Context: an optimization exercise on an open-source flow, tuned for small area, a short achievable clock period and few clock cycles. The choices shown serve that exercise and are no tape-out recipe.
RTL that was checked went through simulation tests only; none was proved equivalent to the original.
Not every run is shown, and edits may drop behaviour that the tests do not exercise.
The RTL of runs 2 and 3 was laid out without a check of its function.

File: config.mk
export PLATFORM = sky130hd
export DESIGN_NAME = rasterizer
export DESIGN_NICKNAME = rasterizer
export VERILOG_FILES = /design/flow/design.v
export SDC_FILE = /design/flow/constraint.sdc
export NUM_CORES = 4
export LEC_CHECK = 0
export CAP_MARGIN = 20
export CORE_MARGIN = 2
export CORE_UTILIZATION = 40
export SLEW_MARGIN = 20
File: constraint.sdc
create_clock -name core_clock -period 12.0 [get_ports {CLK}]
set_input_delay 2.4000 -clock core_clock [delete_from_list [all_inputs] [get_ports {CLK}]]
set_output_delay 2.4000 -clock core_clock [all_outputs]
set_load 0.01 [all_outputs]
File: design.v
module fixed_point_mult(
     input wire signed [15:0] a,
     input wire signed [15:0] b,
     output wire signed [31:0] result
 );
     assign result = (a * b) >>> 6;
endmodule
module boundingbox(
    input wire signed [15:0] v0x, 
    input wire signed [15:0] v1x,
    input wire signed [15:0] v2x,
    input wire signed [15:0] v0y,
    input wire signed [15:0] v1y,
    input wire signed [15:0] v2y,
    output wire signed [15:0] XMIN,
    output wire signed [15:0] XMAX,
    output wire signed [15:0] YMIN,
    output wire signed [15:0] YMAX
);
    wire signed [15:0] xmax_unrounded, xmin_unrounded, ymax_unrounded, ymin_unrounded;
    maximum xmax_mod (.p1(v0x), .p2(v1x), .p3(v2x), .max(xmax_unrounded));
    minimum xmin_mod (.p1(v0x), .p2(v1x), .p3(v2x), .min(xmin_unrounded));
    maximum ymax_mod (.p1(v0y), .p2(v1y), .p3(v2y), .max(ymax_unrounded));
    minimum ymin_mod (.p1(v0y), .p2(v1y), .p3(v2y), .min(ymin_unrounded));
    round_fixed_point rounded_xmax (
        .unrounded(xmax_unrounded),
        .rounded(XMAX)
    );
    round_fixed_point rounded_xmin (
        .unrounded(xmin_unrounded),
        .rounded(XMIN)
    );
    round_fixed_point rounded_ymax (
        .unrounded(ymax_unrounded),
        .rounded(YMAX)
    );
    round_fixed_point rounded_ymin (
        .unrounded(ymin_unrounded),
        .rounded(YMIN)
    );
endmodule
module round_fixed_point(  
    input wire [15:0] unrounded,
    output wire [15:0] rounded
); 
    assign rounded = {unrounded[15:6], 6'b0} + 64*unrounded[5];
endmodule
    module maximum(
        input [15:0] p1,
        input [15:0] p2,
        input [15:0] p3,
        output reg [15:0] max
        );
        always @(*) begin
                if(p1[15:0] > p2[15:0]) begin
                    if(p1[15:0] > p3[15:0]) begin
                        max = p1;
                    end 
                    else begin
                        max = p3;
                    end 
                end
                else begin 
                    if(p2[15:0] > p3[15:0]) begin
                        max = p2;
                    end
                    else begin  
                        max = p3;
                    end
                end
            end
    endmodule
    module minimum(
        input [15:0] p1,
        input [15:0] p2,
        input [15:0] p3,
        output reg [15:0] min
        );
        always @(*) begin
                if(p1[15:0] < p2[15:0]) begin
                    if(p1[15:0] < p3[15:0]) begin
                        min = p1;
                    end 
                    else begin
                        min = p3;
                    end 
                end
                else begin 
                    if(p2[15:0] < p3[15:0]) begin
                        min = p2;
                    end
                    else begin  
                        min = p3;
                    end
                end
            end
    endmodule
module edge_function(
    input wire clk,
    input wire rst,
    input wire valid_data,
    input wire signed [15:0] v0x,
    input wire signed [15:0] v0y,
    input wire signed [15:0] v1x,
    input wire signed [15:0] v1y,
    input wire signed [15:0] v2x,
    input wire signed [15:0] v2y,
    input wire signed [15:0] px,
    input wire signed [15:0] py,
    input wire signed [15:0] a1,
    input wire signed [15:0] a2,
    input wire signed [15:0] a3,
    input wire signed [15:0] b1,
    input wire signed [15:0] b2,
    input wire signed [15:0] b3,
    output reg signed [31:0] e1,
    output reg signed [31:0] e2,
    output reg signed [31:0] e3,
    output reg edge_done
);
reg [2:0] count;
reg busy;
reg signed [15:0] A, B;
wire signed [31:0] mult_result;
reg signed [31:0] m1, m2;
fixed_point_mult mult (
    .a(A),
    .b(B),
    .result(mult_result)
);
always @(posedge clk) begin
    edge_done <= 0;
    if (rst) begin
        e1 <= 32'sd0;
        e2 <= 32'sd0;
        e3 <= 32'sd0;
        m1 <= 32'sd0;
        m2 <= 32'sd0;
        A <= 16'sd0;
        B <= 16'sd0;
        count <= 3'd0;
        busy <= 0;
    end else begin
        if (valid_data && !busy) begin
            count <= 3'd0;
            busy <= 1;
            A <= px - v0x;
            B <= a1;
        end
        else if (busy) begin
            if (count == 0) begin
                m1 <= mult_result;
                A <= py - v0y;
                B <= b1;
            end else if (count == 1) begin
                m2 <= mult_result;
                A <= px - v1x;
                B <= a2;
            end else if (count == 2) begin
                e1 <= m1 + m2;
                m1 <= mult_result;
                A <= py - v1y;
                B <= b2;
            end else if (count == 3) begin
                m2 <= mult_result;
                A <= px - v2x;
                B <= a3;
            end else if (count == 4) begin
                e2 <= m1 + m2;
                m1 <= mult_result;
                A <= py - v2y;
                B <= b3;
            end else if (count == 5) begin
                m2 <= mult_result;
            end else if (count == 6) begin
                e3 <= m1 + m2;
                count <= 3'd0;
                edge_done <= 1;
                busy <= 0;
            end 
            count <= count + 1;
        end  
    end
end
endmodule
module area(
    input wire clk,
    input wire rst,
    input wire valid_data,
    input [15:0] xspan_pix,
    input [15:0] yspan_pix,
    output reg [15:0] area_012,
    output wire area_done
 );
    wire [3:0] msbx, msby;
    wire [15:0] area_012_temp;
    wire x_done;
    wire y_done;
findMSB x(.valid_data(valid_data), .rst(rst), .span(xspan_pix[8:0]), .msb(msbx), .done(x_done));
findMSB y(.valid_data(valid_data), .rst(rst), .span(yspan_pix[8:0]), .msb(msby), .done(y_done));
findArea a(.rst(rst), .x_done(x_done), .y_done(y_done), .msbx(msbx), .msby(msby), .area_012(area_012_temp), .area_done(area_done));
always @(posedge clk) begin 
    if(area_done) begin
        area_012 <= area_012_temp;
    end
end
endmodule
module findArea(
input wire rst,
input wire x_done,
input wire y_done,
input [3:0] msbx,
input [3:0] msby,
output reg area_done,
output reg [15:0] area_012
);
always @(*) begin
    area_012 = msbx + msby;
    area_done = 0;
    if(rst) begin 
        area_012 = 1;
        area_done = 0;
    end else 
    if(x_done && y_done) begin 
        area_012 = msbx + msby;
        area_done = 1;
    end else begin 
        area_done = 0;
    end
end
endmodule
module findMSB(
    input wire valid_data,
    input wire rst,
    input wire [8:0] span,
    output reg [3:0] msb,
    output reg done
);
reg [8:0] temp;
always @(*) begin
    temp = span;
    done = 0;
    msb = 0;
    if(rst) begin 
        done = 0;
        msb = 0;
    end else if(valid_data) begin 
            temp = temp >> 1;  
            if(temp != 0) begin 
                msb = msb + 1;
            end else begin
                done = 1;
            end
            temp = temp >> 1;  
            if(temp != 0) begin 
                msb = msb + 1;
            end else begin
                done = 1;
            end
            temp = temp >> 1;  
            if(temp != 0) begin 
                msb = msb + 1;
            end else begin
                done = 1;
            end
            temp = temp >> 1;  
            if(temp != 0) begin 
                msb = msb + 1;
            end else begin
                done = 1;
            end
            temp = temp >> 1;  
            if(temp != 0) begin 
                msb = msb + 1;
            end else begin
                done = 1;
            end
            temp = temp >> 1;  
            if(temp != 0) begin 
                msb = msb + 1;
            end else begin
                done = 1;
            end
            temp = temp >> 1;  
            if(temp != 0) begin 
                msb = msb + 1;
            end else begin
                done = 1;
            end
            temp = temp >> 1;  
            if(temp != 0) begin 
                msb = msb + 1;
            end else begin
                done = 1;
            end
           temp = temp >> 1;  
            if(temp != 0) begin 
                msb = msb + 1;
            end
                done = 1;
    end 
end
endmodule
module interpolation_weights_old(
    input wire clk,
    input wire rst,
    input wire valid_data,
    input wire [15:0] area_012,
    input wire [15:0] area_p12,
    input wire [15:0] area_0p2,
    input wire [15:0] area_01p,
    output reg [31:0] w0,
    output reg [31:0] w1,
    output reg [31:0] w2,
    output reg interp_done
);
wire [15:0] divisor;
assign divisor = area_012;
always @(posedge clk) begin
    if(interp_done) begin 
        interp_done <= 0;
    end 
    else if (rst) begin
        w0 <= 32'sd0;
        w1 <= 32'sd0;
        w2 <= 32'sd0;
    end 
    else if (valid_data) begin
            w0 <= (area_p12 << 6) >> divisor;
            w1 <= (area_0p2 << 6) >> divisor;
            w2 <= (area_01p << 6) >> divisor;
            interp_done <= 1;
    end
end
endmodule
module rasterizer(
        input wire CLK,
        input wire RST,
        input wire START,        
        output wire READY,       
        input wire [15:0] V0X,   
        input wire [15:0] V0Y,
        input wire [15:0] C0,    
        input wire [15:0] V1X,
        input wire [15:0] V1Y,
        input wire [15:0] C1,
        input wire [15:0] V2X,
        input wire [15:0] V2Y,
        input wire [15:0] C2,
        output wire [15:0] COLOR,  
        output wire [9:0] PX,      
        output wire [7:0] PY,      
        output reg VALID,  
        output reg DONE  
);
    parameter FRAC = 6;  
    wire signed [15:0] v0x, v0y;  
    reg signed [15:0] v0x_reg, v0y_reg;
    wire signed [15:0] v1x, v1y;
    reg signed [15:0] v1x_reg, v1y_reg;
    wire signed [15:0] v2x, v2y;
    reg signed [15:0] v2x_reg, v2y_reg;
    wire [15:0] c0, c1, c2;
    reg [15:0] c0_reg, c1_reg, c2_reg;
        reg [15:0] v0x_reg_temp;  
        reg [15:0] v0y_reg_temp;
        reg [15:0] v1x_reg_temp;
        reg [15:0] v1y_reg_temp;
        reg [15:0] v2x_reg_temp;
        reg [15:0] v2y_reg_temp;
        reg [15:0] c0_reg_temp;  
        reg [15:0] c1_reg_temp;
        reg [15:0] c2_reg_temp;
        reg firstTriangle;
        reg siposFinished;
    reg [15:0] xspan_pix;   
    reg [15:0] yspan_pix;   
    reg [15:0] xrem;
    reg [15:0] yrem;
    wire [15:0] xmax;
    reg [8:0] xmax_reg;
    wire [15:0] xmin;
    reg [8:0] xmin_reg;
    wire [15:0] ymax;
    reg [7:0] ymax_reg;
    wire [15:0] ymin;
    reg [7:0] ymin_reg;
    reg signed [15:0] A1, A2, A3;
    reg signed [15:0] B1, B2, B3;
    wire signed [31:0] e1, e2, e3;
    reg signed [31:0] edge1, edge2, edge3;
    reg signed [31:0] e1_row0, e2_row0, e3_row0;  
    wire signed [15:0] area_012;
    wire signed [31:0] w0, w1, w2;
    wire [4:0] R0 = c0_reg[15:11];
    wire [4:0] G0 = c0_reg[10:6];
    wire [4:0] BL0 = c0_reg[5:1];
    wire       AL0 = c0_reg[0];
    wire [4:0] R1 = c1_reg[15:11];
    wire [4:0] G1 = c1_reg[10:6];
    wire [4:0] BL1 = c1_reg[5:1];
    wire       AL1 = c1_reg[0];
    wire [4:0] R2 = c2_reg[15:11];
    wire [4:0] G2 = c2_reg[10:6];
    wire [4:0] BL2 = c2_reg[5:1];
    wire       AL2 = c2_reg[0];
    wire [21:0] r0p = R0 * w0[15:0];
    wire [21:0] r1p = R1 * w1[15:0];
    wire [21:0] r2p = R2 * w2[15:0];
    wire [21:0] g0p = G0 * w0[15:0];
    wire [21:0] g1p = G1 * w1[15:0];
    wire [21:0] g2p = G2 * w2[15:0];
    wire [21:0] b0p = BL0 * w0[15:0];
    wire [21:0] b1p = BL1 * w1[15:0];
    wire [21:0] b2p = BL2 * w2[15:0];
    wire [22:0] Racc_full = r0p + r1p + r2p;
    wire [22:0] Gacc_full = g0p + g1p + g2p;
    wire [22:0] BLacc_full = b0p + b1p + b2p;
    wire [15:0] Racc_hi = Racc_full[22:6];
    wire [15:0] Gacc_hi = Gacc_full[22:6];
    wire [15:0] BLacc_hi = BLacc_full[22:6];
    wire [4:0] Rout = (Racc_hi > 16'd31) ? 5'd31 : Racc_hi[4:0];
    wire [4:0] Gout = (Gacc_hi > 16'd31) ? 5'd31 : Gacc_hi[4:0];
    wire [4:0] BLout = (BLacc_hi > 16'd31) ? 5'd31 : BLacc_hi[4:0];
    wire [15:0] ALacc = (AL0 ? w0[15:0] : 16'd0)
                    + (AL1 ? w1[15:0] : 16'd0)
                    + (AL2 ? w2[15:0] : 16'd0);
    wire        ALout = (ALacc >= 16'd32);
    wire sipos_done;
    reg area_start;
    wire area_done;
    reg ef_start;
    wire edge_done;
    reg iw_start;
    wire interp_done;
    reg coloring_ready;
    reg pixel_done;
    wire pisos_done;
    reg signed [15:0] xpos, ypos;  
    reg signed [15:0] xpos_out, ypos_out;
    reg [15:0] color;
assign v0x = V0X;
assign v0y = V0Y;
assign c0 = C0;
assign v1x = V1X;
assign v1y = V1Y;
assign c1 = C1;
assign v2x = V2X;
assign v2y = V2Y;
assign c2 = C2;
assign READY = !siposFinished;
assign sipos_done = START && !siposFinished;
boundingbox bb (
    .v0x(v0x_reg),
    .v0y(v0y_reg),
    .v1x(v1x_reg),
    .v1y(v1y_reg),
    .v2x(v2x_reg),
    .v2y(v2y_reg),
    .XMIN(xmin),
    .XMAX(xmax),
    .YMIN(ymin),
    .YMAX(ymax)
);
edge_function ef (
    .clk(CLK),
    .rst(RST),
    .valid_data(ef_start),
    .v0x(v0x_reg),
    .v0y(v0y_reg),
    .v1x(v1x_reg),
    .v1y(v1y_reg),
    .v2x(v2x_reg),
    .v2y(v2y_reg),
    .px(xpos + 16'd32),  
    .py(ypos + 16'd32),
    .a1(A1),
    .a2(A2),
    .a3(A3),
    .b1(B1),
    .b2(B2),
    .b3(B3),
    .e1(e1),
    .e2(e2),
    .e3(e3),
    .edge_done(edge_done)
);
area ar (
    .clk(CLK),
    .rst(RST),
    .valid_data(edge_done),
    .xspan_pix(xspan_pix),
    .yspan_pix(yspan_pix),
    .area_012(area_012),
    .area_done(area_done)
);
wire [15:0] area_p12 = (edge1 >>> FRAC);
wire [15:0] area_0p2 = (edge2 >>> FRAC);
wire [15:0] area_01p = (edge3 >>> FRAC);
interpolation_weights_old iw (
    .clk(CLK),
    .rst(RST),
    .valid_data(iw_start),
    .area_012(area_012),
    .area_p12(area_p12[15:0]),
    .area_0p2(area_0p2[15:0]),
    .area_01p(area_01p[15:0]),
    .w0(w0),
    .w1(w1),
    .w2(w2),
    .interp_done(interp_done)
);  
reg valid_d1, valid_d2;
always @(posedge CLK) begin
    if (RST) begin
        valid_d1 <= 0;
        valid_d2 <= 0;
    end else begin
        valid_d1 <= VALID;
        valid_d2 <= valid_d1;
    end
end
assign pisos_done = valid_d2;
assign PX = xpos_out[15:6];
assign PY = ypos_out[13:6];
assign COLOR = color;
always @(posedge CLK) begin
    VALID <= 0;  
    iw_start <= 0;
    if(RST) begin
        DONE <= 0;
        xspan_pix <= 0;
        yspan_pix <= 0;
        xrem <= 0;
        yrem <= 0;
        xpos <= 0;
        ypos <= 0;
        color <= 0;
        edge1 <= 0;
        edge2 <= 0;
        edge3 <= 0;
        e1_row0 <= 0;
        e2_row0 <= 0;
        e3_row0 <= 0;
        v0x_reg <= 0;
        v0y_reg <= 0;
        v1x_reg <= 0;  
        v1y_reg <= 0;
        v2x_reg <= 0;
        v2y_reg <= 0;
        c0_reg <= 0;
        c1_reg <= 0;
        c2_reg <= 0;
        A1 <= 0;
        A2 <= 0;
        A3 <= 0;
        B1 <= 0;
        B2 <= 0;
        B3 <= 0;
        area_start <= 0;
        ef_start <= 0;
        iw_start <= 0;
        coloring_ready <= 0;
        pixel_done <= 0;
        siposFinished <= 0;
        firstTriangle <= 1;
    end else if(sipos_done) begin
        v0x_reg_temp <= v0x;  
        v0y_reg_temp <= v0y;
        v1x_reg_temp <= v1x;
        v1y_reg_temp <= v1y;
        v2x_reg_temp <= v2x;
        v2y_reg_temp <= v2y;
        c0_reg_temp <= c0;  
        c1_reg_temp <= c1;
        c2_reg_temp <= c2;
        siposFinished <= 1;
    end 
    if((DONE || firstTriangle) && siposFinished) begin  
        DONE <= 0;
        v0x_reg <= v0x_reg_temp;  
        v0y_reg <= v0y_reg_temp;
        v1x_reg <= v1x_reg_temp;
        v1y_reg <= v1y_reg_temp;
        v2x_reg <= v2x_reg_temp;
        v2y_reg <= v2y_reg_temp;
        c0_reg <= c0_reg_temp;  
        c1_reg <= c1_reg_temp;
        c2_reg <= c2_reg_temp;
        siposFinished <= 0;
        firstTriangle <= 0;
        area_start <= 1;
    end else if(area_start) begin 
        A1 <= v0y_reg - v1y_reg;  
        A2 <= v1y_reg - v2y_reg;  
        A3 <= v2y_reg - v0y_reg;
        B1 <= v1x_reg - v0x_reg;
        B2 <= v2x_reg - v1x_reg;
        B3 <= v0x_reg - v2x_reg;
        xspan_pix <= ( (xmax - xmin) >>> FRAC ) + 10'd1;  
        yspan_pix <= ( (ymax - ymin) >>> FRAC ) + 9'd1;
        xrem <= ( (xmax - xmin) >>> FRAC );
        yrem <= ( (ymax - ymin) >>> FRAC );
        xpos <= xmin;
        ypos <= ymin;
        area_start <= 0;
        ef_start <= 1;
    end
    else if(edge_done) begin  
        edge1 <= e1;
        edge2 <= e2;
        edge3 <= e3;
        e1_row0 <= e1;
        e2_row0 <= e2;
        e3_row0 <= e3;
        ef_start <= 0;
        coloring_ready <= 1;
    end
    else if(VALID) begin 
        iw_start <= 1;
    end
    else if(coloring_ready && (pisos_done || !pixel_done || interp_done)) begin  
        if(yrem != 0) begin
            xpos_out <= xpos;
            ypos_out <= ypos;
            if(xrem != 0) begin
                if(edge1 >= 0 && edge2 >= 0 && edge3 >= 0) begin  
                    if(!pixel_done) begin
                    iw_start <= 1;
                    pixel_done <= 1;
                    end
                    if(interp_done) begin  
                        color <= {Rout, Gout, BLout, ALout};  
                        VALID <= 1;  
                        xpos <= xpos + 16'd64;
                        xrem <= xrem - 1;  
                        edge1 <= edge1 + A1;  
                        edge2 <= edge2 + A2;
                        edge3 <= edge3 + A3;
                    end
                end
                else begin
                    VALID <= 0;  
                    pixel_done <= 0;
                    xpos <= xpos + 16'd64;
                    xrem <= xrem - 1;  
                    edge1 <= edge1 + A1;  
                    edge2 <= edge2 + A2;
                    edge3 <= edge3 + A3;
                end
            end 
            else begin
                xpos <= xmin;
                pixel_done <= 0;
                ypos <= ypos + 16'd64;
                xrem <= xspan_pix;  
                yrem <= yrem - 1;  
                e1_row0 <= e1_row0 + B1;  
                e2_row0 <= e2_row0 + B2;
                e3_row0 <= e3_row0 + B3;
                edge1 <= e1_row0 + B1;  
                edge2 <= e2_row0 + B2;
                edge3 <= e3_row0 + B3;
            end
        end 
        else begin
            VALID <= 0;
            coloring_ready <= 0;
            DONE <= 1;
        end
    end
    else begin
        VALID <= 0;
        area_start <= 0;
        ef_start <= 0;
        iw_start <= 0;
    end
end
endmodule
File: run.sh
#!/bin/bash
# synth_recipe.tcl (not shown) runs the flow's synth.tcl, then flattens the netlist and writes it again
# the make line also repeats each setting of config.mk as NAME=value (left out here)
make -C /OpenROAD-flow-scripts/flow DESIGN_CONFIG=/design/flow/config.mk WORK_HOME=/design/flow/orfs CLKGATE_MAP_FILE= SYNTH_SCRIPT=/design/flow/synth_recipe.tcl finish
run_1/layers.png
Scale: 1 px per um.
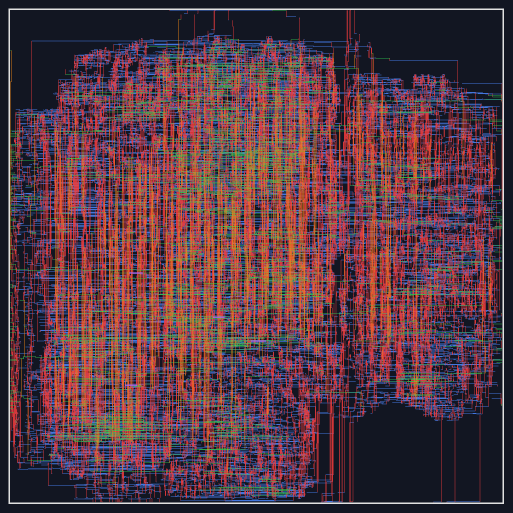
| layer | colour | wire length |
|---|---|---|
| M4 | orange | 28.1 mm |
| M2 | red | 166 mm |
| M3 | green | 25.9 mm |
| M5 | purple | 46.9 um |
| M1 | blue | 142 mm |

run_1/chip.png
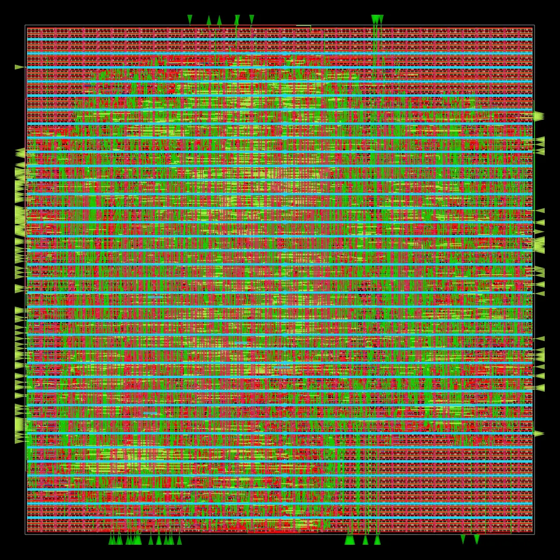
fin area: 104,500 um2
Site Rows: 179
# IOs: 184

==> results.json, run 1 <==
{
  "ys_seq_elements": 948,
  "avgViaCountPerCell": 5.798,
  "worst-setup-path-type": "register to register",
  "finalCriticalPeriod_ns": 7.869,
  "antenna_left": 0,
  "pre_cts_slack_ns": 3.840,
  "drc": 0,
  "cp-start-kind": "register",
  "maxCapViolations": 0,
  "area_growth_pct": 9.423,
  "grt_pass1_wl_um": 536300,
  "setup_ws_ns": 4.131,
  "status": "finished clean",
  "r2r_slack_ns": 4.13,
  "crit_buf_inv": 2,
  "grt_overflow": 0,
  "wl_per_cell_um": 25.38,
  "utilization_pct": 43.96,
  "cts_inserted_buffers": 113,
  "mappedNetlistArea_um2": 95470,
  "syn_inst": 11040,
  "post-route-period-util_pct": 65.58,
  "syn-num-nets": 12840,
  "max_stage_delay_ns": 0.71,
  "final.setup.tns_ns": 0,
  "start_util_pct": 40.18,
  "clockBufferDepth": 3,
  "cts_tree": "yes",
  "setup_violations": 0,
  "min_path_type": "register to register",
  "fin_skew_ns": 0.05096,
  "slew-limit-headroom_pct": 12.79,
  "antenna_found_initial": 17,
  "slew_violations": 0,
  "synth_edf_count": 371,
  "end_kind": "register",
  "clk_pin_slew_worst_paths_ns": 0.06,
  "ctsHtreeMaxLevel": 3
}
Testbench counts for the RTL of run 1, summed over its fixed seeds: cycles 104,207.
run_1/route_heat.png
25 x 25 tiles, from dark blue (low) to red (high), scaled to the fullest tile. Values are wire area over tile area, all layers added.
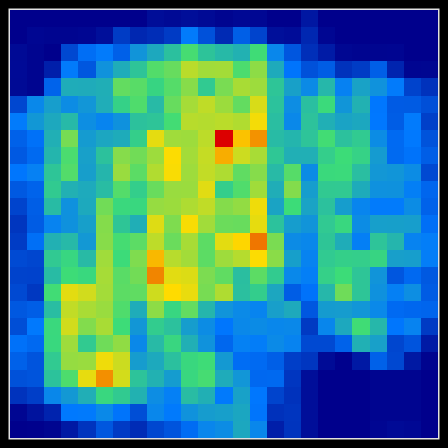
emptiest ninth of the die: south-east
densest ninth of the die: centre
mean over tiles: 0.25
fullest tile: 0.75
WL final: 361,200 um
vias: 82,510

-- run 1: path summary, 6_finish.rpt --
check	endpoint	cells after the start	startpoint
worst min-delay path	valid_d2	1	valid_d1
worst max register to register	xspan_pix[9]	26	v2x_reg[6]
worst max-delay path	xspan_pix[9]	26	v2x_reg[6]
worst min register to register	valid_d2	1	valid_d1
-- run 1: final cells by class --
type / instances / area (um2)
Tap cell: 3167 / 3963
Clock inverter: 69 / 753.2
Multi-Input combinational cell: 8356 / 66420
Antenna cell: 2 / 5.005
Inverter: 1236 / 4652
Fill cell: 23280 / 133200
Timing Repair Buffer: 309 / 2838
Clock buffer: 144 / 3141
Sequential cell: 948 / 22700
-- run 1: cell usage in the layout, fill, tap and decap left out, drive strengths merged, types with 43 or more instances in the layout --
cell           Yosys  final
nor4              46     46
nor2b            141    141
a21oi            722    722
or3               50     50
mux2i            116    116
a211oi           137    137
clkbuf           459    144
a221oi            66     66
a22oi             73     73
clkinv             5     43
nand4             59     59
and3              73     73
xor2             202    202
o21ai            594    594
nand2           1296   1296
xnor2            273    273
inv             1231   1246
dfxtp            577    577
nand2b            83     83
o21a              65     65
nor3             160    160
o22ai            128    128
edfxtp           371    371
o31ai             59     59
and2             697    697
o211ai            64     64
a31oi             72     72
clkdlybuf4s50      0    182
fa               892    892
ha               759    759
a21o             146    146
buf               45    127
nand3            266    266
nor2             598    598
-- run 1: metal layers --
metal	GRT usage, %	vias to the layer above	wire, um
met5	0	-	46
met2	48.08	3432	165500
li1	-	37530	-
met4	19.04	8	28120
met1	35.96	40640	141600
met3	4.372	896	25870
-- run 1: logic make-up after synthesis --
logic type               synth area share, %
AO/OA/AOI/OAI                          16.72
XOR/XNOR                               4.381
multiplexers                           1.487
buffers and inverters                  6.862
AND/OR/NAND/NOR                        18.13
flip-flops                             23.77
adder cells (fa/ha/maj)                28.65
-- run 1: Yosys cell counts (83+ instances only) --
master / number / area share [%]
a211oi_1: 137 / 1.1
a21o_1: 145 / 1.1
a21oi_1: 720 / 3.8
and2_1: 696 / 4.6
clkbuf_1: 459 / 1.8
dfxtp_1: 577 / 12
edfxtp_1: 371 / 12
fa_1: 892 / 19
ha_1: 759 / 9.9
inv_1: 1228 / 4.8
mux2i_1: 116 / 1.2
nand2_1: 1296 / 5.1
nand2b_1: 83 / 0.54
nand3_1: 266 / 1.4
nor2_1: 597 / 2.3
nor2b_1: 141 / 0.92
nor3_1: 158 / 0.83
o21ai_0: 589 / 3.1
o22ai_1: 128 / 0.84
xnor2_1: 273 / 2.5
xor2_1: 202 / 1.9
-- run 1: per-stage QoR --
step / hold WS [ns]
6_report: 0.4389
5_1_grt: 0.4660
4_1_cts: 0.4419
3_5_place_dp: 0.4270
3_3_place_gp: 0.4166
2_1_floorplan: 0.4064
--- run 2 (changed files replaced; the others as in run 1) ---
==> design.v <==
module rasterizer(
        input wire CLK,
        input wire RST,
        input wire START,
        output wire READY,
        input wire [15:0] V0X,
        input wire [15:0] V0Y,
        input wire [15:0] C0,
        input wire [15:0] V1X,
        input wire [15:0] V1Y,
        input wire [15:0] C1,
        input wire [15:0] V2X,
        input wire [15:0] V2Y,
        input wire [15:0] C2,
        output reg [15:0] COLOR,
        output reg [9:0] PX,
        output reg [7:0] PY,
        output reg VALID,
        output reg DONE
);
    reg full;
    reg [15:0] v0x, v0y, v1x, v1y, v2x, v2y, c0, c1, c2;
    assign READY = !full;
    localparam S_IDLE = 3'd0, S_BOX = 3'd1, S_MUL = 3'd2, S_WAIT = 3'd3, S_WALK = 3'd4;
    reg [2:0] state;
    reg [2:0] mcnt;         
    function [15:0] max3(input [15:0] a, input [15:0] b, input [15:0] c);
        max3 = (a > b) ? ((a > c) ? a : c) : ((b > c) ? b : c);
    endfunction
    function [15:0] min3(input [15:0] a, input [15:0] b, input [15:0] c);
        min3 = (a < b) ? ((a < c) ? a : c) : ((b < c) ? b : c);
    endfunction
    function [3:0] msb9(input [8:0] v);
        msb9 = v[8] ? 4'd8 : v[7] ? 4'd7 : v[6] ? 4'd6 : v[5] ? 4'd5 :
               v[4] ? 4'd4 : v[3] ? 4'd3 : v[2] ? 4'd2 : v[1] ? 4'd1 : 4'd0;
    endfunction
    wire [15:0] xmax_u = max3(v0x, v1x, v2x);
    wire [15:0] xmin_u = min3(v0x, v1x, v2x);
    wire [15:0] ymax_u = max3(v0y, v1y, v2y);
    wire [15:0] ymin_u = min3(v0y, v1y, v2y);
    wire [9:0] xmax_p = xmax_u[15:6] + xmax_u[5];
    wire [9:0] xmin_p = xmin_u[15:6] + xmin_u[5];
    wire [9:0] ymax_p = ymax_u[15:6] + ymax_u[5];
    wire [9:0] ymin_p = ymin_u[15:6] + ymin_u[5];
    reg [9:0] xmin_i;       
    reg [7:0] ymin_i;       
    reg [8:0] wbox;         
    reg [7:0] hbox;         
    reg [4:0] dsh;          
    reg signed [15:0] A1, A2, A3, B1, B2, B3;
    reg signed [17:0] A1x3, A2x3, A3x3;
    wire [15:0] X0 = {xmin_i, 6'd32};
    wire [15:0] Y0 = {ymin_i[7:0], 6'd32};
    reg signed [15:0] opa, opb;
    reg op_v;               
    reg [2:0] op_n;         
    always @(*) begin
        case (mcnt)
            3'd0: begin opa = X0 - v0x; opb = A1; end
            3'd1: begin opa = Y0 - v0y; opb = B1; end
            3'd2: begin opa = X0 - v1x; opb = A2; end
            3'd3: begin opa = Y0 - v1y; opb = B2; end
            3'd4: begin opa = X0 - v2x; opb = A3; end
            default: begin opa = Y0 - v2y; opb = B3; end
        endcase
    end
    reg signed [15:0] ma, mb;
    reg signed [23:0] plo, phi;
    reg m1_v;
    reg [2:0] m1_n;
    always @(posedge CLK) begin
        plo <= ma * $signed({1'b0, mb[7:0]});
        phi <= ma * $signed(mb[15:8]);
    end
    wire signed [24:0] pterm = (plo >>> 6) + (phi <<< 2);
    reg signed [24:0] e1, e2, e3;         
    reg signed [24:0] r1, r2, r3;         
    reg [8:0] rem;                        
    reg [7:0] rows;                       
    reg seen;                             
    reg [9:0] cx;                         
    reg [7:0] cy;                         
    reg [15:0] k0, k1, k2;                
    wire signed [24:0] e1a = e1 + A1, e1b = e1 + (A1 <<< 1), e1c = e1 + A1x3, e1d = e1 + (A1 <<< 2);
    wire signed [24:0] e2a = e2 + A2, e2b = e2 + (A2 <<< 1), e2c = e2 + A2x3, e2d = e2 + (A2 <<< 2);
    wire signed [24:0] e3a = e3 + A3, e3b = e3 + (A3 <<< 1), e3c = e3 + A3x3, e3d = e3 + (A3 <<< 2);
    wire in0 = (rem > 9'd0) && !e1[24] && !e2[24] && !e3[24];
    wire in1 = (rem > 9'd1) && !e1a[24] && !e2a[24] && !e3a[24];
    wire in2 = (rem > 9'd2) && !e1b[24] && !e2b[24] && !e3b[24];
    wire in3 = (rem > 9'd3) && !e1c[24] && !e2c[24] && !e3c[24];
    wire any_in = in0 | in1 | in2 | in3;
    wire [1:0] kf = in0 ? 2'd0 : in1 ? 2'd1 : in2 ? 2'd2 : 2'd3;
    wire span_end = kf == 2'd0 ? !in1 : kf == 2'd1 ? !in2 : kf == 2'd2 ? !in3 : (rem == 9'd4);
    wire leave_row = seen ? (!in0 || span_end) : (any_in ? span_end : (rem <= 9'd4));
    wire last_row = rows == 8'd1;
    reg pa_v, pa_done;
    reg [9:0] pa_x;
    reg [7:0] pa_y;
    reg [15:0] pa_e1, pa_e2, pa_e3;
    reg pb_v, pb_done;
    reg [9:0] pb_x;
    reg [7:0] pb_y;
    reg [7:0] w0, w1, w2;
    always @(posedge CLK) begin
        if (!full) begin
            v0x <= V0X; v0y <= V0Y; v1x <= V1X; v1y <= V1Y; v2x <= V2X; v2y <= V2Y;
            c0 <= C0; c1 <= C1; c2 <= C2;
        end
        pa_v <= 1'b0;
        pa_done <= 1'b0;
        ma <= opa;
        mb <= opb;
        m1_v <= op_v; m1_n <= op_n;
        op_v <= 1'b0;
        case (state)
            S_IDLE: if (full) state <= S_BOX;
            S_BOX: begin
                xmin_i <= xmin_p;
                ymin_i <= ymin_p[7:0];
                wbox <= xmax_p[8:0] - xmin_p[8:0];
                hbox <= ymax_p[7:0] - ymin_p[7:0];
                A1 <= v0y - v1y; A2 <= v1y - v2y; A3 <= v2y - v0y;
                B1 <= v1x - v0x; B2 <= v2x - v1x; B3 <= v0x - v2x;
                mcnt <= 3'd0;
                state <= S_MUL;
            end
            S_MUL: begin
                if (mcnt == 3'd0) begin
                    k0 <= c0; k1 <= c1; k2 <= c2;
                    dsh <= msb9(wbox + 9'd1) + msb9({1'b0, hbox} + 9'd1);
                    A1x3 <= A1 + (A1 <<< 1); A2x3 <= A2 + (A2 <<< 1); A3x3 <= A3 + (A3 <<< 1);
                    rows <= hbox;
                end
                if (hbox == 8'd0) begin
                    pa_done <= 1'b1;
                    state <= S_IDLE;
                end else begin
                    op_v <= 1'b1;
                    op_n <= mcnt;
                    mcnt <= mcnt + 3'd1;
                    if (mcnt == 3'd5) state <= S_WAIT;
                end
            end
            S_WAIT: if (m1_v && m1_n == 3'd5) begin
                state <= S_WALK;
                rem <= wbox;
                seen <= 1'b0;
                cx <= xmin_i;
                cy <= ymin_i;
            end
            S_WALK: begin
                if (!(seen && !in0) && any_in) begin
                    pa_v <= 1'b1;
                    pa_x <= cx + kf;
                    pa_y <= cy;
                    case (kf)
                        2'd0: begin pa_e1 <= e1[21:6];  pa_e2 <= e2[21:6];  pa_e3 <= e3[21:6];  end
                        2'd1: begin pa_e1 <= e1a[21:6]; pa_e2 <= e2a[21:6]; pa_e3 <= e3a[21:6]; end
                        2'd2: begin pa_e1 <= e1b[21:6]; pa_e2 <= e2b[21:6]; pa_e3 <= e3b[21:6]; end
                        default: begin pa_e1 <= e1c[21:6]; pa_e2 <= e2c[21:6]; pa_e3 <= e3c[21:6]; end
                    endcase
                end
                if (leave_row) begin
                    if (last_row) begin
                        pa_done <= 1'b1;
                        state <= full ? S_BOX : S_IDLE;
                    end
                    rows <= rows - 8'd1;
                    e1 <= r1 + B1; e2 <= r2 + B2; e3 <= r3 + B3;
                    r1 <= r1 + B1; r2 <= r2 + B2; r3 <= r3 + B3;
                    cx <= xmin_i;
                    cy <= cy + 8'd1;
                    rem <= wbox + 9'd1;
                    seen <= 1'b0;
                end else if (any_in) begin
                    seen <= 1'b1;
                    case (kf)
                        2'd0: begin e1 <= e1a; e2 <= e2a; e3 <= e3a; end
                        2'd1: begin e1 <= e1b; e2 <= e2b; e3 <= e3b; end
                        2'd2: begin e1 <= e1c; e2 <= e2c; e3 <= e3c; end
                        default: begin e1 <= e1d; e2 <= e2d; e3 <= e3d; end
                    endcase
                    cx <= cx + kf + 10'd1;
                    rem <= rem - kf - 9'd1;
                end else begin
                    e1 <= e1d; e2 <= e2d; e3 <= e3d;
                    cx <= cx + 10'd4;
                    rem <= rem - 9'd4;
                end
            end
            default: state <= S_IDLE;
        endcase
        if (m1_v) begin
            case (m1_n)
                3'd0: begin e1 <= pterm; r1 <= pterm; end
                3'd1: begin e1 <= e1 + pterm; r1 <= r1 + pterm; end
                3'd2: begin e2 <= pterm; r2 <= pterm; end
                3'd3: begin e2 <= e2 + pterm; r2 <= r2 + pterm; end
                3'd4: begin e3 <= pterm; r3 <= pterm; end
                default: begin e3 <= e3 + pterm; r3 <= r3 + pterm; end
            endcase
        end
        if (state == S_MUL && (mcnt == 3'd5 || hbox == 8'd0)) full <= 1'b0;
        else if (!full && START) full <= 1'b1;
        if (RST) begin
            full <= 1'b0;
            state <= S_IDLE;
            op_v <= 1'b0;
            m1_v <= 1'b0;
            pa_v <= 1'b0;
            pa_done <= 1'b0;
        end
    end
    function [7:0] wsh(input [15:0] a, input [4:0] d);
        reg [21:0] t;
        begin
            t = {a, 6'd0} >> d;
            wsh = t[7:0];
        end
    endfunction
    wire [4:0] R0 = k0[15:11], G0 = k0[10:6], L0 = k0[5:1];
    wire [4:0] R1 = k1[15:11], G1 = k1[10:6], L1 = k1[5:1];
    wire [4:0] R2 = k2[15:11], G2 = k2[10:6], L2 = k2[5:1];
    wire [14:0] racc = R0 * w0 + R1 * w1 + R2 * w2;
    wire [14:0] gacc = G0 * w0 + G1 * w1 + G2 * w2;
    wire [14:0] lacc = L0 * w0 + L1 * w1 + L2 * w2;
    wire [9:0] aacc = (k0[0] ? w0 : 8'd0) + (k1[0] ? w1 : 8'd0) + (k2[0] ? w2 : 8'd0);
    wire [4:0] rout = (racc[14:11] != 4'd0) ? 5'd31 : racc[10:6];
    wire [4:0] gout = (gacc[14:11] != 4'd0) ? 5'd31 : gacc[10:6];
    wire [4:0] lout = (lacc[14:11] != 4'd0) ? 5'd31 : lacc[10:6];
    always @(posedge CLK) begin
        pb_v <= pa_v;
        pb_done <= pa_done;
        pb_x <= pa_x;
        pb_y <= pa_y;
        w0 <= wsh(pa_e1, dsh);
        w1 <= wsh(pa_e2, dsh);
        w2 <= wsh(pa_e3, dsh);
        VALID <= pb_v;
        DONE <= pb_done;
        PX <= pb_x;
        PY <= pb_y;
        COLOR <= {rout, gout, lout, aacc >= 10'd32};
        if (RST) begin
            pb_v <= 1'b0;
            pb_done <= 1'b0;
            VALID <= 1'b0;
            DONE <= 1'b0;
        end
    end
endmodule
==> run 2 against run 1 <==
  * Clock-buffer cell count is 30 lower
  * Final cell count is 11% lower
  * Non-clock buffer count is 2 higher
  * Critical path depth is 10 lower
  * Highest routed layer is now met4
  * First-iteration DRC count is 1.7% lower
  * Critical endpoint is now rows[2]
  * Global-route usage is 0.61 points lower
  * Sequential share of layout area is 0.53 points higher
  * Wire length is 12% lower
  * Area after synthesis is 10% lower
==> results.json, run 2 <==
{
  "status": "finished clean",
  "mappedNetlistArea_um2": 85700,
  "synthTopCellsByCount": "inv_1 (980), ha_1 (917), nand2_1 (887)",
  "path_max_fanout": 55,
  "reg2reg_to": "rows[2]",
  "start_util_pct": 40.33,
  "synth_area_leaders": "edfxtp_1 (17%), ha_1 (13%), fa_1 (12%), dfxtp_1 (7.3%), xnor2_1 (4.4%)",
  "synth_top_area_share_pct": 17.17,
  "clockBufferDepth": 3,
  "dp_cells": 12530,
  "crit_required_ns": 12.51,
  "fin_skew_ns": 0.1025,
  "min_to": "PY[0]",
  "r2r-start": "A1[1]",
  "hold_viol": 0,
  "cts_inserted_buffers": 97,
  "slew-limit-headroom_pct": 13.74,
  "synth_edf_count": 490,
  "cp-start-kind": "register",
  "hp-start": "pb_y[0]",
  "ys_warn_count": 1,
  "finalCriticalPeriod_ns": 7.164,
  "max_freq_ghz": 0.1396,
  "end_kind": "register",
  "async_reset_ff_share_pct": 0,
  "ctsResizeCount": 0,
  "min_path_type": "register to register",
  "layout_commonest_cell": "inv_1",
  "first_iter_violations": 7257,
  "synth.most_common_cell": "inv_1",
  "final.setup.tns_ns": 0,
  "ys_seq_elements": 804,
  "avgViaCountPerCell": 5.891,
  "core-area_um2": 212500,
  "fin_nets": 11390,
  "reg2reg_depth": 16,
  "clkLatencyLatePin_ns": 0.82,
  "ctsHoldBuffers": 0,
  "final_cell_mix": "inv_1 (979), ha_1 (917), nand2_1 (883), a21oi_1 (687), nor2_1 (568)",
  "clock_sinks": 804,
  "syn-num-nets": 11310,
  "syn_area_per_cell_um2": 8.812,
  "drc": 0,
  "yosysTopAreaCell": "edfxtp_1",
  "drive_gt1_share_pct": 4.793,
  "crit_arrival_ns": 7.67,
  "antenna_found_initial": 14,
  "hold_depth": 0,
  "gp_congestion": 1.009,
  "setup_violations": 0,
  "area_growth_pct": 10.09,
  "pin_count": 184,
  "clockRootBuffer": "clkbuf_16",
  "grt_pass1_wl_um": 471100,
  "r2r_slack_ns": 4.84,
  "post-route-period-util_pct": 59.70,
  "die_w_um": 466.9,
  "maxCapViolations": 0,
  "grt_overflow": 0,
  "die_height_um": 466.9,
  "antenna_left": 0,
  "grt_max_degree": 82,
  "ctsHtreeMaxLevel": 3,
  "worst-setup-path-type": "register to register",
  "slew_violations": 0,
  "cts_tree": "yes",
  "hpwlAfterDp_um": 253200,
  "syn_inst": 9725,
  "clk_pin_slew_worst_paths_ns": 0.06
}
-- run 2: cell types whose count changed after synthesis, moves of 123 or more --
cell / before / now
nand2_1: 1296 / 887
fa_1: 892 / 523
and2_1: 696 / 430
dfxtp_1: 577 / 314
inv_1: 1228 / 980
clkbuf_1: 459 / 275
xnor2_1: 273 / 433
ha_1: 759 / 917
nand3_1: 266 / 143
-- run 2: metrics by stage --
step | hold WS, ns | cell area (um2) | utilization [%] | setup slack [ns]
6_report | 0.3254 | 94350 | 44.40 | 4.836
2_1_floorplan | 0.3096 | 85700 | - | 5.024
3_5_place_dp | 0.3121 | 90940 | 42.79 | 4.978
5_1_grt | 0.3287 | 94320 | 44.38 | 4.445
4_1_cts | 0.3255 | 94320 | 44.38 | 4.929
3_3_place_gp | 0.3134 | 90920 | 42.79 | 5.081
-- run 2: worst max path at each step --
stage / start / slack, ns / endpoint
6_report: A1[1] / 4.84 / rows[2]
5_1_grt: w0[1] / 4.44 / COLOR[3]
4_1_cts: w0[1] / 4.93 / COLOR[4]
3_5_place_dp: w0[1] / 4.98 / COLOR[4]
3_3_place_gp: w0[1] / 5.08 / COLOR[1]
2_1_floorplan: A3[1] / 5.02 / pa_e1[0]
-- run 2: cells by family (layout without fill, tap and decap cells) --
family	Yosys count	in the layout	synth area share, %
mux	197	197	2.424
compound gates	2617	2617	19.79
simple gates	2692	2692	15.10
buf+inv	1313	1477	5.806
flops	804	804	24.50
xor+xnor	662	662	6.766
fa+ha+maj	1440	1440	25.61
other cells	0	13	0
-- run 2: per-layer routing --
| metal | vias up | track usage (%) | wire length, um |
|---|---|---|---|
| li1 | 34630 | - | - |
| met1 | 36350 | 36.32 | 130900 |
| met4 | 0 | 17.07 | 21950 |
| met5 | - | 0 | 0 |
| met3 | 779 | 4.560 | 22910 |
| met2 | 3193 | 46.13 | 143800 |
-- run 2: worst max-delay path, stage by stage (launching register included) --
cell       delay, ns
edfxtp_1        0.54
inv_1           0.23
fa_1            0.50
nor2b_1         0.19
o31a_1          0.25
o22ai_1         0.21
o21ai_0         0.51
nand4_1         0.22
a21bo_2         0.24
nand4_1         0.46
buf_4           0.44
o2111ai_2       0.13
buf_4           0.27
or2_1           0.38
a31oi_4         0.83
buf_4           0.96
or2_2           0.37
-- run 2: cell type report --
class | count | area, um2
Antenna cell | 13 | 32.53
Clock buffer | 114 | 2615
Clock inverter | 70 | 757.0
Fill cell | 20610 | 118200
Inverter | 982 | 3691
Multi-Input combinational cell | 7608 | 59930
Sequential cell | 804 | 21000
Tap cell | 2821 | 3530
Timing Repair Buffer | 311 | 2793
run_2/layers.png
Scale: 1 px per um.
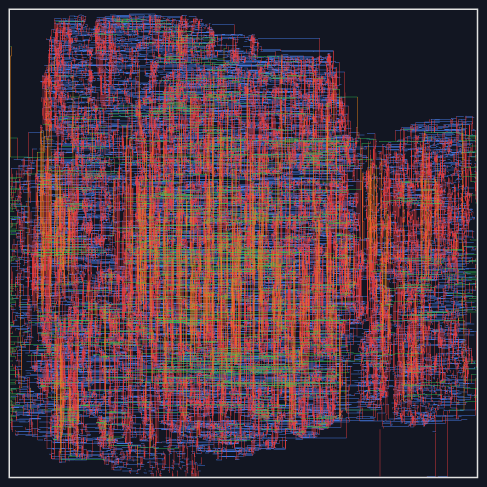
vias: 74,950
WL final: 319,600 um
GRT Overall Usage: 28.71%
drt wl/cell: 25.12 um

run_2/chip.png
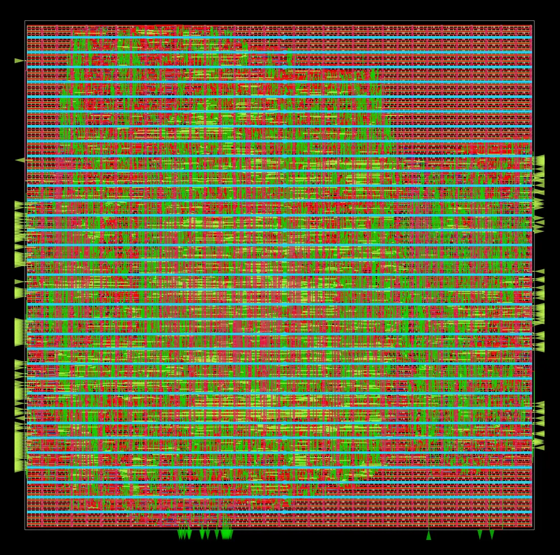
fin area: 94,350 um2
full die area: 218,000 um2
Site Rows: 169
Post-Layout Cell Count: 12,720

==> run 3, diff against run 2 <==
--- a/design.v
+++ b/design.v
@@ -24,20 +24,21 @@
     localparam S_IDLE = 3'd0, S_BOX = 3'd1, S_MUL = 3'd2, S_WAIT = 3'd3, S_WALK = 3'd4;
     reg [2:0] state;
     reg [2:0] mcnt;         
-    function [15:0] max3(input [15:0] a, input [15:0] b, input [15:0] c);
-        max3 = (a > b) ? ((a > c) ? a : c) : ((b > c) ? b : c);
-    endfunction
-    function [15:0] min3(input [15:0] a, input [15:0] b, input [15:0] c);
-        min3 = (a < b) ? ((a < c) ? a : c) : ((b < c) ? b : c);
+    function [31:0] maxmin3(input [15:0] a, input [15:0] b, input [15:0] c);
+        reg gab, gac, gbc;
+        begin
+            gab = a > b; gac = a > c; gbc = b > c;
+            maxmin3[31:16] = gab ? (gac ? a : c) : (gbc ? b : c);
+            maxmin3[15:0]  = gab ? (gbc ? c : b) : (gac ? c : a);
+        end
     endfunction
     function [3:0] msb9(input [8:0] v);
         msb9 = v[8] ? 4'd8 : v[7] ? 4'd7 : v[6] ? 4'd6 : v[5] ? 4'd5 :
                v[4] ? 4'd4 : v[3] ? 4'd3 : v[2] ? 4'd2 : v[1] ? 4'd1 : 4'd0;
     endfunction
-    wire [15:0] xmax_u = max3(v0x, v1x, v2x);
-    wire [15:0] xmin_u = min3(v0x, v1x, v2x);
-    wire [15:0] ymax_u = max3(v0y, v1y, v2y);
-    wire [15:0] ymin_u = min3(v0y, v1y, v2y);
+    wire [15:0] xmax_u, xmin_u, ymax_u, ymin_u;
+    assign {xmax_u, xmin_u} = maxmin3(v0x, v1x, v2x);
+    assign {ymax_u, ymin_u} = maxmin3(v0y, v1y, v2y);
     wire [9:0] xmax_p = xmax_u[15:6] + xmax_u[5];
     wire [9:0] xmin_p = xmin_u[15:6] + xmin_u[5];
     wire [9:0] ymax_p = ymax_u[15:6] + ymax_u[5];
@@ -73,6 +74,8 @@
         phi <= ma * $signed(mb[15:8]);
     end
     wire signed [24:0] pterm = (plo >>> 6) + (phi <<< 2);
+    reg signed [24:0] acc_in;
+    wire signed [24:0] acc_sum = acc_in + pterm;
     reg signed [24:0] e1, e2, e3;         
     reg signed [24:0] r1, r2, r3;         
     reg [8:0] rem;                        
@@ -93,6 +96,14 @@
     wire span_end = kf == 2'd0 ? !in1 : kf == 2'd1 ? !in2 : kf == 2'd2 ? !in3 : (rem == 9'd4);
     wire leave_row = seen ? (!in0 || span_end) : (any_in ? span_end : (rem <= 9'd4));
     wire last_row = rows == 8'd1;
+    always @(*) begin
+        case (m1_n)
+            3'd1: acc_in = e1;
+            3'd3: acc_in = e2;
+            3'd5: acc_in = e3;
+            default: acc_in = 25'sd0;
+        endcase
+    end
     reg pa_v, pa_done;
     reg [9:0] pa_x;
     reg [7:0] pa_y;
@@ -191,13 +202,10 @@
             default: state <= S_IDLE;
         endcase
         if (m1_v) begin
-            case (m1_n)
-                3'd0: begin e1 <= pterm; r1 <= pterm; end
-                3'd1: begin e1 <= e1 + pterm; r1 <= r1 + pterm; end
-                3'd2: begin e2 <= pterm; r2 <= pterm; end
-                3'd3: begin e2 <= e2 + pterm; r2 <= r2 + pterm; end
-                3'd4: begin e3 <= pterm; r3 <= pterm; end
-                default: begin e3 <= e3 + pterm; r3 <= r3 + pterm; end
+            case (m1_n[2:1])
+                2'd0: begin e1 <= acc_sum; r1 <= acc_sum; end
+                2'd1: begin e2 <= acc_sum; r2 <= acc_sum; end
+                default: begin e3 <= acc_sum; r3 <= acc_sum; end
             endcase
         end
         if (state == S_MUL && (mcnt == 3'd5 || hbox == 8'd0)) full <= 1'b0;
==> flow/run.sh (new file) <==
#!/bin/bash
# Standard layout, with repair_timing aiming well below the 12 ns clock
# (the SDC is unchanged; only the optimisation target margin is raised).
set -euo pipefail
bash standard.sh SETUP_SLACK_MARGIN=8 finish > standard.log 2>&1
==> standard.sh (new file) <==
#!/bin/bash
# synth_recipe.tcl (not shown) runs the flow's synth.tcl, then flattens the netlist and writes it again
# the make line also repeats each setting of config.mk as NAME=value (left out here)
make -C /OpenROAD-flow-scripts/flow DESIGN_CONFIG=/design/flow/config.mk WORK_HOME=/design/flow/orfs CLKGATE_MAP_FILE= SYNTH_SCRIPT=/design/flow/synth_recipe.tcl "${@:-finish}"
--- a/config.mk
+++ b/config.mk
@@ -5,6 +5,7 @@
 export SDC_FILE = /design/flow/constraint.sdc
 export NUM_CORES = 4
 export LEC_CHECK = 0
+export ABC_CLOCK_PERIOD_IN_PS = 4000
 export CAP_MARGIN = 20
 export CORE_MARGIN = 2
 export CORE_UTILIZATION = 40
removed: run.sh
==> run 3 against run 2 <==
  * Still clean on timing, DRC and antenna
  * Register-to-register slack better by 1.1 ns
  * Cell area is 9.3% higher
  * Via count is 1.1% lower
==> results.json, run 3 <==
{
  "synth_edf_count": 490,
  "start_util_pct": 40.19,
  "gp_congestion": 1.004,
  "layout_commonest_cell": "inv_1",
  "final.setup.tns_ns": 0,
  "synth.most_common_cell": "inv_1",
  "pin_count": 184,
  "finalNonFillerCells": 12390,
  "end_kind": "register",
  "final_cell_mix": "inv_1 (843), nand2_1 (725), ha_1 (678), buf_4 (534), nor2_1 (523)",
  "max_stage_delay_ns": 0.59,
  "slew-limit-headroom_pct": 17.87,
  "cpMostUsedCell": "fa_1",
  "cts_tree": "yes",
  "grt_use_total_pct": 31.61,
  "wl_per_cell_um": 26.89,
  "slew_violations": 0,
  "vias": 74110,
  "synth_top_family_by_area": "adder cells",
  "clkLatencyLatePin_ns": 0.83,
  "hp-start": "pb_x[1]",
  "fin_hold_ws_ns": 0.3242,
  "syn_inst": 8825,
  "synthTopCellsByCount": "inv_1 (901), nand2_1 (806), ha_1 (776)",
  "worstSetupStartpoint": "k0[2]",
  "min_path_type": "register to register",
  "num_rows": 163,
  "grt_overflow": 0,
  "mappedNetlistArea_um2": 79270,
  "drc": 0,
  "synth_compound_area_share_pct": 17.97,
  "synth-xor-area-share_pct": 6.001,
  "critPathTopFamily": "adder cells",
  "synth_fa_ha_area_share_pct": 25.86,
  "synth_area_leaders": "edfxtp_1 (19%), fa_1 (14%), ha_1 (12%), dfxtp_1 (7.9%), inv_1 (4.3%)",
  "synth_top_area_share_pct": 18.56,
  "antenna_left": 0,
  "crit_chain": "buf_4 > buf_4 > and2_1 > fa_1 > fa_1 > fa_1 > fa_1 > fa_1 > inv_1 > fa_1 > inv_1 > ha_1 > a21oi_2 > nor2b_2 > o21a_1 > o21a_1 > o21a_1 > o21a_1 > a2111oi_2 > a21oi_1 > a31oi_2 > o21ai_1",
  "crit_required_ns": 12.62,
  "cp-start-kind": "register",
  "cts_inserted_buffers": 99,
  "hold_viol": 0,
  "routed_wl_um": 333200,
  "avgViaCountPerCell": 5.981,
  "fin_skew_ns": 0.08188,
  "clock_sinks": 804,
  "ctsHoldBuffers": 0,
  "r2r-start": "k0[2]",
  "grt_pass1_wl_um": 477000,
  "synth.area.mux_share_pct": 2.376,
  "drive_gt1_share_pct": 22.18,
  "clockBufferDepth": 3,
  "critPathSlowestCell": "fa_1",
  "max_freq_ghz": 0.1648,
  "yosysTopAreaCell": "edfxtp_1",
  "ys_warn_count": 1,
  "syn_area_per_cell_um2": 8.982,
  "core-area_um2": 197200,
  "maxCapViolations": 0,
  "clk_pin_slew_worst_paths_ns": 0.06,
  "status": "finished clean",
  "finalCriticalPeriod_ns": 6.067,
  "ctsHtreeMaxLevel": 3,
  "setup_violations": 0,
  "grt_max_degree": 121,
  "yosys.area_share.simple_pct": 15.44,
  "path_max_fanout": 7,
  "worst-setup-path-type": "register to register",
  "clockRootBuffer": "clkbuf_16",
  "crit_arrival_ns": 6.69,
  "ys_seq_elements": 804,
  "crit_buf_inv": 4,
  "design.die.area_um2": 201700,
  "die_w_um": 449.2
}
[run 3: what timing repair did]
item                                    4_1_cts  5_1_grt
endpoints found under the hold margin         0        0
gates cloned                                 55        8
endpoints found under the setup margin      441      402
setup buffers                               512      209
gates resized for setup                    1168      470
pin swaps                                   394      357
[run 3: per-layer routing]
layer / GRT usage, % / part of all wire, %
met1: 37.91 / 37
met3: 6.929 / 9.3
met2: 49.50 / 44
met5: 0 / 0.027
met4: 24.12 / 9.7
[run 3: worst paths after layout]
check	slack, ns	cells after the start	end
setup reg to reg	5.93	22	COLOR[3]
setup / recovery	5.93	22	COLOR[3]
hold reg to reg	0.32	0	PX[1]
hold / removal	0.32	0	PX[1]
[run 3: kinds of logic after synthesis]
group | after synthesis
buf+inv | 1226
fa+ha+maj | 1315
compound gates | 2224
simple gates | 2538
flops | 804
xor+xnor | 540
mux | 178
[run 3: metrics by stage]
step / instance area, um2 / setup WS [ns] / util, %
3_3_place_gp: 84980 / 5.369 / 43.09
2_1_floorplan: 80790 / 6.172 / -
4_1_cts: 99170 / 5.946 / 50.29
5_1_grt: 103100 / 5.623 / 52.27
6_report: 103100 / 5.933 / 52.28
3_5_place_dp: 85000 / 5.340 / 43.10
[run 3: final cells by class]
type | instances | area [um2]
Tap cell | 2640 | 3303
Sequential cell | 804 | 21210
Antenna cell | 8 | 20.02
Fill cell | 17600 | 94100
Inverter | 902 | 3428
Clock buffer | 138 | 3005
Multi-Input combinational cell | 6804 | 60130
Clock inverter | 50 | 665.6
Timing Repair Buffer | 1044 | 11350
run_3/layers.png
Scale: 1 px per um.
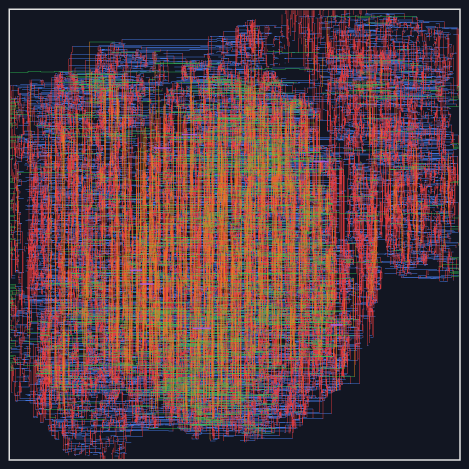
| layer | colour | wire length |
|---|---|---|
| M1 | blue | 123 mm |
| M4 | orange | 32.3 mm |
| M5 | purple | 91.1 um |
| M2 | red | 146 mm |
| M3 | green | 31.0 mm |

run_3/m1.png
Scale: 1 px per um. Cells faint in the background.
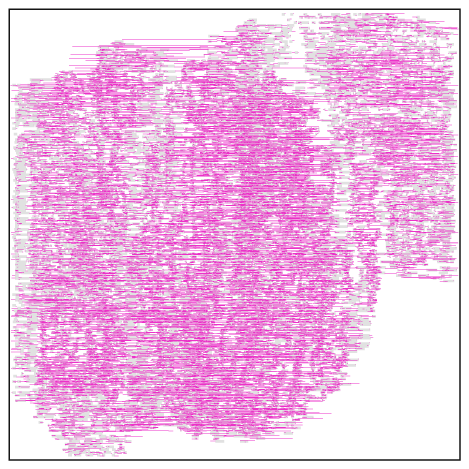
longest straight run: 138 um
nets with wire on the layer: 10,537
main direction: horizontal
share of all routed wire: 37%
wire length on this layer: 123 mm

## Run 4: files that changed since run 3, shown whole
removed: flow/run.sh
removed: standard.sh
==> design.v <==
module rasterizer(
        input wire CLK,
        input wire RST,
        input wire START,
        output wire READY,
        input wire [15:0] V0X,
        input wire [15:0] V0Y,
        input wire [15:0] C0,
        input wire [15:0] V1X,
        input wire [15:0] V1Y,
        input wire [15:0] C1,
        input wire [15:0] V2X,
        input wire [15:0] V2Y,
        input wire [15:0] C2,
        output reg [15:0] COLOR,
        output reg [9:0] PX,
        output reg [7:0] PY,
        output reg VALID,
        output reg DONE
);
    reg full, full_d;
    reg [15:0] v0x, v0y, v1x, v1y, v2x, v2y, c0, c1, c2;
    assign READY = !full;
    function [31:0] maxmin3(input [15:0] a, input [15:0] b, input [15:0] c);
        reg gab, gac, gbc;
        begin
            gab = a > b; gac = a > c; gbc = b > c;
            maxmin3[31:16] = gab ? (gac ? a : c) : (gbc ? b : c);
            maxmin3[15:0]  = gab ? (gbc ? c : b) : (gac ? c : a);
        end
    endfunction
    function [3:0] msb9(input [8:0] v);
        msb9 = v[8] ? 4'd8 : v[7] ? 4'd7 : v[6] ? 4'd6 : v[5] ? 4'd5 :
               v[4] ? 4'd4 : v[3] ? 4'd3 : v[2] ? 4'd2 : v[1] ? 4'd1 : 4'd0;
    endfunction
    wire [15:0] xmax_u, xmin_u, ymax_u, ymin_u;
    assign {xmax_u, xmin_u} = maxmin3(v0x, v1x, v2x);
    assign {ymax_u, ymin_u} = maxmin3(v0y, v1y, v2y);
    reg [9:0] bx_xmax, bx_xmin, bx_ymax, bx_ymin;
    wire [8:0] bx_w = bx_xmax[8:0] - bx_xmin[8:0];
    wire [7:0] bx_h = bx_ymax[7:0] - bx_ymin[7:0];
    reg [9:0] bb_xmin;
    reg [7:0] bb_ymin;
    reg [8:0] bb_w;
    reg [7:0] bb_h;
    reg [4:0] bb_d;
    always @(posedge CLK) begin
        bx_xmax <= xmax_u[15:6] + xmax_u[5];
        bx_xmin <= xmin_u[15:6] + xmin_u[5];
        bx_ymax <= ymax_u[15:6] + ymax_u[5];
        bx_ymin <= ymin_u[15:6] + ymin_u[5];
        bb_xmin <= bx_xmin;
        bb_ymin <= bx_ymin[7:0];
        bb_w <= bx_w;
        bb_h <= bx_h;
        bb_d <= msb9(bx_w + 9'd1) + msb9({1'b0, bx_h} + 9'd1);
    end
    localparam S_IDLE = 2'd0, S_MUL = 2'd1, S_WAIT = 2'd2, S_WALK = 2'd3;
    reg [1:0] state;
    reg [2:0] mcnt;         
    wire go = full && full_d;    
    reg [9:0] xmin_i;
    reg [7:0] ymin_i;
    reg [8:0] wbox;
    reg [4:0] dsh;
    reg signed [15:0] A1, A2, A3, B1, B2, B3;
    reg signed [17:0] A1x3, A2x3, A3x3;
    reg [15:0] vsel, cp, cq;
    always @(*) begin
        case (mcnt)
            3'd0: begin vsel = v0x; cp = v0y; cq = v1y; end    
            3'd1: begin vsel = v0y; cp = v1x; cq = v0x; end    
            3'd2: begin vsel = v1x; cp = v1y; cq = v2y; end    
            3'd3: begin vsel = v1y; cp = v2x; cq = v1x; end    
            3'd4: begin vsel = v2x; cp = v2y; cq = v0y; end    
            default: begin vsel = v2y; cp = v0x; cq = v2x; end    
        endcase
    end
    wire [15:0] corner = mcnt[0] ? {bb_ymin, 6'd32} : {bb_xmin, 6'd32};
    wire signed [15:0] opa = corner - vsel;
    wire signed [15:0] coef = cp - cq;
    reg signed [15:0] a3sel;
    always @(*) begin
        case (mcnt[2:1])
            2'd0: a3sel = A1;
            2'd1: a3sel = A2;
            default: a3sel = A3;
        endcase
    end
    wire signed [17:0] a3sum = a3sel + (a3sel <<< 1);
    reg signed [15:0] ma, mb;
    reg signed [23:0] plo, phi;
    reg op_v, m1_v;
    reg [2:0] op_n, m1_n;
    wire signed [8:0] mb_lo = {1'b0, mb[7:0]};
    wire signed [7:0] mb_hi = mb[15:8];
    always @(posedge CLK) begin
        plo <= ma * mb_lo;
        phi <= ma * mb_hi;
    end
    wire signed [24:0] pterm = (plo >>> 6) + (phi <<< 2);
    reg signed [24:0] acc_in;
    wire signed [24:0] acc_sum = acc_in + pterm;
    reg signed [24:0] e1, e2, e3;         
    reg signed [24:0] r1, r2, r3;         
    reg [8:0] rem;                        
    reg [7:0] rows;                       
    reg seen;                             
    reg [9:0] cx;                         
    reg [7:0] cy;                         
    reg [15:0] k0, k1, k2;                
    always @(*) begin
        case (m1_n)
            3'd1: acc_in = e1;
            3'd3: acc_in = e2;
            3'd5: acc_in = e3;
            default: acc_in = 25'sd0;
        endcase
    end
    wire signed [24:0] e1a = e1 + A1, e1b = e1 + (A1 <<< 1), e1c = e1 + A1x3, e1d = e1 + (A1 <<< 2);
    wire signed [24:0] e2a = e2 + A2, e2b = e2 + (A2 <<< 1), e2c = e2 + A2x3, e2d = e2 + (A2 <<< 2);
    wire signed [24:0] e3a = e3 + A3, e3b = e3 + (A3 <<< 1), e3c = e3 + A3x3, e3d = e3 + (A3 <<< 2);
    wire in0 = (rem > 9'd0) && !e1[24] && !e2[24] && !e3[24];
    wire in1 = (rem > 9'd1) && !e1a[24] && !e2a[24] && !e3a[24];
    wire in2 = (rem > 9'd2) && !e1b[24] && !e2b[24] && !e3b[24];
    wire in3 = (rem > 9'd3) && !e1c[24] && !e2c[24] && !e3c[24];
    wire any_in = in0 | in1 | in2 | in3;
    wire [1:0] kf = in0 ? 2'd0 : in1 ? 2'd1 : in2 ? 2'd2 : 2'd3;
    wire span_end = kf == 2'd0 ? !in1 : kf == 2'd1 ? !in2 : kf == 2'd2 ? !in3 : (rem == 9'd4);
    wire leave_row = seen ? (!in0 || span_end) : (any_in ? span_end : (rem <= 9'd4));
    wire last_row = rows == 8'd1;
    reg pa_v, pa_done;                    
    reg [9:0] pa_x;
    reg [7:0] pa_y;
    reg [15:0] pa_e1, pa_e2, pa_e3;
    reg pb_v, pb_done;                    
    reg [9:0] pb_x;
    reg [7:0] pb_y;
    reg [7:0] w0, w1, w2;
    reg pc_v, pc_done;                    
    reg [9:0] pc_x;
    reg [7:0] pc_y;
    reg [13:0] rs01, gs01, ls01;
    reg [12:0] rs2, gs2, ls2;
    reg pc_al;
    always @(posedge CLK) begin
        if (!full) begin
            v0x <= V0X; v0y <= V0Y; v1x <= V1X; v1y <= V1Y; v2x <= V2X; v2y <= V2Y;
            c0 <= C0; c1 <= C1; c2 <= C2;
        end
        full_d <= full;
        pa_v <= 1'b0;
        pa_done <= 1'b0;
        ma <= opa;
        mb <= coef;
        m1_v <= op_v; m1_n <= op_n;
        op_v <= 1'b0;
        case (state)
            S_IDLE: if (go) begin
                mcnt <= 3'd0;
                state <= S_MUL;
            end
            S_MUL: begin
                case (mcnt)
                    3'd0: A1 <= coef;
                    3'd1: B1 <= coef;
                    3'd2: A2 <= coef;
                    3'd3: B2 <= coef;
                    3'd4: A3 <= coef;
                    default: B3 <= coef;
                endcase
                case (mcnt)
                    3'd1: A1x3 <= a3sum;
                    3'd3: A2x3 <= a3sum;
                    3'd5: A3x3 <= a3sum;
                    default: ;
                endcase
                if (mcnt == 3'd0) begin
                    xmin_i <= bb_xmin;
                    ymin_i <= bb_ymin;
                    wbox <= bb_w;
                    rows <= bb_h;
                    dsh <= bb_d;
                end
                if (mcnt == 3'd1) begin
                    k0 <= c0; k1 <= c1; k2 <= c2;
                end
                if (mcnt == 3'd1 && bb_h == 8'd0) begin
                    pa_done <= 1'b1;
                    state <= S_IDLE;
                end else begin
                    op_v <= 1'b1;
                    op_n <= mcnt;
                    mcnt <= mcnt + 3'd1;
                    if (mcnt == 3'd5) state <= S_WAIT;
                end
            end
            S_WAIT: if (m1_v && m1_n == 3'd5) begin
                state <= S_WALK;
                rem <= wbox;
                seen <= 1'b0;
                cx <= xmin_i;
                cy <= ymin_i;
            end
            default: begin   
                if (!(seen && !in0) && any_in) begin
                    pa_v <= 1'b1;
                    pa_x <= cx + kf;
                    pa_y <= cy;
                    case (kf)
                        2'd0: begin pa_e1 <= e1[21:6];  pa_e2 <= e2[21:6];  pa_e3 <= e3[21:6];  end
                        2'd1: begin pa_e1 <= e1a[21:6]; pa_e2 <= e2a[21:6]; pa_e3 <= e3a[21:6]; end
                        2'd2: begin pa_e1 <= e1b[21:6]; pa_e2 <= e2b[21:6]; pa_e3 <= e3b[21:6]; end
                        default: begin pa_e1 <= e1c[21:6]; pa_e2 <= e2c[21:6]; pa_e3 <= e3c[21:6]; end
                    endcase
                end
                if (leave_row) begin
                    if (last_row) begin
                        pa_done <= 1'b1;
                        if (go) begin
                            mcnt <= 3'd0;
                            state <= S_MUL;
                        end else begin
                            state <= S_IDLE;
                        end
                    end
                    rows <= rows - 8'd1;
                    e1 <= r1 + B1; e2 <= r2 + B2; e3 <= r3 + B3;
                    r1 <= r1 + B1; r2 <= r2 + B2; r3 <= r3 + B3;
                    cx <= xmin_i;
                    cy <= cy + 8'd1;
                    rem <= wbox + 9'd1;
                    seen <= 1'b0;
                end else if (any_in) begin
                    seen <= 1'b1;
                    case (kf)
                        2'd0: begin e1 <= e1a; e2 <= e2a; e3 <= e3a; end
                        2'd1: begin e1 <= e1b; e2 <= e2b; e3 <= e3b; end
                        2'd2: begin e1 <= e1c; e2 <= e2c; e3 <= e3c; end
                        default: begin e1 <= e1d; e2 <= e2d; e3 <= e3d; end
                    endcase
                    cx <= cx + kf + 10'd1;
                    rem <= rem - kf - 9'd1;
                end else begin
                    e1 <= e1d; e2 <= e2d; e3 <= e3d;
                    cx <= cx + 10'd4;
                    rem <= rem - 9'd4;
                end
            end
        endcase
        if (m1_v) begin
            case (m1_n[2:1])
                2'd0: begin e1 <= acc_sum; r1 <= acc_sum; end
                2'd1: begin e2 <= acc_sum; r2 <= acc_sum; end
                default: begin e3 <= acc_sum; r3 <= acc_sum; end
            endcase
        end
        if (state == S_MUL && (mcnt == 3'd5 || (mcnt == 3'd1 && bb_h == 8'd0))) full <= 1'b0;
        else if (!full && START) full <= 1'b1;
        if (RST) begin
            full <= 1'b0;
            full_d <= 1'b0;
            state <= S_IDLE;
            op_v <= 1'b0;
            m1_v <= 1'b0;
            pa_v <= 1'b0;
            pa_done <= 1'b0;
        end
    end
    function [7:0] wsh(input [15:0] a, input [4:0] d);
        reg [21:0] t;
        begin
            t = {a, 6'd0} >> d;
            wsh = t[7:0];
        end
    endfunction
    wire [4:0] R0 = k0[15:11], G0 = k0[10:6], L0 = k0[5:1];
    wire [4:0] R1 = k1[15:11], G1 = k1[10:6], L1 = k1[5:1];
    wire [4:0] R2 = k2[15:11], G2 = k2[10:6], L2 = k2[5:1];
    wire [9:0] aacc = (k0[0] ? w0 : 8'd0) + (k1[0] ? w1 : 8'd0) + (k2[0] ? w2 : 8'd0);
    wire [14:0] racc = rs01 + rs2;
    wire [14:0] gacc = gs01 + gs2;
    wire [14:0] lacc = ls01 + ls2;
    wire [4:0] rout = (racc[14:11] != 4'd0) ? 5'd31 : racc[10:6];
    wire [4:0] gout = (gacc[14:11] != 4'd0) ? 5'd31 : gacc[10:6];
    wire [4:0] lout = (lacc[14:11] != 4'd0) ? 5'd31 : lacc[10:6];
    always @(posedge CLK) begin
        pb_v <= pa_v;
        pb_done <= pa_done;
        pb_x <= pa_x;
        pb_y <= pa_y;
        w0 <= wsh(pa_e1, dsh);
        w1 <= wsh(pa_e2, dsh);
        w2 <= wsh(pa_e3, dsh);
        pc_v <= pb_v;
        pc_done <= pb_done;
        pc_x <= pb_x;
        pc_y <= pb_y;
        rs01 <= R0 * w0 + R1 * w1;
        gs01 <= G0 * w0 + G1 * w1;
        ls01 <= L0 * w0 + L1 * w1;
        rs2 <= R2 * w2;
        gs2 <= G2 * w2;
        ls2 <= L2 * w2;
        pc_al <= aacc >= 10'd32;
        VALID <= pc_v;
        DONE <= pc_done;
        PX <= pc_x;
        PY <= pc_y;
        COLOR <= {rout, gout, lout, pc_al};
        if (RST) begin
            pb_v <= 1'b0;
            pb_done <= 1'b0;
            pc_v <= 1'b0;
            pc_done <= 1'b0;
            VALID <= 1'b0;
            DONE <= 1'b0;
        end
    end
endmodule
==> run.sh <==
#!/bin/bash
# synth_recipe.tcl (not shown) runs the flow's synth.tcl, then flattens the netlist and writes it again
# the make line also repeats each setting of config.mk as NAME=value (left out here)
make -C /OpenROAD-flow-scripts/flow DESIGN_CONFIG=/design/flow/config.mk WORK_HOME=/design/flow/orfs CLKGATE_MAP_FILE= SYNTH_SCRIPT=/design/flow/synth_recipe.tcl finish
==> config.mk <==
export PLATFORM = sky130hd
export DESIGN_NAME = rasterizer
export DESIGN_NICKNAME = rasterizer
export VERILOG_FILES = /design/flow/design.v
export SDC_FILE = /design/flow/constraint.sdc
export NUM_CORES = 4
export LEC_CHECK = 0
export CAP_MARGIN = 20
export CORE_MARGIN = 2
export CORE_UTILIZATION = 40
export SLEW_MARGIN = 20
==> run 4 against run 3 <==
  * Cell area shrank 14%
  * Worst hold slack lost 0.0026 ns
  * Area after synthesis grew 1.1%
  * Still clean on timing, DRC and antenna
  * Critical endpoint is now cx[9]
  * Synthesized cell count shrank 2.7%
  * Worst setup slack lost 1.0 ns
  * Global-route usage shrank 5.3 points
  * Wire length shrank 18%
  * Clock-buffer cell count grew 11
  * First-iteration DRC count shrank 27%
  * Clock skew shrank 0.024 ns
==> results.json, run 4 <==
{
  "status": "finished clean",
  "r2r_slack_ns": 4.89,
  "async_reset_ff_share_pct": 0,
  "synth_cell_types": 110,
  "start_util_pct": 40.16,
  "yosys.area_share.simple_pct": 14.15,
  "cts_inserted_buffers": 110,
  "ctsHoldBuffers": 0,
  "grt_use_total_pct": 26.33,
  "antenna_found_initial": 13,
  "synth.area.mux_share_pct": 1.798,
  "synth-xor-area-share_pct": 5.837,
  "reg2reg_depth": 25,
  "hpwlAfterDp_um": 209800,
  "ys_warn_count": 1,
  "hold_viol": 0,
  "synth.most_common_cell": "ha_1",
  "synthTopCellsByCount": "ha_1 (809), nand2_1 (791), inv_1 (740)",
  "syn_area_per_cell_um2": 9.328,
  "drt_pass1_iterations": 7,
  "synth_edf_count": 482,
  "fin_skew_ns": 0.05814,
  "maxCapViolations": 0,
  "clkLatencyLatePin_ns": 0.81,
  "post-route-period-util_pct": 59.29,
  "slew-limit-headroom_pct": 12.77,
  "slew_violations": 0,
  "syn-num-nets": 10020,
  "path_max_fanout": 15,
  "min_path_type": "register to register",
  "antenna_left": 0,
  "clockBufferDepth": 3,
  "clockRootBuffer": "clkbuf_16",
  "ys_seq_area_share_pct": 30.34,
  "cp-start-kind": "register",
  "ctsHtreeMaxLevel": 3,
  "synth_fa_ha_area_share_pct": 24.43,
  "layout_commonest_cell": "ha_1",
  "gp_congestion": 0.9892,
  "crit_required_ns": 12.62,
  "clk_pin_slew_worst_paths_ns": 0.06,
  "drc": 0,
  "synth_ff_type": "dfxtp_1",
  "mappedNetlistArea_um2": 80110,
  "critPathSlowestCell": "a221oi_1",
  "finalCriticalPeriod_ns": 7.115,
  "synth_area_leaders": "edfxtp_1 (18%), ha_1 (13%), dfxtp_1 (12%), fa_1 (12%), xnor2_1 (3.9%)",
  "grt_overflow": 0,
  "ctsResizeCount": 0,
  "setup_violations": 0,
  "avgViaCountPerCell": 5.824,
  "area_growth_pct": 10.67,
  "synth_top_area_share_pct": 18.07,
  "synth_top_family_by_area": "adder cells",
  "r2r-start": "A2[0]",
  "grt_pass1_vias": 65650,
  "num_rows": 164,
  "fin_nets": 10070,
  "max_stage_delay_ns": 0.93,
  "end_kind": "register",
  "utilization_pct": 44.45,
  "rsz0062_at_grt": "no",
  "ys_seq_elements": 973,
  "grt_max_degree": 84,
  "yosysTopAreaCell": "edfxtp_1",
  "reg2reg_to": "cx[9]",
  "grt_pass1_wl_um": 410400,
  "worstSetupStartpoint": "A2[0]",
  "max_freq_ghz": 0.1406,
  "syn_inst": 8588,
  "final.setup.tns_ns": 0,
  "cts_tree": "yes",
  "clock_sinks": 973,
  "final_cell_mix": "ha_1 (807), nand2_1 (789), inv_1 (739), a21oi_1 (598), nor2_1 (501)",
  "core-area_um2": 199500,
  "worst-setup-path-type": "register to register",
  "synth_compound_area_share_pct": 18.29,
  "cp-endpoint": "cx[9]",
  "tightest_slew_ns": 1.295,
  "crit_arrival_ns": 7.74,
  "post_cts_buffers": 0,
  "port_buffers": 183,
  "pin_count": 184,
  "wl_per_cell_um": 24.04,
  "drive_gt1_share_pct": 4.826,
  "first_iter_violations": 6167
}
Testbench counts for the RTL of run 4, summed over its fixed seeds: cycles 25,516.
## run 4: changes by cell type after synthesis, sizes merged, moves of 38 or more
cell / before / now
a22oi: 61 / 107
a21oi: 650 / 601
fa: 539 / 472
nor2: 573 / 506
inv: 901 / 742
dfxtp: 314 / 491
buf: 58 / 96
## run 4: stage by stage
step | setup WS (ns) | hold slack [ns] | instances | cell area, um2
global placement | 5.083 | 0.3149 | 11190 | 84770
finish | 4.885 | 0.3216 | 11400 | 88650
CTS | 5.106 | 0.3152 | 11400 | 88640
floorplan | 3.528 | 0.3096 | 8588 | 80110
global route | 4.543 | 0.3250 | 11400 | 88650
detailed placement | 5.131 | 0.3121 | 11190 | 84800
## run 4: metal layers
layer  GRT usage, %  routed length, um  vias to the layer above
met5              0                 97                        -
met4          15.02              18240                       14
met3          5.166              22090                      724
met2          41.81             121400                     2842
met1          33.46             112300                    32320
li1               -                  -                    30510
## run 4: cell families after synthesis
group	Yosys count
buffers and inverters	1067
DFF	973
and+or+nand+nor	2356
adders and majority gates	1281
muxes	136
xor gates and xnor gates	533
AOI/OAI and AO/OA	2242
## run 4: layout make-up
type	count	area (um2)
timing repair buffer	271	2509
multi-input combinational	6548	51880
sequential	973	24300
tap	2656	3323
antenna	4	10.01
fill	19190	110800
clock inverter	61	626.9
clock buffer	149	3212
inverter	742	2790
## run 4: worst max-delay path: cells and delay by family (launching register included)
kind	cells	cell delay, ns
fa+ha+maj	4	1.16
xor+xnor	2	0.35
buf+inv	4	0.83
flops	1	0.43
compound gates	7	2.60
mux	1	0.26
simple gates	7	1.29
## run 4: worst min-delay path by stage
| stage | to | slack [ns] | start | depth (start not counted) |
|---|---|---|---|---|
| 6_report | pc_y[6] | 0.32 | pb_y[6] | 0 |
| 5_1_grt | pc_y[0] | 0.33 | pb_y[0] | 0 |
| 4_1_cts | pc_y[0] | 0.32 | pb_y[0] | 0 |
| 3_5_place_dp | pc_x[0] | 0.31 | pb_x[0] | 0 |
| 3_3_place_gp | PX[7] | 0.31 | pc_x[7] | 0 |
| 2_1_floorplan | COLOR[0] | 0.31 | pc_al | 0 |
run_4/chip.png
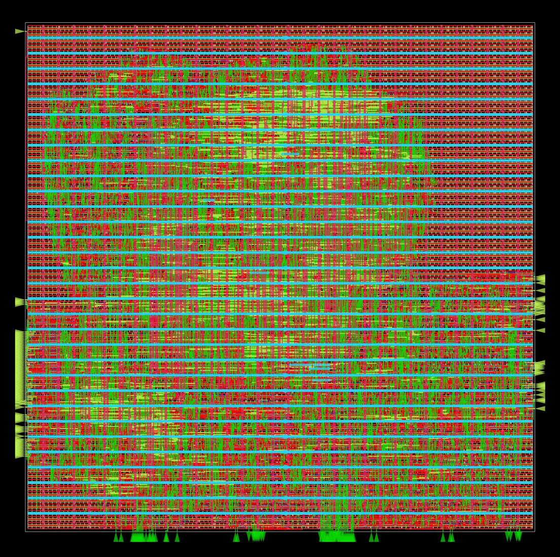
Post-Layout Cell Count: 11,400
die extent in x: 451.5 um
WL final: 274,100 um
full die area: 203,900 um2

run_4/m1.png
Scale: 1 px per um. Cells faint in the background.
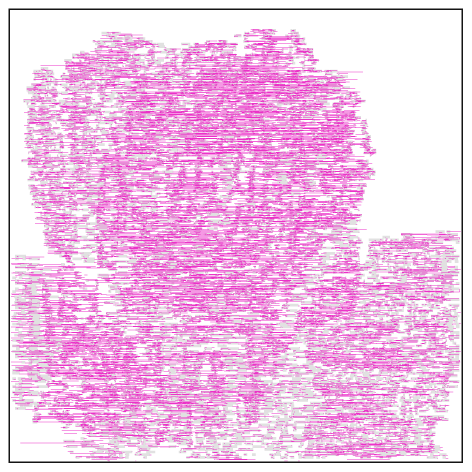
vias: 66,420
M1 GR Usage: 33.46%

==> run 5, diff against run 4 <==
--- a/design.v
+++ b/design.v
@@ -89,18 +89,27 @@
     end
     wire signed [17:0] a3sum = a3sel + (a3sel <<< 1);
     reg signed [15:0] ma, mb;
-    reg signed [23:0] plo, phi;
-    reg op_v, m1_v;
-    reg [2:0] op_n, m1_n;
-    wire signed [8:0] mb_lo = {1'b0, mb[7:0]};
-    wire signed [7:0] mb_hi = mb[15:8];
+    reg signed [19:0] q0, q1, q2, q3;
+    reg op_v, m1_v, m2_v;
+    reg [2:0] op_n, m1_n, m2_n;
+    wire signed [4:0] mb0 = {1'b0, mb[3:0]};
+    wire signed [4:0] mb1 = {1'b0, mb[7:4]};
+    wire signed [4:0] mb2 = {1'b0, mb[11:8]};
+    wire signed [3:0] mb3 = mb[15:12];
     always @(posedge CLK) begin
-        plo <= ma * mb_lo;
-        phi <= ma * mb_hi;
+        q0 <= ma * mb0;
+        q1 <= ma * mb1;
+        q2 <= ma * mb2;
+        q3 <= ma * mb3;
     end
-    wire signed [24:0] pterm = (plo >>> 6) + (phi <<< 2);
-    reg signed [24:0] acc_in;
-    wire signed [24:0] acc_sum = acc_in + pterm;
+    wire [6:0] low6 = q0[5:0] + {q1[1:0], 4'd0};
+    wire signed [24:0] t0 = q0 >>> 6;
+    wire signed [24:0] t1 = q1 >>> 2;
+    wire signed [24:0] t2 = q2 <<< 2;
+    wire signed [24:0] t3 = q3 <<< 6;
+    wire signed [24:0] t4 = {24'd0, low6[6]};
+    reg signed [24:0] pt;                 
+    always @(posedge CLK) pt <= t0 + t1 + t2 + t3 + t4;
     reg signed [24:0] e1, e2, e3;         
     reg signed [24:0] r1, r2, r3;         
     reg [8:0] rem;                        
@@ -109,14 +118,10 @@
     reg [9:0] cx;                         
     reg [7:0] cy;                         
     reg [15:0] k0, k1, k2;                
-    always @(*) begin
-        case (m1_n)
-            3'd1: acc_in = e1;
-            3'd3: acc_in = e2;
-            3'd5: acc_in = e3;
-            default: acc_in = 25'sd0;
-        endcase
-    end
+    wire walking = state == S_WALK;
+    wire signed [24:0] rs1 = r1 + (walking ? {{9{B1[15]}}, B1} : pt);
+    wire signed [24:0] rs2 = r2 + (walking ? {{9{B2[15]}}, B2} : pt);
+    wire signed [24:0] rs3 = r3 + (walking ? {{9{B3[15]}}, B3} : pt);
     wire signed [24:0] e1a = e1 + A1, e1b = e1 + (A1 <<< 1), e1c = e1 + A1x3, e1d = e1 + (A1 <<< 2);
     wire signed [24:0] e2a = e2 + A2, e2b = e2 + (A2 <<< 1), e2c = e2 + A2x3, e2d = e2 + (A2 <<< 2);
     wire signed [24:0] e3a = e3 + A3, e3b = e3 + (A3 <<< 1), e3c = e3 + A3x3, e3d = e3 + (A3 <<< 2);
@@ -129,6 +134,8 @@
     wire span_end = kf == 2'd0 ? !in1 : kf == 2'd1 ? !in2 : kf == 2'd2 ? !in3 : (rem == 9'd4);
     wire leave_row = seen ? (!in0 || span_end) : (any_in ? span_end : (rem <= 9'd4));
     wire last_row = rows == 8'd1;
+    wire [9:0] cx1 = cx + 10'd1, cx2 = cx + 10'd2, cx3 = cx + 10'd3, cx4 = cx + 10'd4;
+    wire [8:0] rm1 = rem - 9'd1, rm2 = rem - 9'd2, rm3 = rem - 9'd3, rm4 = rem - 9'd4;
     reg pa_v, pa_done;                    
     reg [9:0] pa_x;
     reg [7:0] pa_y;
@@ -140,8 +147,7 @@
     reg pc_v, pc_done;                    
     reg [9:0] pc_x;
     reg [7:0] pc_y;
-    reg [13:0] rs01, gs01, ls01;
-    reg [12:0] rs2, gs2, ls2;
+    reg [12:0] rp0, rp1, rp2, gp0, gp1, gp2, lp0, lp1, lp2;
     reg pc_al;
     always @(posedge CLK) begin
         if (!full) begin
@@ -154,6 +160,7 @@
         ma <= opa;
         mb <= coef;
         m1_v <= op_v; m1_n <= op_n;
+        m2_v <= m1_v; m2_n <= m1_n;
         op_v <= 1'b0;
         case (state)
             S_IDLE: if (go) begin
@@ -195,7 +202,7 @@
                     if (mcnt == 3'd5) state <= S_WAIT;
                 end
             end
-            S_WAIT: if (m1_v && m1_n == 3'd5) begin
+            S_WAIT: if (m2_v && m2_n == 3'd5) begin
                 state <= S_WALK;
                 rem <= wbox;
                 seen <= 1'b0;
@@ -205,7 +212,12 @@
             default: begin   
                 if (!(seen && !in0) && any_in) begin
                     pa_v <= 1'b1;
-                    pa_x <= cx + kf;
+                    case (kf)
+                        2'd0: pa_x <= cx;
+                        2'd1: pa_x <= cx1;
+                        2'd2: pa_x <= cx2;
+                        default: pa_x <= cx3;
+                    endcase
                     pa_y <= cy;
                     case (kf)
                         2'd0: begin pa_e1 <= e1[21:6];  pa_e2 <= e2[21:6];  pa_e3 <= e3[21:6];  end
@@ -225,8 +237,8 @@
                         end
                     end
                     rows <= rows - 8'd1;
-                    e1 <= r1 + B1; e2 <= r2 + B2; e3 <= r3 + B3;
-                    r1 <= r1 + B1; r2 <= r2 + B2; r3 <= r3 + B3;
+                    e1 <= rs1; e2 <= rs2; e3 <= rs3;
+                    r1 <= rs1; r2 <= rs2; r3 <= rs3;
                     cx <= xmin_i;
                     cy <= cy + 8'd1;
                     rem <= wbox + 9'd1;
@@ -239,20 +251,27 @@
                         2'd2: begin e1 <= e1c; e2 <= e2c; e3 <= e3c; end
                         default: begin e1 <= e1d; e2 <= e2d; e3 <= e3d; end
                     endcase
-                    cx <= cx + kf + 10'd1;
-                    rem <= rem - kf - 9'd1;
+                    case (kf)
+                        2'd0: begin cx <= cx1; rem <= rm1; end
+                        2'd1: begin cx <= cx2; rem <= rm2; end
+                        2'd2: begin cx <= cx3; rem <= rm3; end
+                        default: begin cx <= cx4; rem <= rm4; end
+                    endcase
                 end else begin
                     e1 <= e1d; e2 <= e2d; e3 <= e3d;
-                    cx <= cx + 10'd4;
-                    rem <= rem - 9'd4;
+                    cx <= cx4;
+                    rem <= rm4;
                 end
             end
         endcase
-        if (m1_v) begin
-            case (m1_n[2:1])
-                2'd0: begin e1 <= acc_sum; r1 <= acc_sum; end
-                2'd1: begin e2 <= acc_sum; r2 <= acc_sum; end
-                default: begin e3 <= acc_sum; r3 <= acc_sum; end
+        if (state == S_MUL && mcnt == 3'd0) begin
+            r1 <= 25'sd0; r2 <= 25'sd0; r3 <= 25'sd0;
+        end
+        if (m2_v) begin
+            case (m2_n[2:1])
+                2'd0: begin e1 <= rs1; r1 <= rs1; end
+                2'd1: begin e2 <= rs2; r2 <= rs2; end
+                default: begin e3 <= rs3; r3 <= rs3; end
             endcase
         end
         if (state == S_MUL && (mcnt == 3'd5 || (mcnt == 3'd1 && bb_h == 8'd0))) full <= 1'b0;
@@ -263,6 +282,7 @@
             state <= S_IDLE;
             op_v <= 1'b0;
             m1_v <= 1'b0;
+            m2_v <= 1'b0;
             pa_v <= 1'b0;
             pa_done <= 1'b0;
         end
@@ -278,9 +298,9 @@
     wire [4:0] R1 = k1[15:11], G1 = k1[10:6], L1 = k1[5:1];
     wire [4:0] R2 = k2[15:11], G2 = k2[10:6], L2 = k2[5:1];
     wire [9:0] aacc = (k0[0] ? w0 : 8'd0) + (k1[0] ? w1 : 8'd0) + (k2[0] ? w2 : 8'd0);
-    wire [14:0] racc = rs01 + rs2;
-    wire [14:0] gacc = gs01 + gs2;
-    wire [14:0] lacc = ls01 + ls2;
+    wire [14:0] racc = rp0 + rp1 + rp2;
+    wire [14:0] gacc = gp0 + gp1 + gp2;
+    wire [14:0] lacc = lp0 + lp1 + lp2;
     wire [4:0] rout = (racc[14:11] != 4'd0) ? 5'd31 : racc[10:6];
     wire [4:0] gout = (gacc[14:11] != 4'd0) ? 5'd31 : gacc[10:6];
     wire [4:0] lout = (lacc[14:11] != 4'd0) ? 5'd31 : lacc[10:6];
@@ -296,12 +316,9 @@
         pc_done <= pb_done;
         pc_x <= pb_x;
         pc_y <= pb_y;
-        rs01 <= R0 * w0 + R1 * w1;
-        gs01 <= G0 * w0 + G1 * w1;
-        ls01 <= L0 * w0 + L1 * w1;
-        rs2 <= R2 * w2;
-        gs2 <= G2 * w2;
-        ls2 <= L2 * w2;
+        rp0 <= R0 * w0; rp1 <= R1 * w1; rp2 <= R2 * w2;
+        gp0 <= G0 * w0; gp1 <= G1 * w1; gp2 <= G2 * w2;
+        lp0 <= L0 * w0; lp1 <= L1 * w1; lp2 <= L2 * w2;
         pc_al <= aacc >= 10'd32;
         VALID <= pc_v;
         DONE <= pc_done;
==> flow/run.sh (new file) <==
#!/bin/bash
set -euo pipefail
bash standard.sh SETUP_SLACK_MARGIN=7.5 finish > standard.log 2>&1
==> standard.sh (new file) <==
#!/bin/bash
# synth_recipe.tcl (not shown) runs the flow's synth.tcl, then flattens the netlist and writes it again
# the make line also repeats each setting of config.mk as NAME=value (left out here)
make -C /OpenROAD-flow-scripts/flow DESIGN_CONFIG=/design/flow/config.mk WORK_HOME=/design/flow/orfs CLKGATE_MAP_FILE= SYNTH_SCRIPT=/design/flow/synth_recipe.tcl "${@:-finish}"
removed: run.sh
==> run 5 against run 4 <==
  * Critical path depth fell by 3
  * Synthesized cell count is 2.9% higher
  * Clock skew shrank 0.019 ns
  * Via count is 5.5% higher
  * Die area rose by 3.2%
  * Final cell count is 6.3% higher
  * Area after synthesis up 3.3%
  * Largest cell class unchanged
  * Highest routed layer unchanged
==> results.json, run 5 <==
{
  "mappedNetlistArea_um2": 82730,
  "synth_ff_type": "dfxtp_1",
  "clk_pin_slew_worst_paths_ns": 0.06,
  "status": "finished clean",
  "syn_inst": 8833,
  "grt_max_degree": 63,
  "rsz0062_at_grt": "yes",
  "layout_commonest_cell": "ha_1",
  "num_rows": 166,
  "fillers": 18610,
  "synth_cell_types": 105,
  "tightest_slew_ns": 1.185,
  "cts_inserted_buffers": 130,
  "finalCriticalPeriod_ns": 5.235,
  "hold_viol": 0,
  "synth_top_area_share_pct": 17.50,
  "synth_area_leaders": "edfxtp_1 (17%), dfxtp_1 (14%), ha_1 (14%), fa_1 (9.5%), xnor2_1 (4.5%)",
  "yosysTopAreaCell": "edfxtp_1",
  "gp_congestion": 0.9662,
  "clockRootBuffer": "clkbuf_16",
  "pin_count": 184,
  "antenna_left": 0,
  "fin_nets": 10770,
  "end_kind": "register",
  "final_cell_mix": "ha_1 (868), nand2_1 (832), inv_1 (757), dfxtp_1 (559), a21oi_1 (503)",
  "highest_layer": "met5",
  "pre_cts_slack_ns": 4.481,
  "ys_seq_elements": 1072,
  "cts_tree": "yes",
  "maxCapViolations": 0,
  "fin_skew_ns": 0.03868,
  "m1WireLength_um": 115400,
  "post-route-period-util_pct": 43.63,
  "design.die.area_um2": 210500,
  "synthTopCellsByCount": "ha_1 (903), nand2_1 (847), inv_1 (770)",
  "drive_gt1_share_pct": 13.78,
  "start_util_pct": 40.35,
  "setup_violations": 0,
  "setup_ws_ns": 6.765,
  "cp-start-kind": "register",
  "crit_arrival_ns": 5.79,
  "port_buffers": 183,
  "area_growth_pct": 22.50,
  "ys_seq_area_share_pct": 31.77,
  "worst-setup-path-type": "register to register",
  "drt_pass1_iterations": 8,
  "grt_overflow": 0,
  "synth_edf_count": 482,
  "hpwlAfterDp_um": 196600,
  "grt_pass1_vias": 68560,
  "ys_warn_count": 1,
  "syn_area_per_cell_um2": 9.366,
  "clockBufferDepth": 3,
  "core-area_um2": 205000,
  "ctsHoldBuffers": 0,
  "avgViaCountPerCell": 5.778,
  "reg2reg_depth": 22,
  "grt_pass1_wl_um": 424200,
  "slew-limit-headroom_pct": 20.98,
  "max_freq_ghz": 0.1910,
  "hold_depth": 0,
  "wl_met3_um": 22270,
  "wl_per_cell_um": 23.55,
  "utilization_pct": 49.43,
  "ctsHtreeMaxLevel": 4,
  "wl_met2_um": 130200,
  "syn-num-nets": 10280,
  "die_height_um": 458.8,
  "antenna_found_initial": 14,
  "crit_required_ns": 12.55,
  "async_reset_ff_share_pct": 0,
  "slew_violations": 0,
  "path_max_fanout": 5,
  "min_path_type": "register to register",
  "die_w_um": 458.8,
  "synth.most_common_cell": "ha_1",
  "first_iter_violations": 6847
}
Testbench counts for the RTL of run 5, summed over its fixed seeds: cycles 25,990.
## run 5: changes by cell type in the layout (fill, tap and decap cells not counted), sizes merged, moves of 37 or more
cell    previous run  this run
buf               88       476
a31oi            106        54
nand2            792       850
a222oi            34        76
nor2             506       439
nand3            123       160
xnor2            354       423
clkbuf           149       186
dfxtp            491       590
ha               809       903
o21bai            84       122
fa               472       394
## run 5: timing repair
action | 4_1_cts | 5_1_grt
buffers inserted | 262 | 90
pin swaps | 233 | 159
cloned | 69 | 6
resized for setup | 725 | 271
endpoints found under the setup margin | 477 | 464
## run 5: kinds of logic after synthesis
kind of cell               after synthesis  synth area share [%]
and+or+nand+nor                       2368                 13.76
AOI/OAI and AO/OA                     2291                 18.52
adders and majority gates             1297                 23.19
buffers and inverters                 1106                 5.091
DFF                                   1072                 31.77
xor gates and xnor gates               586                 6.204
muxes                                  113                 1.460
## run 5: final timing paths
kind         startpoint     end  slack, ns
max               A1[2]  rem[6]       6.76
min             pc_y[3]   PY[3]       0.32
max reg2reg       A1[2]  rem[6]       6.76
min reg2reg     pc_y[3]   PY[3]       0.32
## run 5: critical path, cell delays in order (launching register included)
cell      delay [ns]
edfxtp_1        0.47
ha_4            0.28
o211ai_1        0.24
o211ai_2        0.20
a311oi_4        0.42
o41ai_4         0.09
buf_4           0.18
mux2i_4         0.19
or4_4           0.50
nor4_4          0.32
a21oi_4         0.14
ha_4            0.25
buf_16          0.14
nor4_4          0.23
nor2_2          0.10
o21ai_2         0.10
a32o_4          0.24
o22ai_4         0.10
buf_12          0.17
nand2_8         0.09
inv_8           0.05
or3_4           0.35
o211a_1         0.11
## run 5: area by class of cell
type | count | area, um2 | share of cell area [%]
clock inverter | 62 | 857.1 | 0.8458
clock buffer | 180 | 3800 | 3.750
inverter | 773 | 2983 | 2.944
timing repair buffer | 682 | 8417 | 8.306
timing repair inverter | 1 | 11.26 | 0.01111
tap | 2688 | 3363 | 3.319
multi-input combinational | 6664 | 55550 | 54.81
sequential | 1072 | 26350 | 26.00
antenna | 3 | 7.507 | 0.007408
## run 5: through the flow
step,hold slack (ns),instances,area [um2]
after floorplan,0.3096,8833,83100
after global placement,0.3099,11450,87620
after detailed placement,0.3121,11450,87640
after CTS,0.3256,12030,99360
after global routing,0.3290,12120,101300
final,0.3239,12130,101300
## run 5: routing by layer
| metal | vias up | track usage, % |
|---|---|---|
| li1 | 32450 | - |
| met3 | 779 | 4.957 |
| met1 | 33860 | 33.31 |
| met5 | - | 0 |
| met2 | 2958 | 42.69 |
| met4 | 8 | 13.87 |
run_5/layers.png
Scale: 1 px per um.
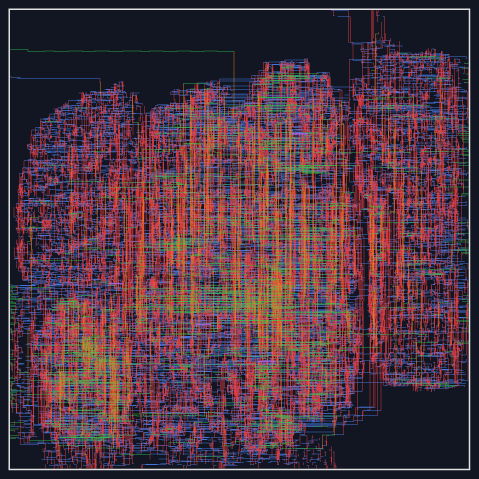
vias: 70,050
WL final: 285,600 um
GRT Overall Usage: 26.35%

run_5/m1.png
Scale: 1 px per um. Cells faint in the background.
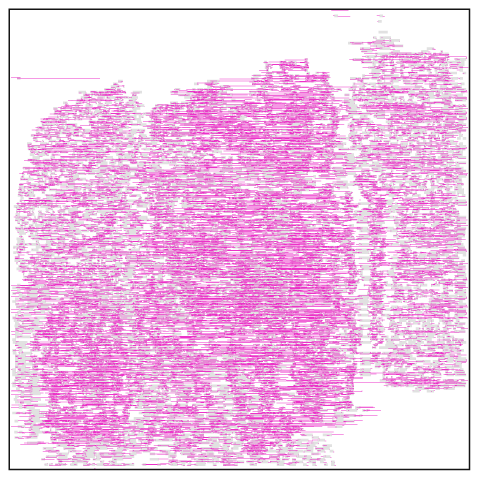
M1 GR Usage: 33.31%

==> run 6: a larger rewrite; changed files in full <==
==> design.v <==
module edge_step(
    input wire signed [24:0] e,
    input wire signed [15:0] a,
    input wire signed [17:0] a3,
    output wire [24:0] s1,
    output wire [24:0] s2,
    output wire [24:0] s3,
    output wire [24:0] s4,
    output wire n1,
    output wire n2,
    output wire n3
);
    wire [17:0] k1 = {{2{a[15]}}, a};
    wire [17:0] k2 = {a[15], a, 1'b0};
    wire [17:0] k3 = a3;
    wire [17:0] k4 = {a, 2'b00};
    wire [8:0] h0 = e[24:16];
    wire [8:0] hm = h0 - 9'd1;
    wire [8:0] hp = h0 + 9'd1;
    wire n0 = e[24];
    wire nm = e[24] | (h0 == 9'd0);         
    wire np = e[24] & (h0 != 9'h1ff);       
    wire [16:0] l1 = {1'b0, e[15:0]} + {1'b0, k1[15:0]};
    wire [16:0] l2 = {1'b0, e[15:0]} + {1'b0, k2[15:0]};
    wire [16:0] l3 = {1'b0, e[15:0]} + {1'b0, k3[15:0]};
    wire [16:0] l4 = {1'b0, e[15:0]} + {1'b0, k4[15:0]};
    assign s1 = {k1[17] ? (l1[16] ? h0 : hm) : (l1[16] ? hp : h0), l1[15:0]};
    assign s2 = {k2[17] ? (l2[16] ? h0 : hm) : (l2[16] ? hp : h0), l2[15:0]};
    assign s3 = {k3[17] ? (l3[16] ? h0 : hm) : (l3[16] ? hp : h0), l3[15:0]};
    assign s4 = {k4[17] ? (l4[16] ? h0 : hm) : (l4[16] ? hp : h0), l4[15:0]};
    assign n1 = k1[17] ? (l1[16] ? n0 : nm) : (l1[16] ? np : n0);
    assign n2 = k2[17] ? (l2[16] ? n0 : nm) : (l2[16] ? np : n0);
    assign n3 = k3[17] ? (l3[16] ? n0 : nm) : (l3[16] ? np : n0);
endmodule
module rasterizer(
        input wire CLK,
        input wire RST,
        input wire START,
        output wire READY,
        input wire [15:0] V0X,
        input wire [15:0] V0Y,
        input wire [15:0] C0,
        input wire [15:0] V1X,
        input wire [15:0] V1Y,
        input wire [15:0] C1,
        input wire [15:0] V2X,
        input wire [15:0] V2Y,
        input wire [15:0] C2,
        output reg [15:0] COLOR,
        output reg [9:0] PX,
        output reg [7:0] PY,
        output reg VALID,
        output reg DONE
);
    reg full, full_d;
    reg [15:0] v0x, v0y, v1x, v1y, v2x, v2y, c0, c1, c2;
    assign READY = !full;
    function [31:0] maxmin3(input [15:0] a, input [15:0] b, input [15:0] c);
        reg gab, gac, gbc;
        begin
            gab = a > b; gac = a > c; gbc = b > c;
            maxmin3[31:16] = gab ? (gac ? a : c) : (gbc ? b : c);
            maxmin3[15:0]  = gab ? (gbc ? c : b) : (gac ? c : a);
        end
    endfunction
    function [3:0] msb9(input [8:0] v);
        msb9 = v[8] ? 4'd8 : v[7] ? 4'd7 : v[6] ? 4'd6 : v[5] ? 4'd5 :
               v[4] ? 4'd4 : v[3] ? 4'd3 : v[2] ? 4'd2 : v[1] ? 4'd1 : 4'd0;
    endfunction
    wire [15:0] xmax_u, xmin_u, ymax_u, ymin_u;
    assign {xmax_u, xmin_u} = maxmin3(v0x, v1x, v2x);
    assign {ymax_u, ymin_u} = maxmin3(v0y, v1y, v2y);
    reg [9:0] bx_xmax, bx_xmin, bx_ymax, bx_ymin;
    wire [8:0] bx_w = bx_xmax[8:0] - bx_xmin[8:0];
    wire [7:0] bx_h = bx_ymax[7:0] - bx_ymin[7:0];
    reg [9:0] bb_xmin;
    reg [7:0] bb_ymin;
    reg [8:0] bb_w;
    reg [7:0] bb_h;
    reg [4:0] bb_d;
    always @(posedge CLK) begin
        bx_xmax <= xmax_u[15:6] + xmax_u[5];
        bx_xmin <= xmin_u[15:6] + xmin_u[5];
        bx_ymax <= ymax_u[15:6] + ymax_u[5];
        bx_ymin <= ymin_u[15:6] + ymin_u[5];
        bb_xmin <= bx_xmin;
        bb_ymin <= bx_ymin[7:0];
        bb_w <= bx_w;
        bb_h <= bx_h;
        bb_d <= msb9(bx_w + 9'd1) + msb9({1'b0, bx_h} + 9'd1);
    end
    localparam S_IDLE = 2'd0, S_MUL = 2'd1, S_WAIT = 2'd2, S_WALK = 2'd3;
    reg [1:0] state;
    reg [2:0] mcnt;         
    wire go = full && full_d;    
    reg [9:0] xmin_i;
    reg [7:0] ymin_i;
    reg [8:0] wbox;
    reg [4:0] dsh;
    reg signed [15:0] A1, A2, A3, B1, B2, B3;
    reg signed [17:0] A1x3, A2x3, A3x3;
    reg [5:0] msel;         
    wire [15:0] vsel = ({16{msel[0]}} & v0x) | ({16{msel[1]}} & v0y) | ({16{msel[2]}} & v1x)
                     | ({16{msel[3]}} & v1y) | ({16{msel[4]}} & v2x) | ({16{msel[5]}} & v2y);
    wire [15:0] cp = ({16{msel[0]}} & v0y) | ({16{msel[1]}} & v1x) | ({16{msel[2]}} & v1y)
                   | ({16{msel[3]}} & v2x) | ({16{msel[4]}} & v2y) | ({16{msel[5]}} & v0x);
    wire [15:0] cq = ({16{msel[0]}} & v1y) | ({16{msel[1]}} & v0x) | ({16{msel[2]}} & v2y)
                   | ({16{msel[3]}} & v1x) | ({16{msel[4]}} & v0y) | ({16{msel[5]}} & v2x);
    wire [15:0] corner = (msel[1] | msel[3] | msel[5]) ? {bb_ymin, 6'd32} : {bb_xmin, 6'd32};
    wire signed [15:0] opa = corner - vsel;
    wire signed [15:0] coef = cp - cq;
    reg signed [15:0] a3sel;
    always @(*) begin
        case (mcnt[2:1])
            2'd0: a3sel = A1;
            2'd1: a3sel = A2;
            default: a3sel = A3;
        endcase
    end
    wire signed [17:0] a3sum = a3sel + (a3sel <<< 1);
    reg signed [15:0] ma, mb;
    reg signed [19:0] q0, q1, q2, q3;
    reg op_v, m1_v, m2_v;
    reg [2:0] op_n, m1_n, m2_n;
    wire signed [4:0] mb0 = {1'b0, mb[3:0]};
    wire signed [4:0] mb1 = {1'b0, mb[7:4]};
    wire signed [4:0] mb2 = {1'b0, mb[11:8]};
    wire signed [3:0] mb3 = mb[15:12];
    always @(posedge CLK) begin
        q0 <= ma * mb0;
        q1 <= ma * mb1;
        q2 <= ma * mb2;
        q3 <= ma * mb3;
    end
    wire [6:0] low6 = q0[5:0] + {q1[1:0], 4'd0};
    wire signed [24:0] t0 = q0 >>> 6;
    wire signed [24:0] t1 = q1 >>> 2;
    wire signed [24:0] t2 = q2 <<< 2;
    wire signed [24:0] t3 = q3 <<< 6;
    wire signed [24:0] t4 = {24'd0, low6[6]};
    reg signed [24:0] pt;                 
    always @(posedge CLK) pt <= t0 + t1 + t2 + t3 + t4;
    reg signed [24:0] e1, e2, e3;         
    reg signed [24:0] r1, r2, r3;         
    reg [8:0] rem;                        
    reg [7:0] rows;                       
    reg seen;                             
    reg [9:0] cx;                         
    reg [7:0] cy;                         
    reg [15:0] k0, k1, k2;                
    wire walking = state == S_WALK;
    wire signed [24:0] rs1 = r1 + (walking ? {{9{B1[15]}}, B1} : pt);
    wire signed [24:0] rs2 = r2 + (walking ? {{9{B2[15]}}, B2} : pt);
    wire signed [24:0] rs3 = r3 + (walking ? {{9{B3[15]}}, B3} : pt);
    wire signed [24:0] e1a, e1b, e1c, e1d, e2a, e2b, e2c, e2d, e3a, e3b, e3c, e3d;
    wire n1a, n1b, n1c, n2a, n2b, n2c, n3a, n3b, n3c;
    edge_step es1(.e(e1), .a(A1), .a3(A1x3), .s1(e1a), .s2(e1b), .s3(e1c), .s4(e1d), .n1(n1a), .n2(n1b), .n3(n1c));
    edge_step es2(.e(e2), .a(A2), .a3(A2x3), .s1(e2a), .s2(e2b), .s3(e2c), .s4(e2d), .n1(n2a), .n2(n2b), .n3(n2c));
    edge_step es3(.e(e3), .a(A3), .a3(A3x3), .s1(e3a), .s2(e3b), .s3(e3c), .s4(e3d), .n1(n3a), .n2(n3b), .n3(n3c));
    wire in0 = (rem > 9'd0) && !e1[24] && !e2[24] && !e3[24];
    wire in1 = (rem > 9'd1) && !n1a && !n2a && !n3a;
    wire in2 = (rem > 9'd2) && !n1b && !n2b && !n3b;
    wire in3 = (rem > 9'd3) && !n1c && !n2c && !n3c;
    wire p0 = in0;
    wire p1 = !in0 & in1;
    wire p2 = !in0 & !in1 & in2;
    wire p3 = !in0 & !in1 & !in2 & in3;
    wire pn = !in0 & !in1 & !in2 & !in3;
    wire v4 = rem > 9'd4;
    wire leave_row = seen ? !(in0 & in1)
                          : (p0 & !in1) | (p1 & !in2) | (p2 & !in3) | ((p3 | pn) & !v4);
    wire emit = walking & (seen ? in0 : !pn);
    wire st1 = walking & !leave_row & p0;
    wire st2 = walking & !leave_row & !seen & p1;
    wire st3 = walking & !leave_row & !seen & p2;
    wire st4 = walking & !leave_row & !seen & (p3 | pn);
    wire acc1 = m2_v & (m2_n[2:1] == 2'd0);
    wire acc2 = m2_v & (m2_n[2:1] == 2'd1);
    wire acc3 = m2_v & (m2_n[2:1] == 2'd2);
    wire strow = walking & leave_row;
    wire [24:0] e1n = ({25{strow | acc1}} & rs1) | ({25{st1}} & e1a) | ({25{st2}} & e1b)
                    | ({25{st3}} & e1c) | ({25{st4}} & e1d);
    wire [24:0] e2n = ({25{strow | acc2}} & rs2) | ({25{st1}} & e2a) | ({25{st2}} & e2b)
                    | ({25{st3}} & e2c) | ({25{st4}} & e2d);
    wire [24:0] e3n = ({25{strow | acc3}} & rs3) | ({25{st1}} & e3a) | ({25{st2}} & e3b)
                    | ({25{st3}} & e3c) | ({25{st4}} & e3d);
    wire last_row = rows == 8'd1;
    wire [9:0] cx1 = cx + 10'd1, cx2 = cx + 10'd2, cx3 = cx + 10'd3, cx4 = cx + 10'd4;
    wire [8:0] rm1 = rem - 9'd1, rm2 = rem - 9'd2, rm3 = rem - 9'd3, rm4 = rem - 9'd4;
    reg pa_v, pa_done;                    
    reg [9:0] pa_x;
    reg [7:0] pa_y;
    reg [15:0] pa_e1, pa_e2, pa_e3;
    reg pb_v, pb_done;                    
    reg [9:0] pb_x;
    reg [7:0] pb_y;
    reg [7:0] w0, w1, w2;
    reg pc_v, pc_done;                    
    reg [9:0] pc_x;
    reg [7:0] pc_y;
    reg [12:0] rp0, rp1, rp2, gp0, gp1, gp2, lp0, lp1, lp2;
    reg pc_al;
    always @(posedge CLK) begin
        if (!full) begin
            v0x <= V0X; v0y <= V0Y; v1x <= V1X; v1y <= V1Y; v2x <= V2X; v2y <= V2Y;
            c0 <= C0; c1 <= C1; c2 <= C2;
        end
        full_d <= full;
        pa_v <= 1'b0;
        pa_done <= 1'b0;
        ma <= opa;
        mb <= coef;
        m1_v <= op_v; m1_n <= op_n;
        m2_v <= m1_v; m2_n <= m1_n;
        op_v <= 1'b0;
        case (state)
            S_IDLE: if (go) begin
                mcnt <= 3'd0;
                msel <= 6'd1;
                state <= S_MUL;
            end
            S_MUL: begin
                if (msel[0]) A1 <= coef;
                if (msel[1]) B1 <= coef;
                if (msel[2]) A2 <= coef;
                if (msel[3]) B2 <= coef;
                if (msel[4]) A3 <= coef;
                if (msel[5]) B3 <= coef;
                case (mcnt)
                    3'd1: A1x3 <= a3sum;
                    3'd3: A2x3 <= a3sum;
                    3'd5: A3x3 <= a3sum;
                    default: ;
                endcase
                if (mcnt == 3'd0) begin
                    xmin_i <= bb_xmin;
                    ymin_i <= bb_ymin;
                    wbox <= bb_w;
                    rows <= bb_h;
                    dsh <= bb_d;
                end
                if (mcnt == 3'd1) begin
                    k0 <= c0; k1 <= c1; k2 <= c2;
                end
                if (mcnt == 3'd1 && bb_h == 8'd0) begin
                    pa_done <= 1'b1;
                    state <= S_IDLE;
                end else begin
                    op_v <= 1'b1;
                    op_n <= mcnt;
                    mcnt <= mcnt + 3'd1;
                    msel <= {msel[4:0], 1'b0};
                    if (mcnt == 3'd5) state <= S_WAIT;
                end
            end
            S_WAIT: if (m2_v && m2_n == 3'd5) begin
                state <= S_WALK;
                rem <= wbox;
                seen <= 1'b0;
                cx <= xmin_i;
                cy <= ymin_i;
            end
            default: begin   
                if (emit) begin
                    pa_v <= 1'b1;
                    pa_x <= ({10{p0}} & cx) | ({10{p1}} & cx1) | ({10{p2}} & cx2) | ({10{p3}} & cx3);
                    pa_y <= cy;
                    pa_e1 <= ({16{p0}} & e1[21:6]) | ({16{p1}} & e1a[21:6]) | ({16{p2}} & e1b[21:6]) | ({16{p3}} & e1c[21:6]);
                    pa_e2 <= ({16{p0}} & e2[21:6]) | ({16{p1}} & e2a[21:6]) | ({16{p2}} & e2b[21:6]) | ({16{p3}} & e2c[21:6]);
                    pa_e3 <= ({16{p0}} & e3[21:6]) | ({16{p1}} & e3a[21:6]) | ({16{p2}} & e3b[21:6]) | ({16{p3}} & e3c[21:6]);
                end
                if (leave_row) begin
                    if (last_row) begin
                        pa_done <= 1'b1;
                        if (go) begin
                            mcnt <= 3'd0;
                            msel <= 6'd1;
                            state <= S_MUL;
                        end else begin
                            state <= S_IDLE;
                        end
                    end
                    rows <= rows - 8'd1;
                    cx <= xmin_i;
                    cy <= cy + 8'd1;
                    rem <= wbox + 9'd1;
                    seen <= 1'b0;
                end else begin
                    if (!pn) seen <= 1'b1;
                    cx <= ({10{st1}} & cx1) | ({10{st2}} & cx2) | ({10{st3}} & cx3) | ({10{st4}} & cx4);
                    rem <= ({9{st1}} & rm1) | ({9{st2}} & rm2) | ({9{st3}} & rm3) | ({9{st4}} & rm4);
                end
            end
        endcase
        if (walking | acc1) e1 <= e1n;
        if (walking | acc2) e2 <= e2n;
        if (walking | acc3) e3 <= e3n;
        if (strow | acc1) r1 <= rs1;
        if (strow | acc2) r2 <= rs2;
        if (strow | acc3) r3 <= rs3;
        if (state == S_MUL && mcnt == 3'd0) begin
            r1 <= 25'sd0; r2 <= 25'sd0; r3 <= 25'sd0;
        end
        if (state == S_MUL && (mcnt == 3'd5 || (mcnt == 3'd1 && bb_h == 8'd0))) full <= 1'b0;
        else if (!full && START) full <= 1'b1;
        if (RST) begin
            full <= 1'b0;
            full_d <= 1'b0;
            state <= S_IDLE;
            op_v <= 1'b0;
            m1_v <= 1'b0;
            m2_v <= 1'b0;
            pa_v <= 1'b0;
            pa_done <= 1'b0;
        end
    end
    function [7:0] wsh(input [15:0] a, input [4:0] d);
        reg [21:0] t;
        begin
            t = {a, 6'd0} >> d;
            wsh = t[7:0];
        end
    endfunction
    wire [4:0] R0 = k0[15:11], G0 = k0[10:6], L0 = k0[5:1];
    wire [4:0] R1 = k1[15:11], G1 = k1[10:6], L1 = k1[5:1];
    wire [4:0] R2 = k2[15:11], G2 = k2[10:6], L2 = k2[5:1];
    wire [9:0] aacc = (k0[0] ? w0 : 8'd0) + (k1[0] ? w1 : 8'd0) + (k2[0] ? w2 : 8'd0);
    wire [14:0] racc = rp0 + rp1 + rp2;
    wire [14:0] gacc = gp0 + gp1 + gp2;
    wire [14:0] lacc = lp0 + lp1 + lp2;
    wire [4:0] rout = (racc[14:11] != 4'd0) ? 5'd31 : racc[10:6];
    wire [4:0] gout = (gacc[14:11] != 4'd0) ? 5'd31 : gacc[10:6];
    wire [4:0] lout = (lacc[14:11] != 4'd0) ? 5'd31 : lacc[10:6];
    always @(posedge CLK) begin
        pb_v <= pa_v;
        pb_done <= pa_done;
        pb_x <= pa_x;
        pb_y <= pa_y;
        w0 <= wsh(pa_e1, dsh);
        w1 <= wsh(pa_e2, dsh);
        w2 <= wsh(pa_e3, dsh);
        pc_v <= pb_v;
        pc_done <= pb_done;
        pc_x <= pb_x;
        pc_y <= pb_y;
        rp0 <= R0 * w0; rp1 <= R1 * w1; rp2 <= R2 * w2;
        gp0 <= G0 * w0; gp1 <= G1 * w1; gp2 <= G2 * w2;
        lp0 <= L0 * w0; lp1 <= L1 * w1; lp2 <= L2 * w2;
        pc_al <= aacc >= 10'd32;
        VALID <= pc_v;
        DONE <= pc_done;
        PX <= pc_x;
        PY <= pc_y;
        COLOR <= {rout, gout, lout, pc_al};
        if (RST) begin
            pb_v <= 1'b0;
            pb_done <= 1'b0;
            pc_v <= 1'b0;
            pc_done <= 1'b0;
            VALID <= 1'b0;
            DONE <= 1'b0;
        end
    end
endmodule
==> flow/run.sh <==
#!/bin/bash
set -euo pipefail
bash standard.sh SETUP_SLACK_MARGIN=8 finish > standard.log 2>&1
==> config.mk <==
export PLATFORM = sky130hd
export DESIGN_NAME = rasterizer
export DESIGN_NICKNAME = rasterizer
export VERILOG_FILES = /design/flow/design.v
export SDC_FILE = /design/flow/constraint.sdc
export NUM_CORES = 4
export LEC_CHECK = 0
export CAP_MARGIN = 20
export CORE_MARGIN = 2
export CORE_UTILIZATION = 60
export SLEW_MARGIN = 20
==> run 6 against run 5 <==
  * Final cell count shrank 9.3%
  * First-iteration DRC count is 16% higher
  * Wire length is 3.6% lower
  * Die area down 35%
  * Clock-buffer cell count shrank 30
  * Still clean on timing, DRC and antenna
  * Worst setup slack gained 0.69 ns
  * Maximum frequency increased by 15%
==> results.json, run 6 <==
{
  "status": "finished clean",
  "worstSetupStartpoint": "rem[2]",
  "layout_commonest_cell": "ha_1",
  "tightest_slew_ns": 1.256,
  "clockRootBuffer": "clkbuf_16",
  "grt_overflow": 0,
  "post-route-period-util_pct": 37.88,
  "die_w_um": 371.0,
  "synth_top_area_share_pct": 20.81,
  "routed_wl_um": 275300,
  "slew-limit-headroom_pct": 15.37,
  "core-area_um2": 133600,
  "cp-start-kind": "register",
  "cts_inserted_buffers": 115,
  "cpMostUsedCell": "nor2_2",
  "worst-setup-path-type": "register to register",
  "dpl_cell_area_um2": 84760,
  "fillers": 9443,
  "num_rows": 134,
  "crit_buf_inv": 2,
  "slew_violations": 0,
  "synthTopCellsByCount": "nand2_1 (992), ha_1 (854), inv_1 (745)",
  "crit_arrival_ns": 5.17,
  "utilization_pct": 74.26,
  "hold_viol": 0,
  "max_freq_ghz": 0.2200,
  "gp_congestion": 0.9998,
  "grt_use_total_pct": 38.36,
  "die_height_um": 371.0,
  "drt_pass1_iterations": 14,
  "synth.most_common_cell": "nand2_1",
  "crit_chain": "inv_1 > ha_1 > nor2b_2 > nand2_1 > nor3b_2 > or4_1 > buf_4 > nor2_2 > nand2_8 > nor2_2 > o221ai_1 > nand4_1 > a21boi_2",
  "fin_skew_ns": 0.03052,
  "ctsHtreeMaxLevel": 3,
  "crit_required_ns": 12.62,
  "finalCriticalPeriod_ns": 4.545,
  "critPathTopFamily": "simple AND/OR/NAND/NOR gates",
  "grt_pass1_vias": 66510,
  "drive_gt1_share_pct": 18.45,
  "clockBufferDepth": 3,
  "final-seq-area_um2": 27210,
  "yosysTopAreaCell": "edfxtp_1",
  "finalInstanceArea_um2": 99230,
  "path_max_fanout": 18,
  "syn-num-nets": 9931,
  "max_stage_delay_ns": 0.93,
  "avgViaCountPerCell": 6.353,
  "multi_input_area_um2": 54490,
  "synth_edf_count": 560,
  "grt_max_degree": 145,
  "r2r-start": "rem[2]",
  "ys_warn_count": 1,
  "port_buffers": 183,
  "antenna_left": 0,
  "ys_seq_area_share_pct": 33.57,
  "first_iter_violations": 7949,
  "async_reset_ff_share_pct": 0,
  "hpwlAfterDp_um": 185600,
  "final_cell_mix": "ha_1 (823), nand2_1 (820), inv_1 (726), edfxtp_1 (560), dfxtp_1 (488)",
  "cts_tree": "yes",
  "syn_area_per_cell_um2": 9.466,
  "synth_cell_types": 95,
  "synth_area_leaders": "edfxtp_1 (21%), ha_1 (13%), dfxtp_1 (13%), fa_1 (9.8%), nand2_1 (4.6%)",
  "hp-start": "pb_y[6]",
  "synth_ff_type": "edfxtp_1",
  "critPathSlowestCell": "nor2_2"
}
Testbench counts for the RTL of run 6, summed over its fixed seeds: cycles 25,990.
-- run 6: cell types whose count changed in the layout (fill, tap and decap cells not counted), sizes merged, moves of 36 or more --
cell | previous run | this run
a21o | 197 | 138
a21oi | 594 | 554
a222oi | 76 | 11
a22oi | 100 | 199
buf | 476 | 586
clkdlybuf4s50 | 183 | 146
dfxtp | 590 | 515
dlygate4sd2 | 0 | 36
edfxtp | 482 | 560
ha | 903 | 854
nand2 | 850 | 994
o211ai | 104 | 61
o21ai | 435 | 323
-- run 6: final timing paths --
check	endpoint	slack, ns	cells past startpoint
min	pc_y[6]	0.32	0
max	rem[4]	7.45	13
min reg2reg	pc_y[6]	0.32	0
max reg2reg	rem[4]	7.45	13
-- run 6: per-layer routing --
metal / routed length (um) / vias to the layer above / global-route usage [%]
met5: 282 / - / 0
met2: 119700 / 3806 / 58.56
met3: 31600 / 990 / 10.48
met1: 106100 / 33790 / 50.11
met4: 17660 / 10 / 19.26
li1: - / 31310 / -
-- run 6: per-stage QoR --
step,worst slack (ns),std cells
6_report,7.455,11000
5_1_grt,7.436,11000
4_1_cts,7.574,10810
3_5_place_dp,5.727,10270
3_3_place_gp,5.762,10270
2_1_floorplan,7.602,8536
-- run 6: cell families after synthesis --
group,share of synthesized area [%]
adders and majority gates,23.07
buffers and inverters,4.966
xor gates and xnor gates,6.059
AOI/OAI and AO/OA,16.17
muxes,1.793
DFF,33.57
and+or+nand+nor,14.37
-- run 6: area by class of cell --
cell class,count,area share (%)
Clock buffer,150,3.399
Inverter,748,2.839
Sequential cell,1075,27.43
Tap cell,1768,2.229
Antenna cell,5,0.01261
Clock inverter,69,0.7880
Multi-Input combinational cell,6410,54.91
Timing Repair Buffer,778,8.399
-- run 6: worst reg2reg max path, cell delays in order, from the launching register on --
cell      delay, ns
edfxtp_1       0.55
inv_1          0.23
ha_1           0.30
nor2b_2        0.21
nand2_1        0.18
nor3b_2        0.11
or4_1          0.43
buf_4          0.27
nor2_2         0.94
nand2_8        0.35
nor2_2         0.26
o221ai_1       0.20
nand4_1        0.20
a21boi_2       0.19
-- run 6: timing repair --
item                                    CTS  global route
pin swaps                               283           278
endpoints found under the setup margin  511           455
hold buffers                              0             0
resized for setup                       851           552
setup buffers                           279           180
gates cloned                             40             9
run_6/layers.png
Scale: 1 px per um.
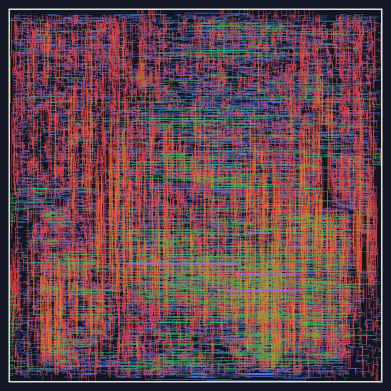
| layer | colour | wire length |
|---|---|---|
| M1 | blue | 106 mm |
| M3 | green | 31.6 mm |
| M4 | orange | 17,700 um |
| M5 | purple | 282 um |
| M2 | red | 120 mm |

run_6/route_heat.png
Scale: 1 px per um. 37 x 37 tiles, from dark blue (low) to red (high), scaled to the fullest tile. Values are wire area over tile area, all layers added.
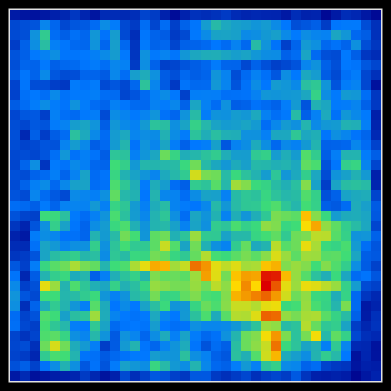
vias: 69,900
drt wl/cell: 25.02 um

==> run 7, diff against run 6 <==
==> flow/run.sh (replaced) <==
#!/bin/bash
set -euo pipefail
bash standard.sh SETUP_SLACK_MARGIN=7.5 finish > standard.log 2>&1
--- a/config.mk
+++ b/config.mk
@@ -7,5 +7,5 @@
 export LEC_CHECK = 0
 export CAP_MARGIN = 20
 export CORE_MARGIN = 2
-export CORE_UTILIZATION = 60
+export CORE_UTILIZATION = 40
 export SLEW_MARGIN = 20
==> run 7 against run 6 <==
  * Critical path depth up 6
  * Still clean on timing, DRC and antenna
  * Worst setup slack worse by 0.18 ns
  * Die area up 49%
  * Flip-flop and latch count unchanged
  * Highest routed layer unchanged
  * Wire length down 3.7%
  * Critical path type unchanged
  * Cell area down 3.3%
  * Utilization down 26 points
  * Clock-buffer cell count up 33
  * Register-to-register slack worse by 0.18 ns
  * Largest cell class unchanged
  * Global-route usage down 14 points
==> results.json, run 7 <==
{
  "ys_warn_count": 1,
  "yosysTopAreaCell": "edfxtp_1",
  "synth_fa_ha_area_share_pct": 23.07,
  "dp_cells": 11160,
  "avgViaCountPerCell": 5.696,
  "ys_seq_area_share_pct": 33.57,
  "syn_area_per_cell_um2": 9.466,
  "utilization_pct": 47.91,
  "layout_commonest_cell": "nand2_1",
  "synth_top_family_by_area": "adder cells",
  "post-route-period-util_pct": 39.34,
  "status": "finished clean",
  "synth_area_leaders": "edfxtp_1 (21%), ha_1 (13%), dfxtp_1 (13%), fa_1 (9.8%), nand2_1 (4.6%)",
  "syn-num-nets": 9931,
  "crit_arrival_ns": 5.24,
  "hold_depth": 0,
  "fin_skew_ns": 0.05657,
  "cpMostUsedCell": "ha_4",
  "first_iter_violations": 6170,
  "synth_top_area_share_pct": 20.81,
  "drive_gt1_share_pct": 12.22,
  "port_buffers": 183,
  "synthTopCellsByCount": "nand2_1 (992), ha_1 (854), inv_1 (745)",
  "max_stage_delay_ns": 0.63,
  "num_rows": 164,
  "ctsHtreeMaxLevel": 4,
  "final_cell_mix": "nand2_1 (868), ha_1 (841), inv_1 (735), edfxtp_1 (560), dfxtp_1 (493)",
  "hpwlAfterDp_um": 187100,
  "grt.busiest_layer": "met2",
  "finalInstanceArea_um2": 95950,
  "grt_use_met1_pct": 31.68,
  "grt_pass1_vias": 64870,
  "synth.area.mux_share_pct": 1.793,
  "tightest_slew_ns": 1.113,
  "finalNonFillerCells": 11680,
  "cts_tree": "yes",
  "cts_inserted_buffers": 131,
  "synth.most_common_cell": "nand2_1",
  "synth-xor-area-share_pct": 6.059,
  "crit_required_ns": 12.52,
  "critPathSlowestCell": "a222oi_1",
  "core-area_um2": 200300,
  "clockRootBuffer": "clkbuf_16",
  "antenna_left": 0,
  "yosys.area_share.simple_pct": 14.37,
  "die_height_um": 453.4,
  "reg2reg_depth": 19,
  "synth_ff_type": "edfxtp_1"
}
[run 7: repair_timing]
action | CTS | global route
cloned | 20 | 17
hold buffers | 0 | 0
pin swaps | 82 | 192
buffers inserted | 126 | 115
gates resized for setup | 311 | 465
setup endpoints to repair | 381 | 410
[run 7: kinds of logic (layout without fill, tap and decap cells)]
group | count (synthesis) | after routing
other cells | 0 | 6
flops | 1075 | 1075
xor+xnor | 559 | 559
simple gates | 2467 | 2468
mux | 137 | 137
buf+inv | 1060 | 1540
compound gates | 1983 | 1986
fa+ha+maj | 1255 | 1255
[run 7: cell type report]
type,instances,area (um2)
fill,18730,104300
multi-input combinational,6405,52140
sequential,1075,27190
timing repair buffer,551,5966
clock buffer,183,3786
tap,2656,3323
inverter,748,2819
clock inverter,58,716.9
antenna,6,15.01
[run 7: critical path: cells and delay by family (launching register included)]
family / cells / cell delay, ns
fa+ha+maj: 2 / 0.38
compound gates: 5 / 1.54
flops: 1 / 0.41
simple gates: 9 / 1.73
buf+inv: 3 / 0.36
[run 7: through the flow]
stage	hold slack (ns)	setup slack (ns)
after floorplan	0.3096	7.502
after global placement	0.3110	5.584
after detailed placement	0.3121	5.357
after CTS	0.3181	7.368
after global routing	0.3248	7.207
final	0.3062	7.279
[run 7: routing by layer]
layer / part of all wire [%] / vias up
li1: - / 30850
met4: 4.5 / 2
met1: 41 / 32570
met5: 0.0049 / -
met3: 7.3 / 577
met2: 48 / 2538
[run 7: path summary, 6_finish.rpt]
check        startpoint       to  slack (ns)
max              e1[17]  mcnt[0]        7.28
min reg2reg     op_n[0]  m1_n[0]        0.31
max reg2reg      e1[17]  mcnt[0]        7.28
min             op_n[0]  m1_n[0]        0.31
run_7/layers.png
Scale: 1 px per um.
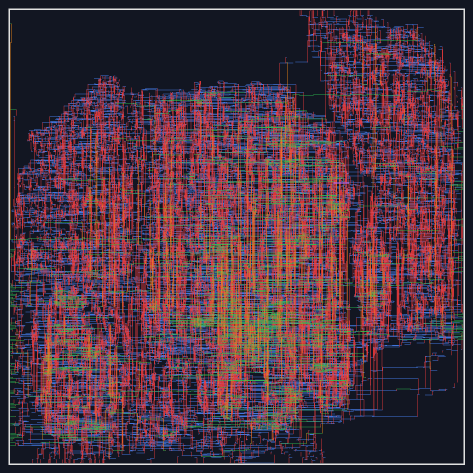
drt wl/cell: 22.69 um
vias: 66,540
GRT Overall Usage: 24.61%
WL final: 265,100 um

run_7/m1.png
Scale: 1 px per um. Cells faint in the background.
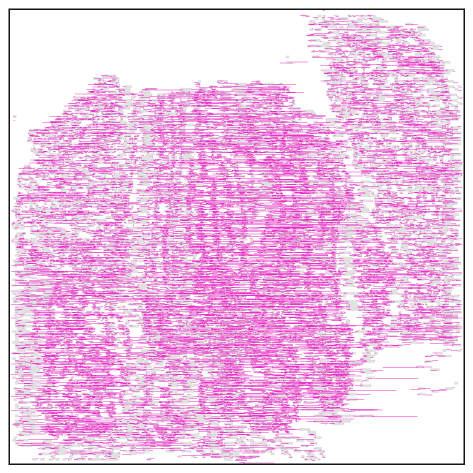
main direction: horizontal
wire length on this layer: 108 mm
nets with wire on the layer: 9,735
longest straight run: 128 um

[separate check: timing with driven ports]
In the flow no input, the clock included, has a driving cell. The finished layouts below were timed again as built, in two steps. Step 1 (the two cells are an assumption about what drives the block):
set clk [get_ports {CLK}]
set_driving_cell -lib_cell sky130_fd_sc_hd__clkbuf_16 $clk
set_driving_cell -lib_cell sky130_fd_sc_hd__buf_2 [delete_from_list [all_inputs] $clk]
Step 2, shift: input delay + t, output delay - t, t = (earliest + latest rising clock arrival at the registers) / 2. This alone moves slack from input paths to output paths. Slacks: no drivers / after step 1 / after step 2; pairs: no drivers / after step 1.
run	shift t [ns]	setup slack, ns	worst setup path at the end	slew at the worst register clock pin (ns)	cell pins on the clock port's net
run 1	0.879	4.131 / 4.131 / 4.131	register to register	0.07 / 0.07	1
run 2	0.857	4.836 / 4.836 / 4.836	register to register	0.07 / 0.07	1
run 3	0.874	5.933 / 5.933 / 5.933	register to register	0.07 / 0.07	1
run 4	0.865	4.885 / 4.885 / 4.885	register to register	0.07 / 0.07	1
run 5	0.887	6.765 / 6.765 / 6.765	register to register	0.07 / 0.07	1
run 6	0.855	7.455 / 7.455 / 7.455	register to register	0.08 / 0.08	1
run 7	0.891	7.279 / 7.279 / 7.279	register to register	0.08 / 0.08	1
After both steps setup and hold are still met in every run listed.
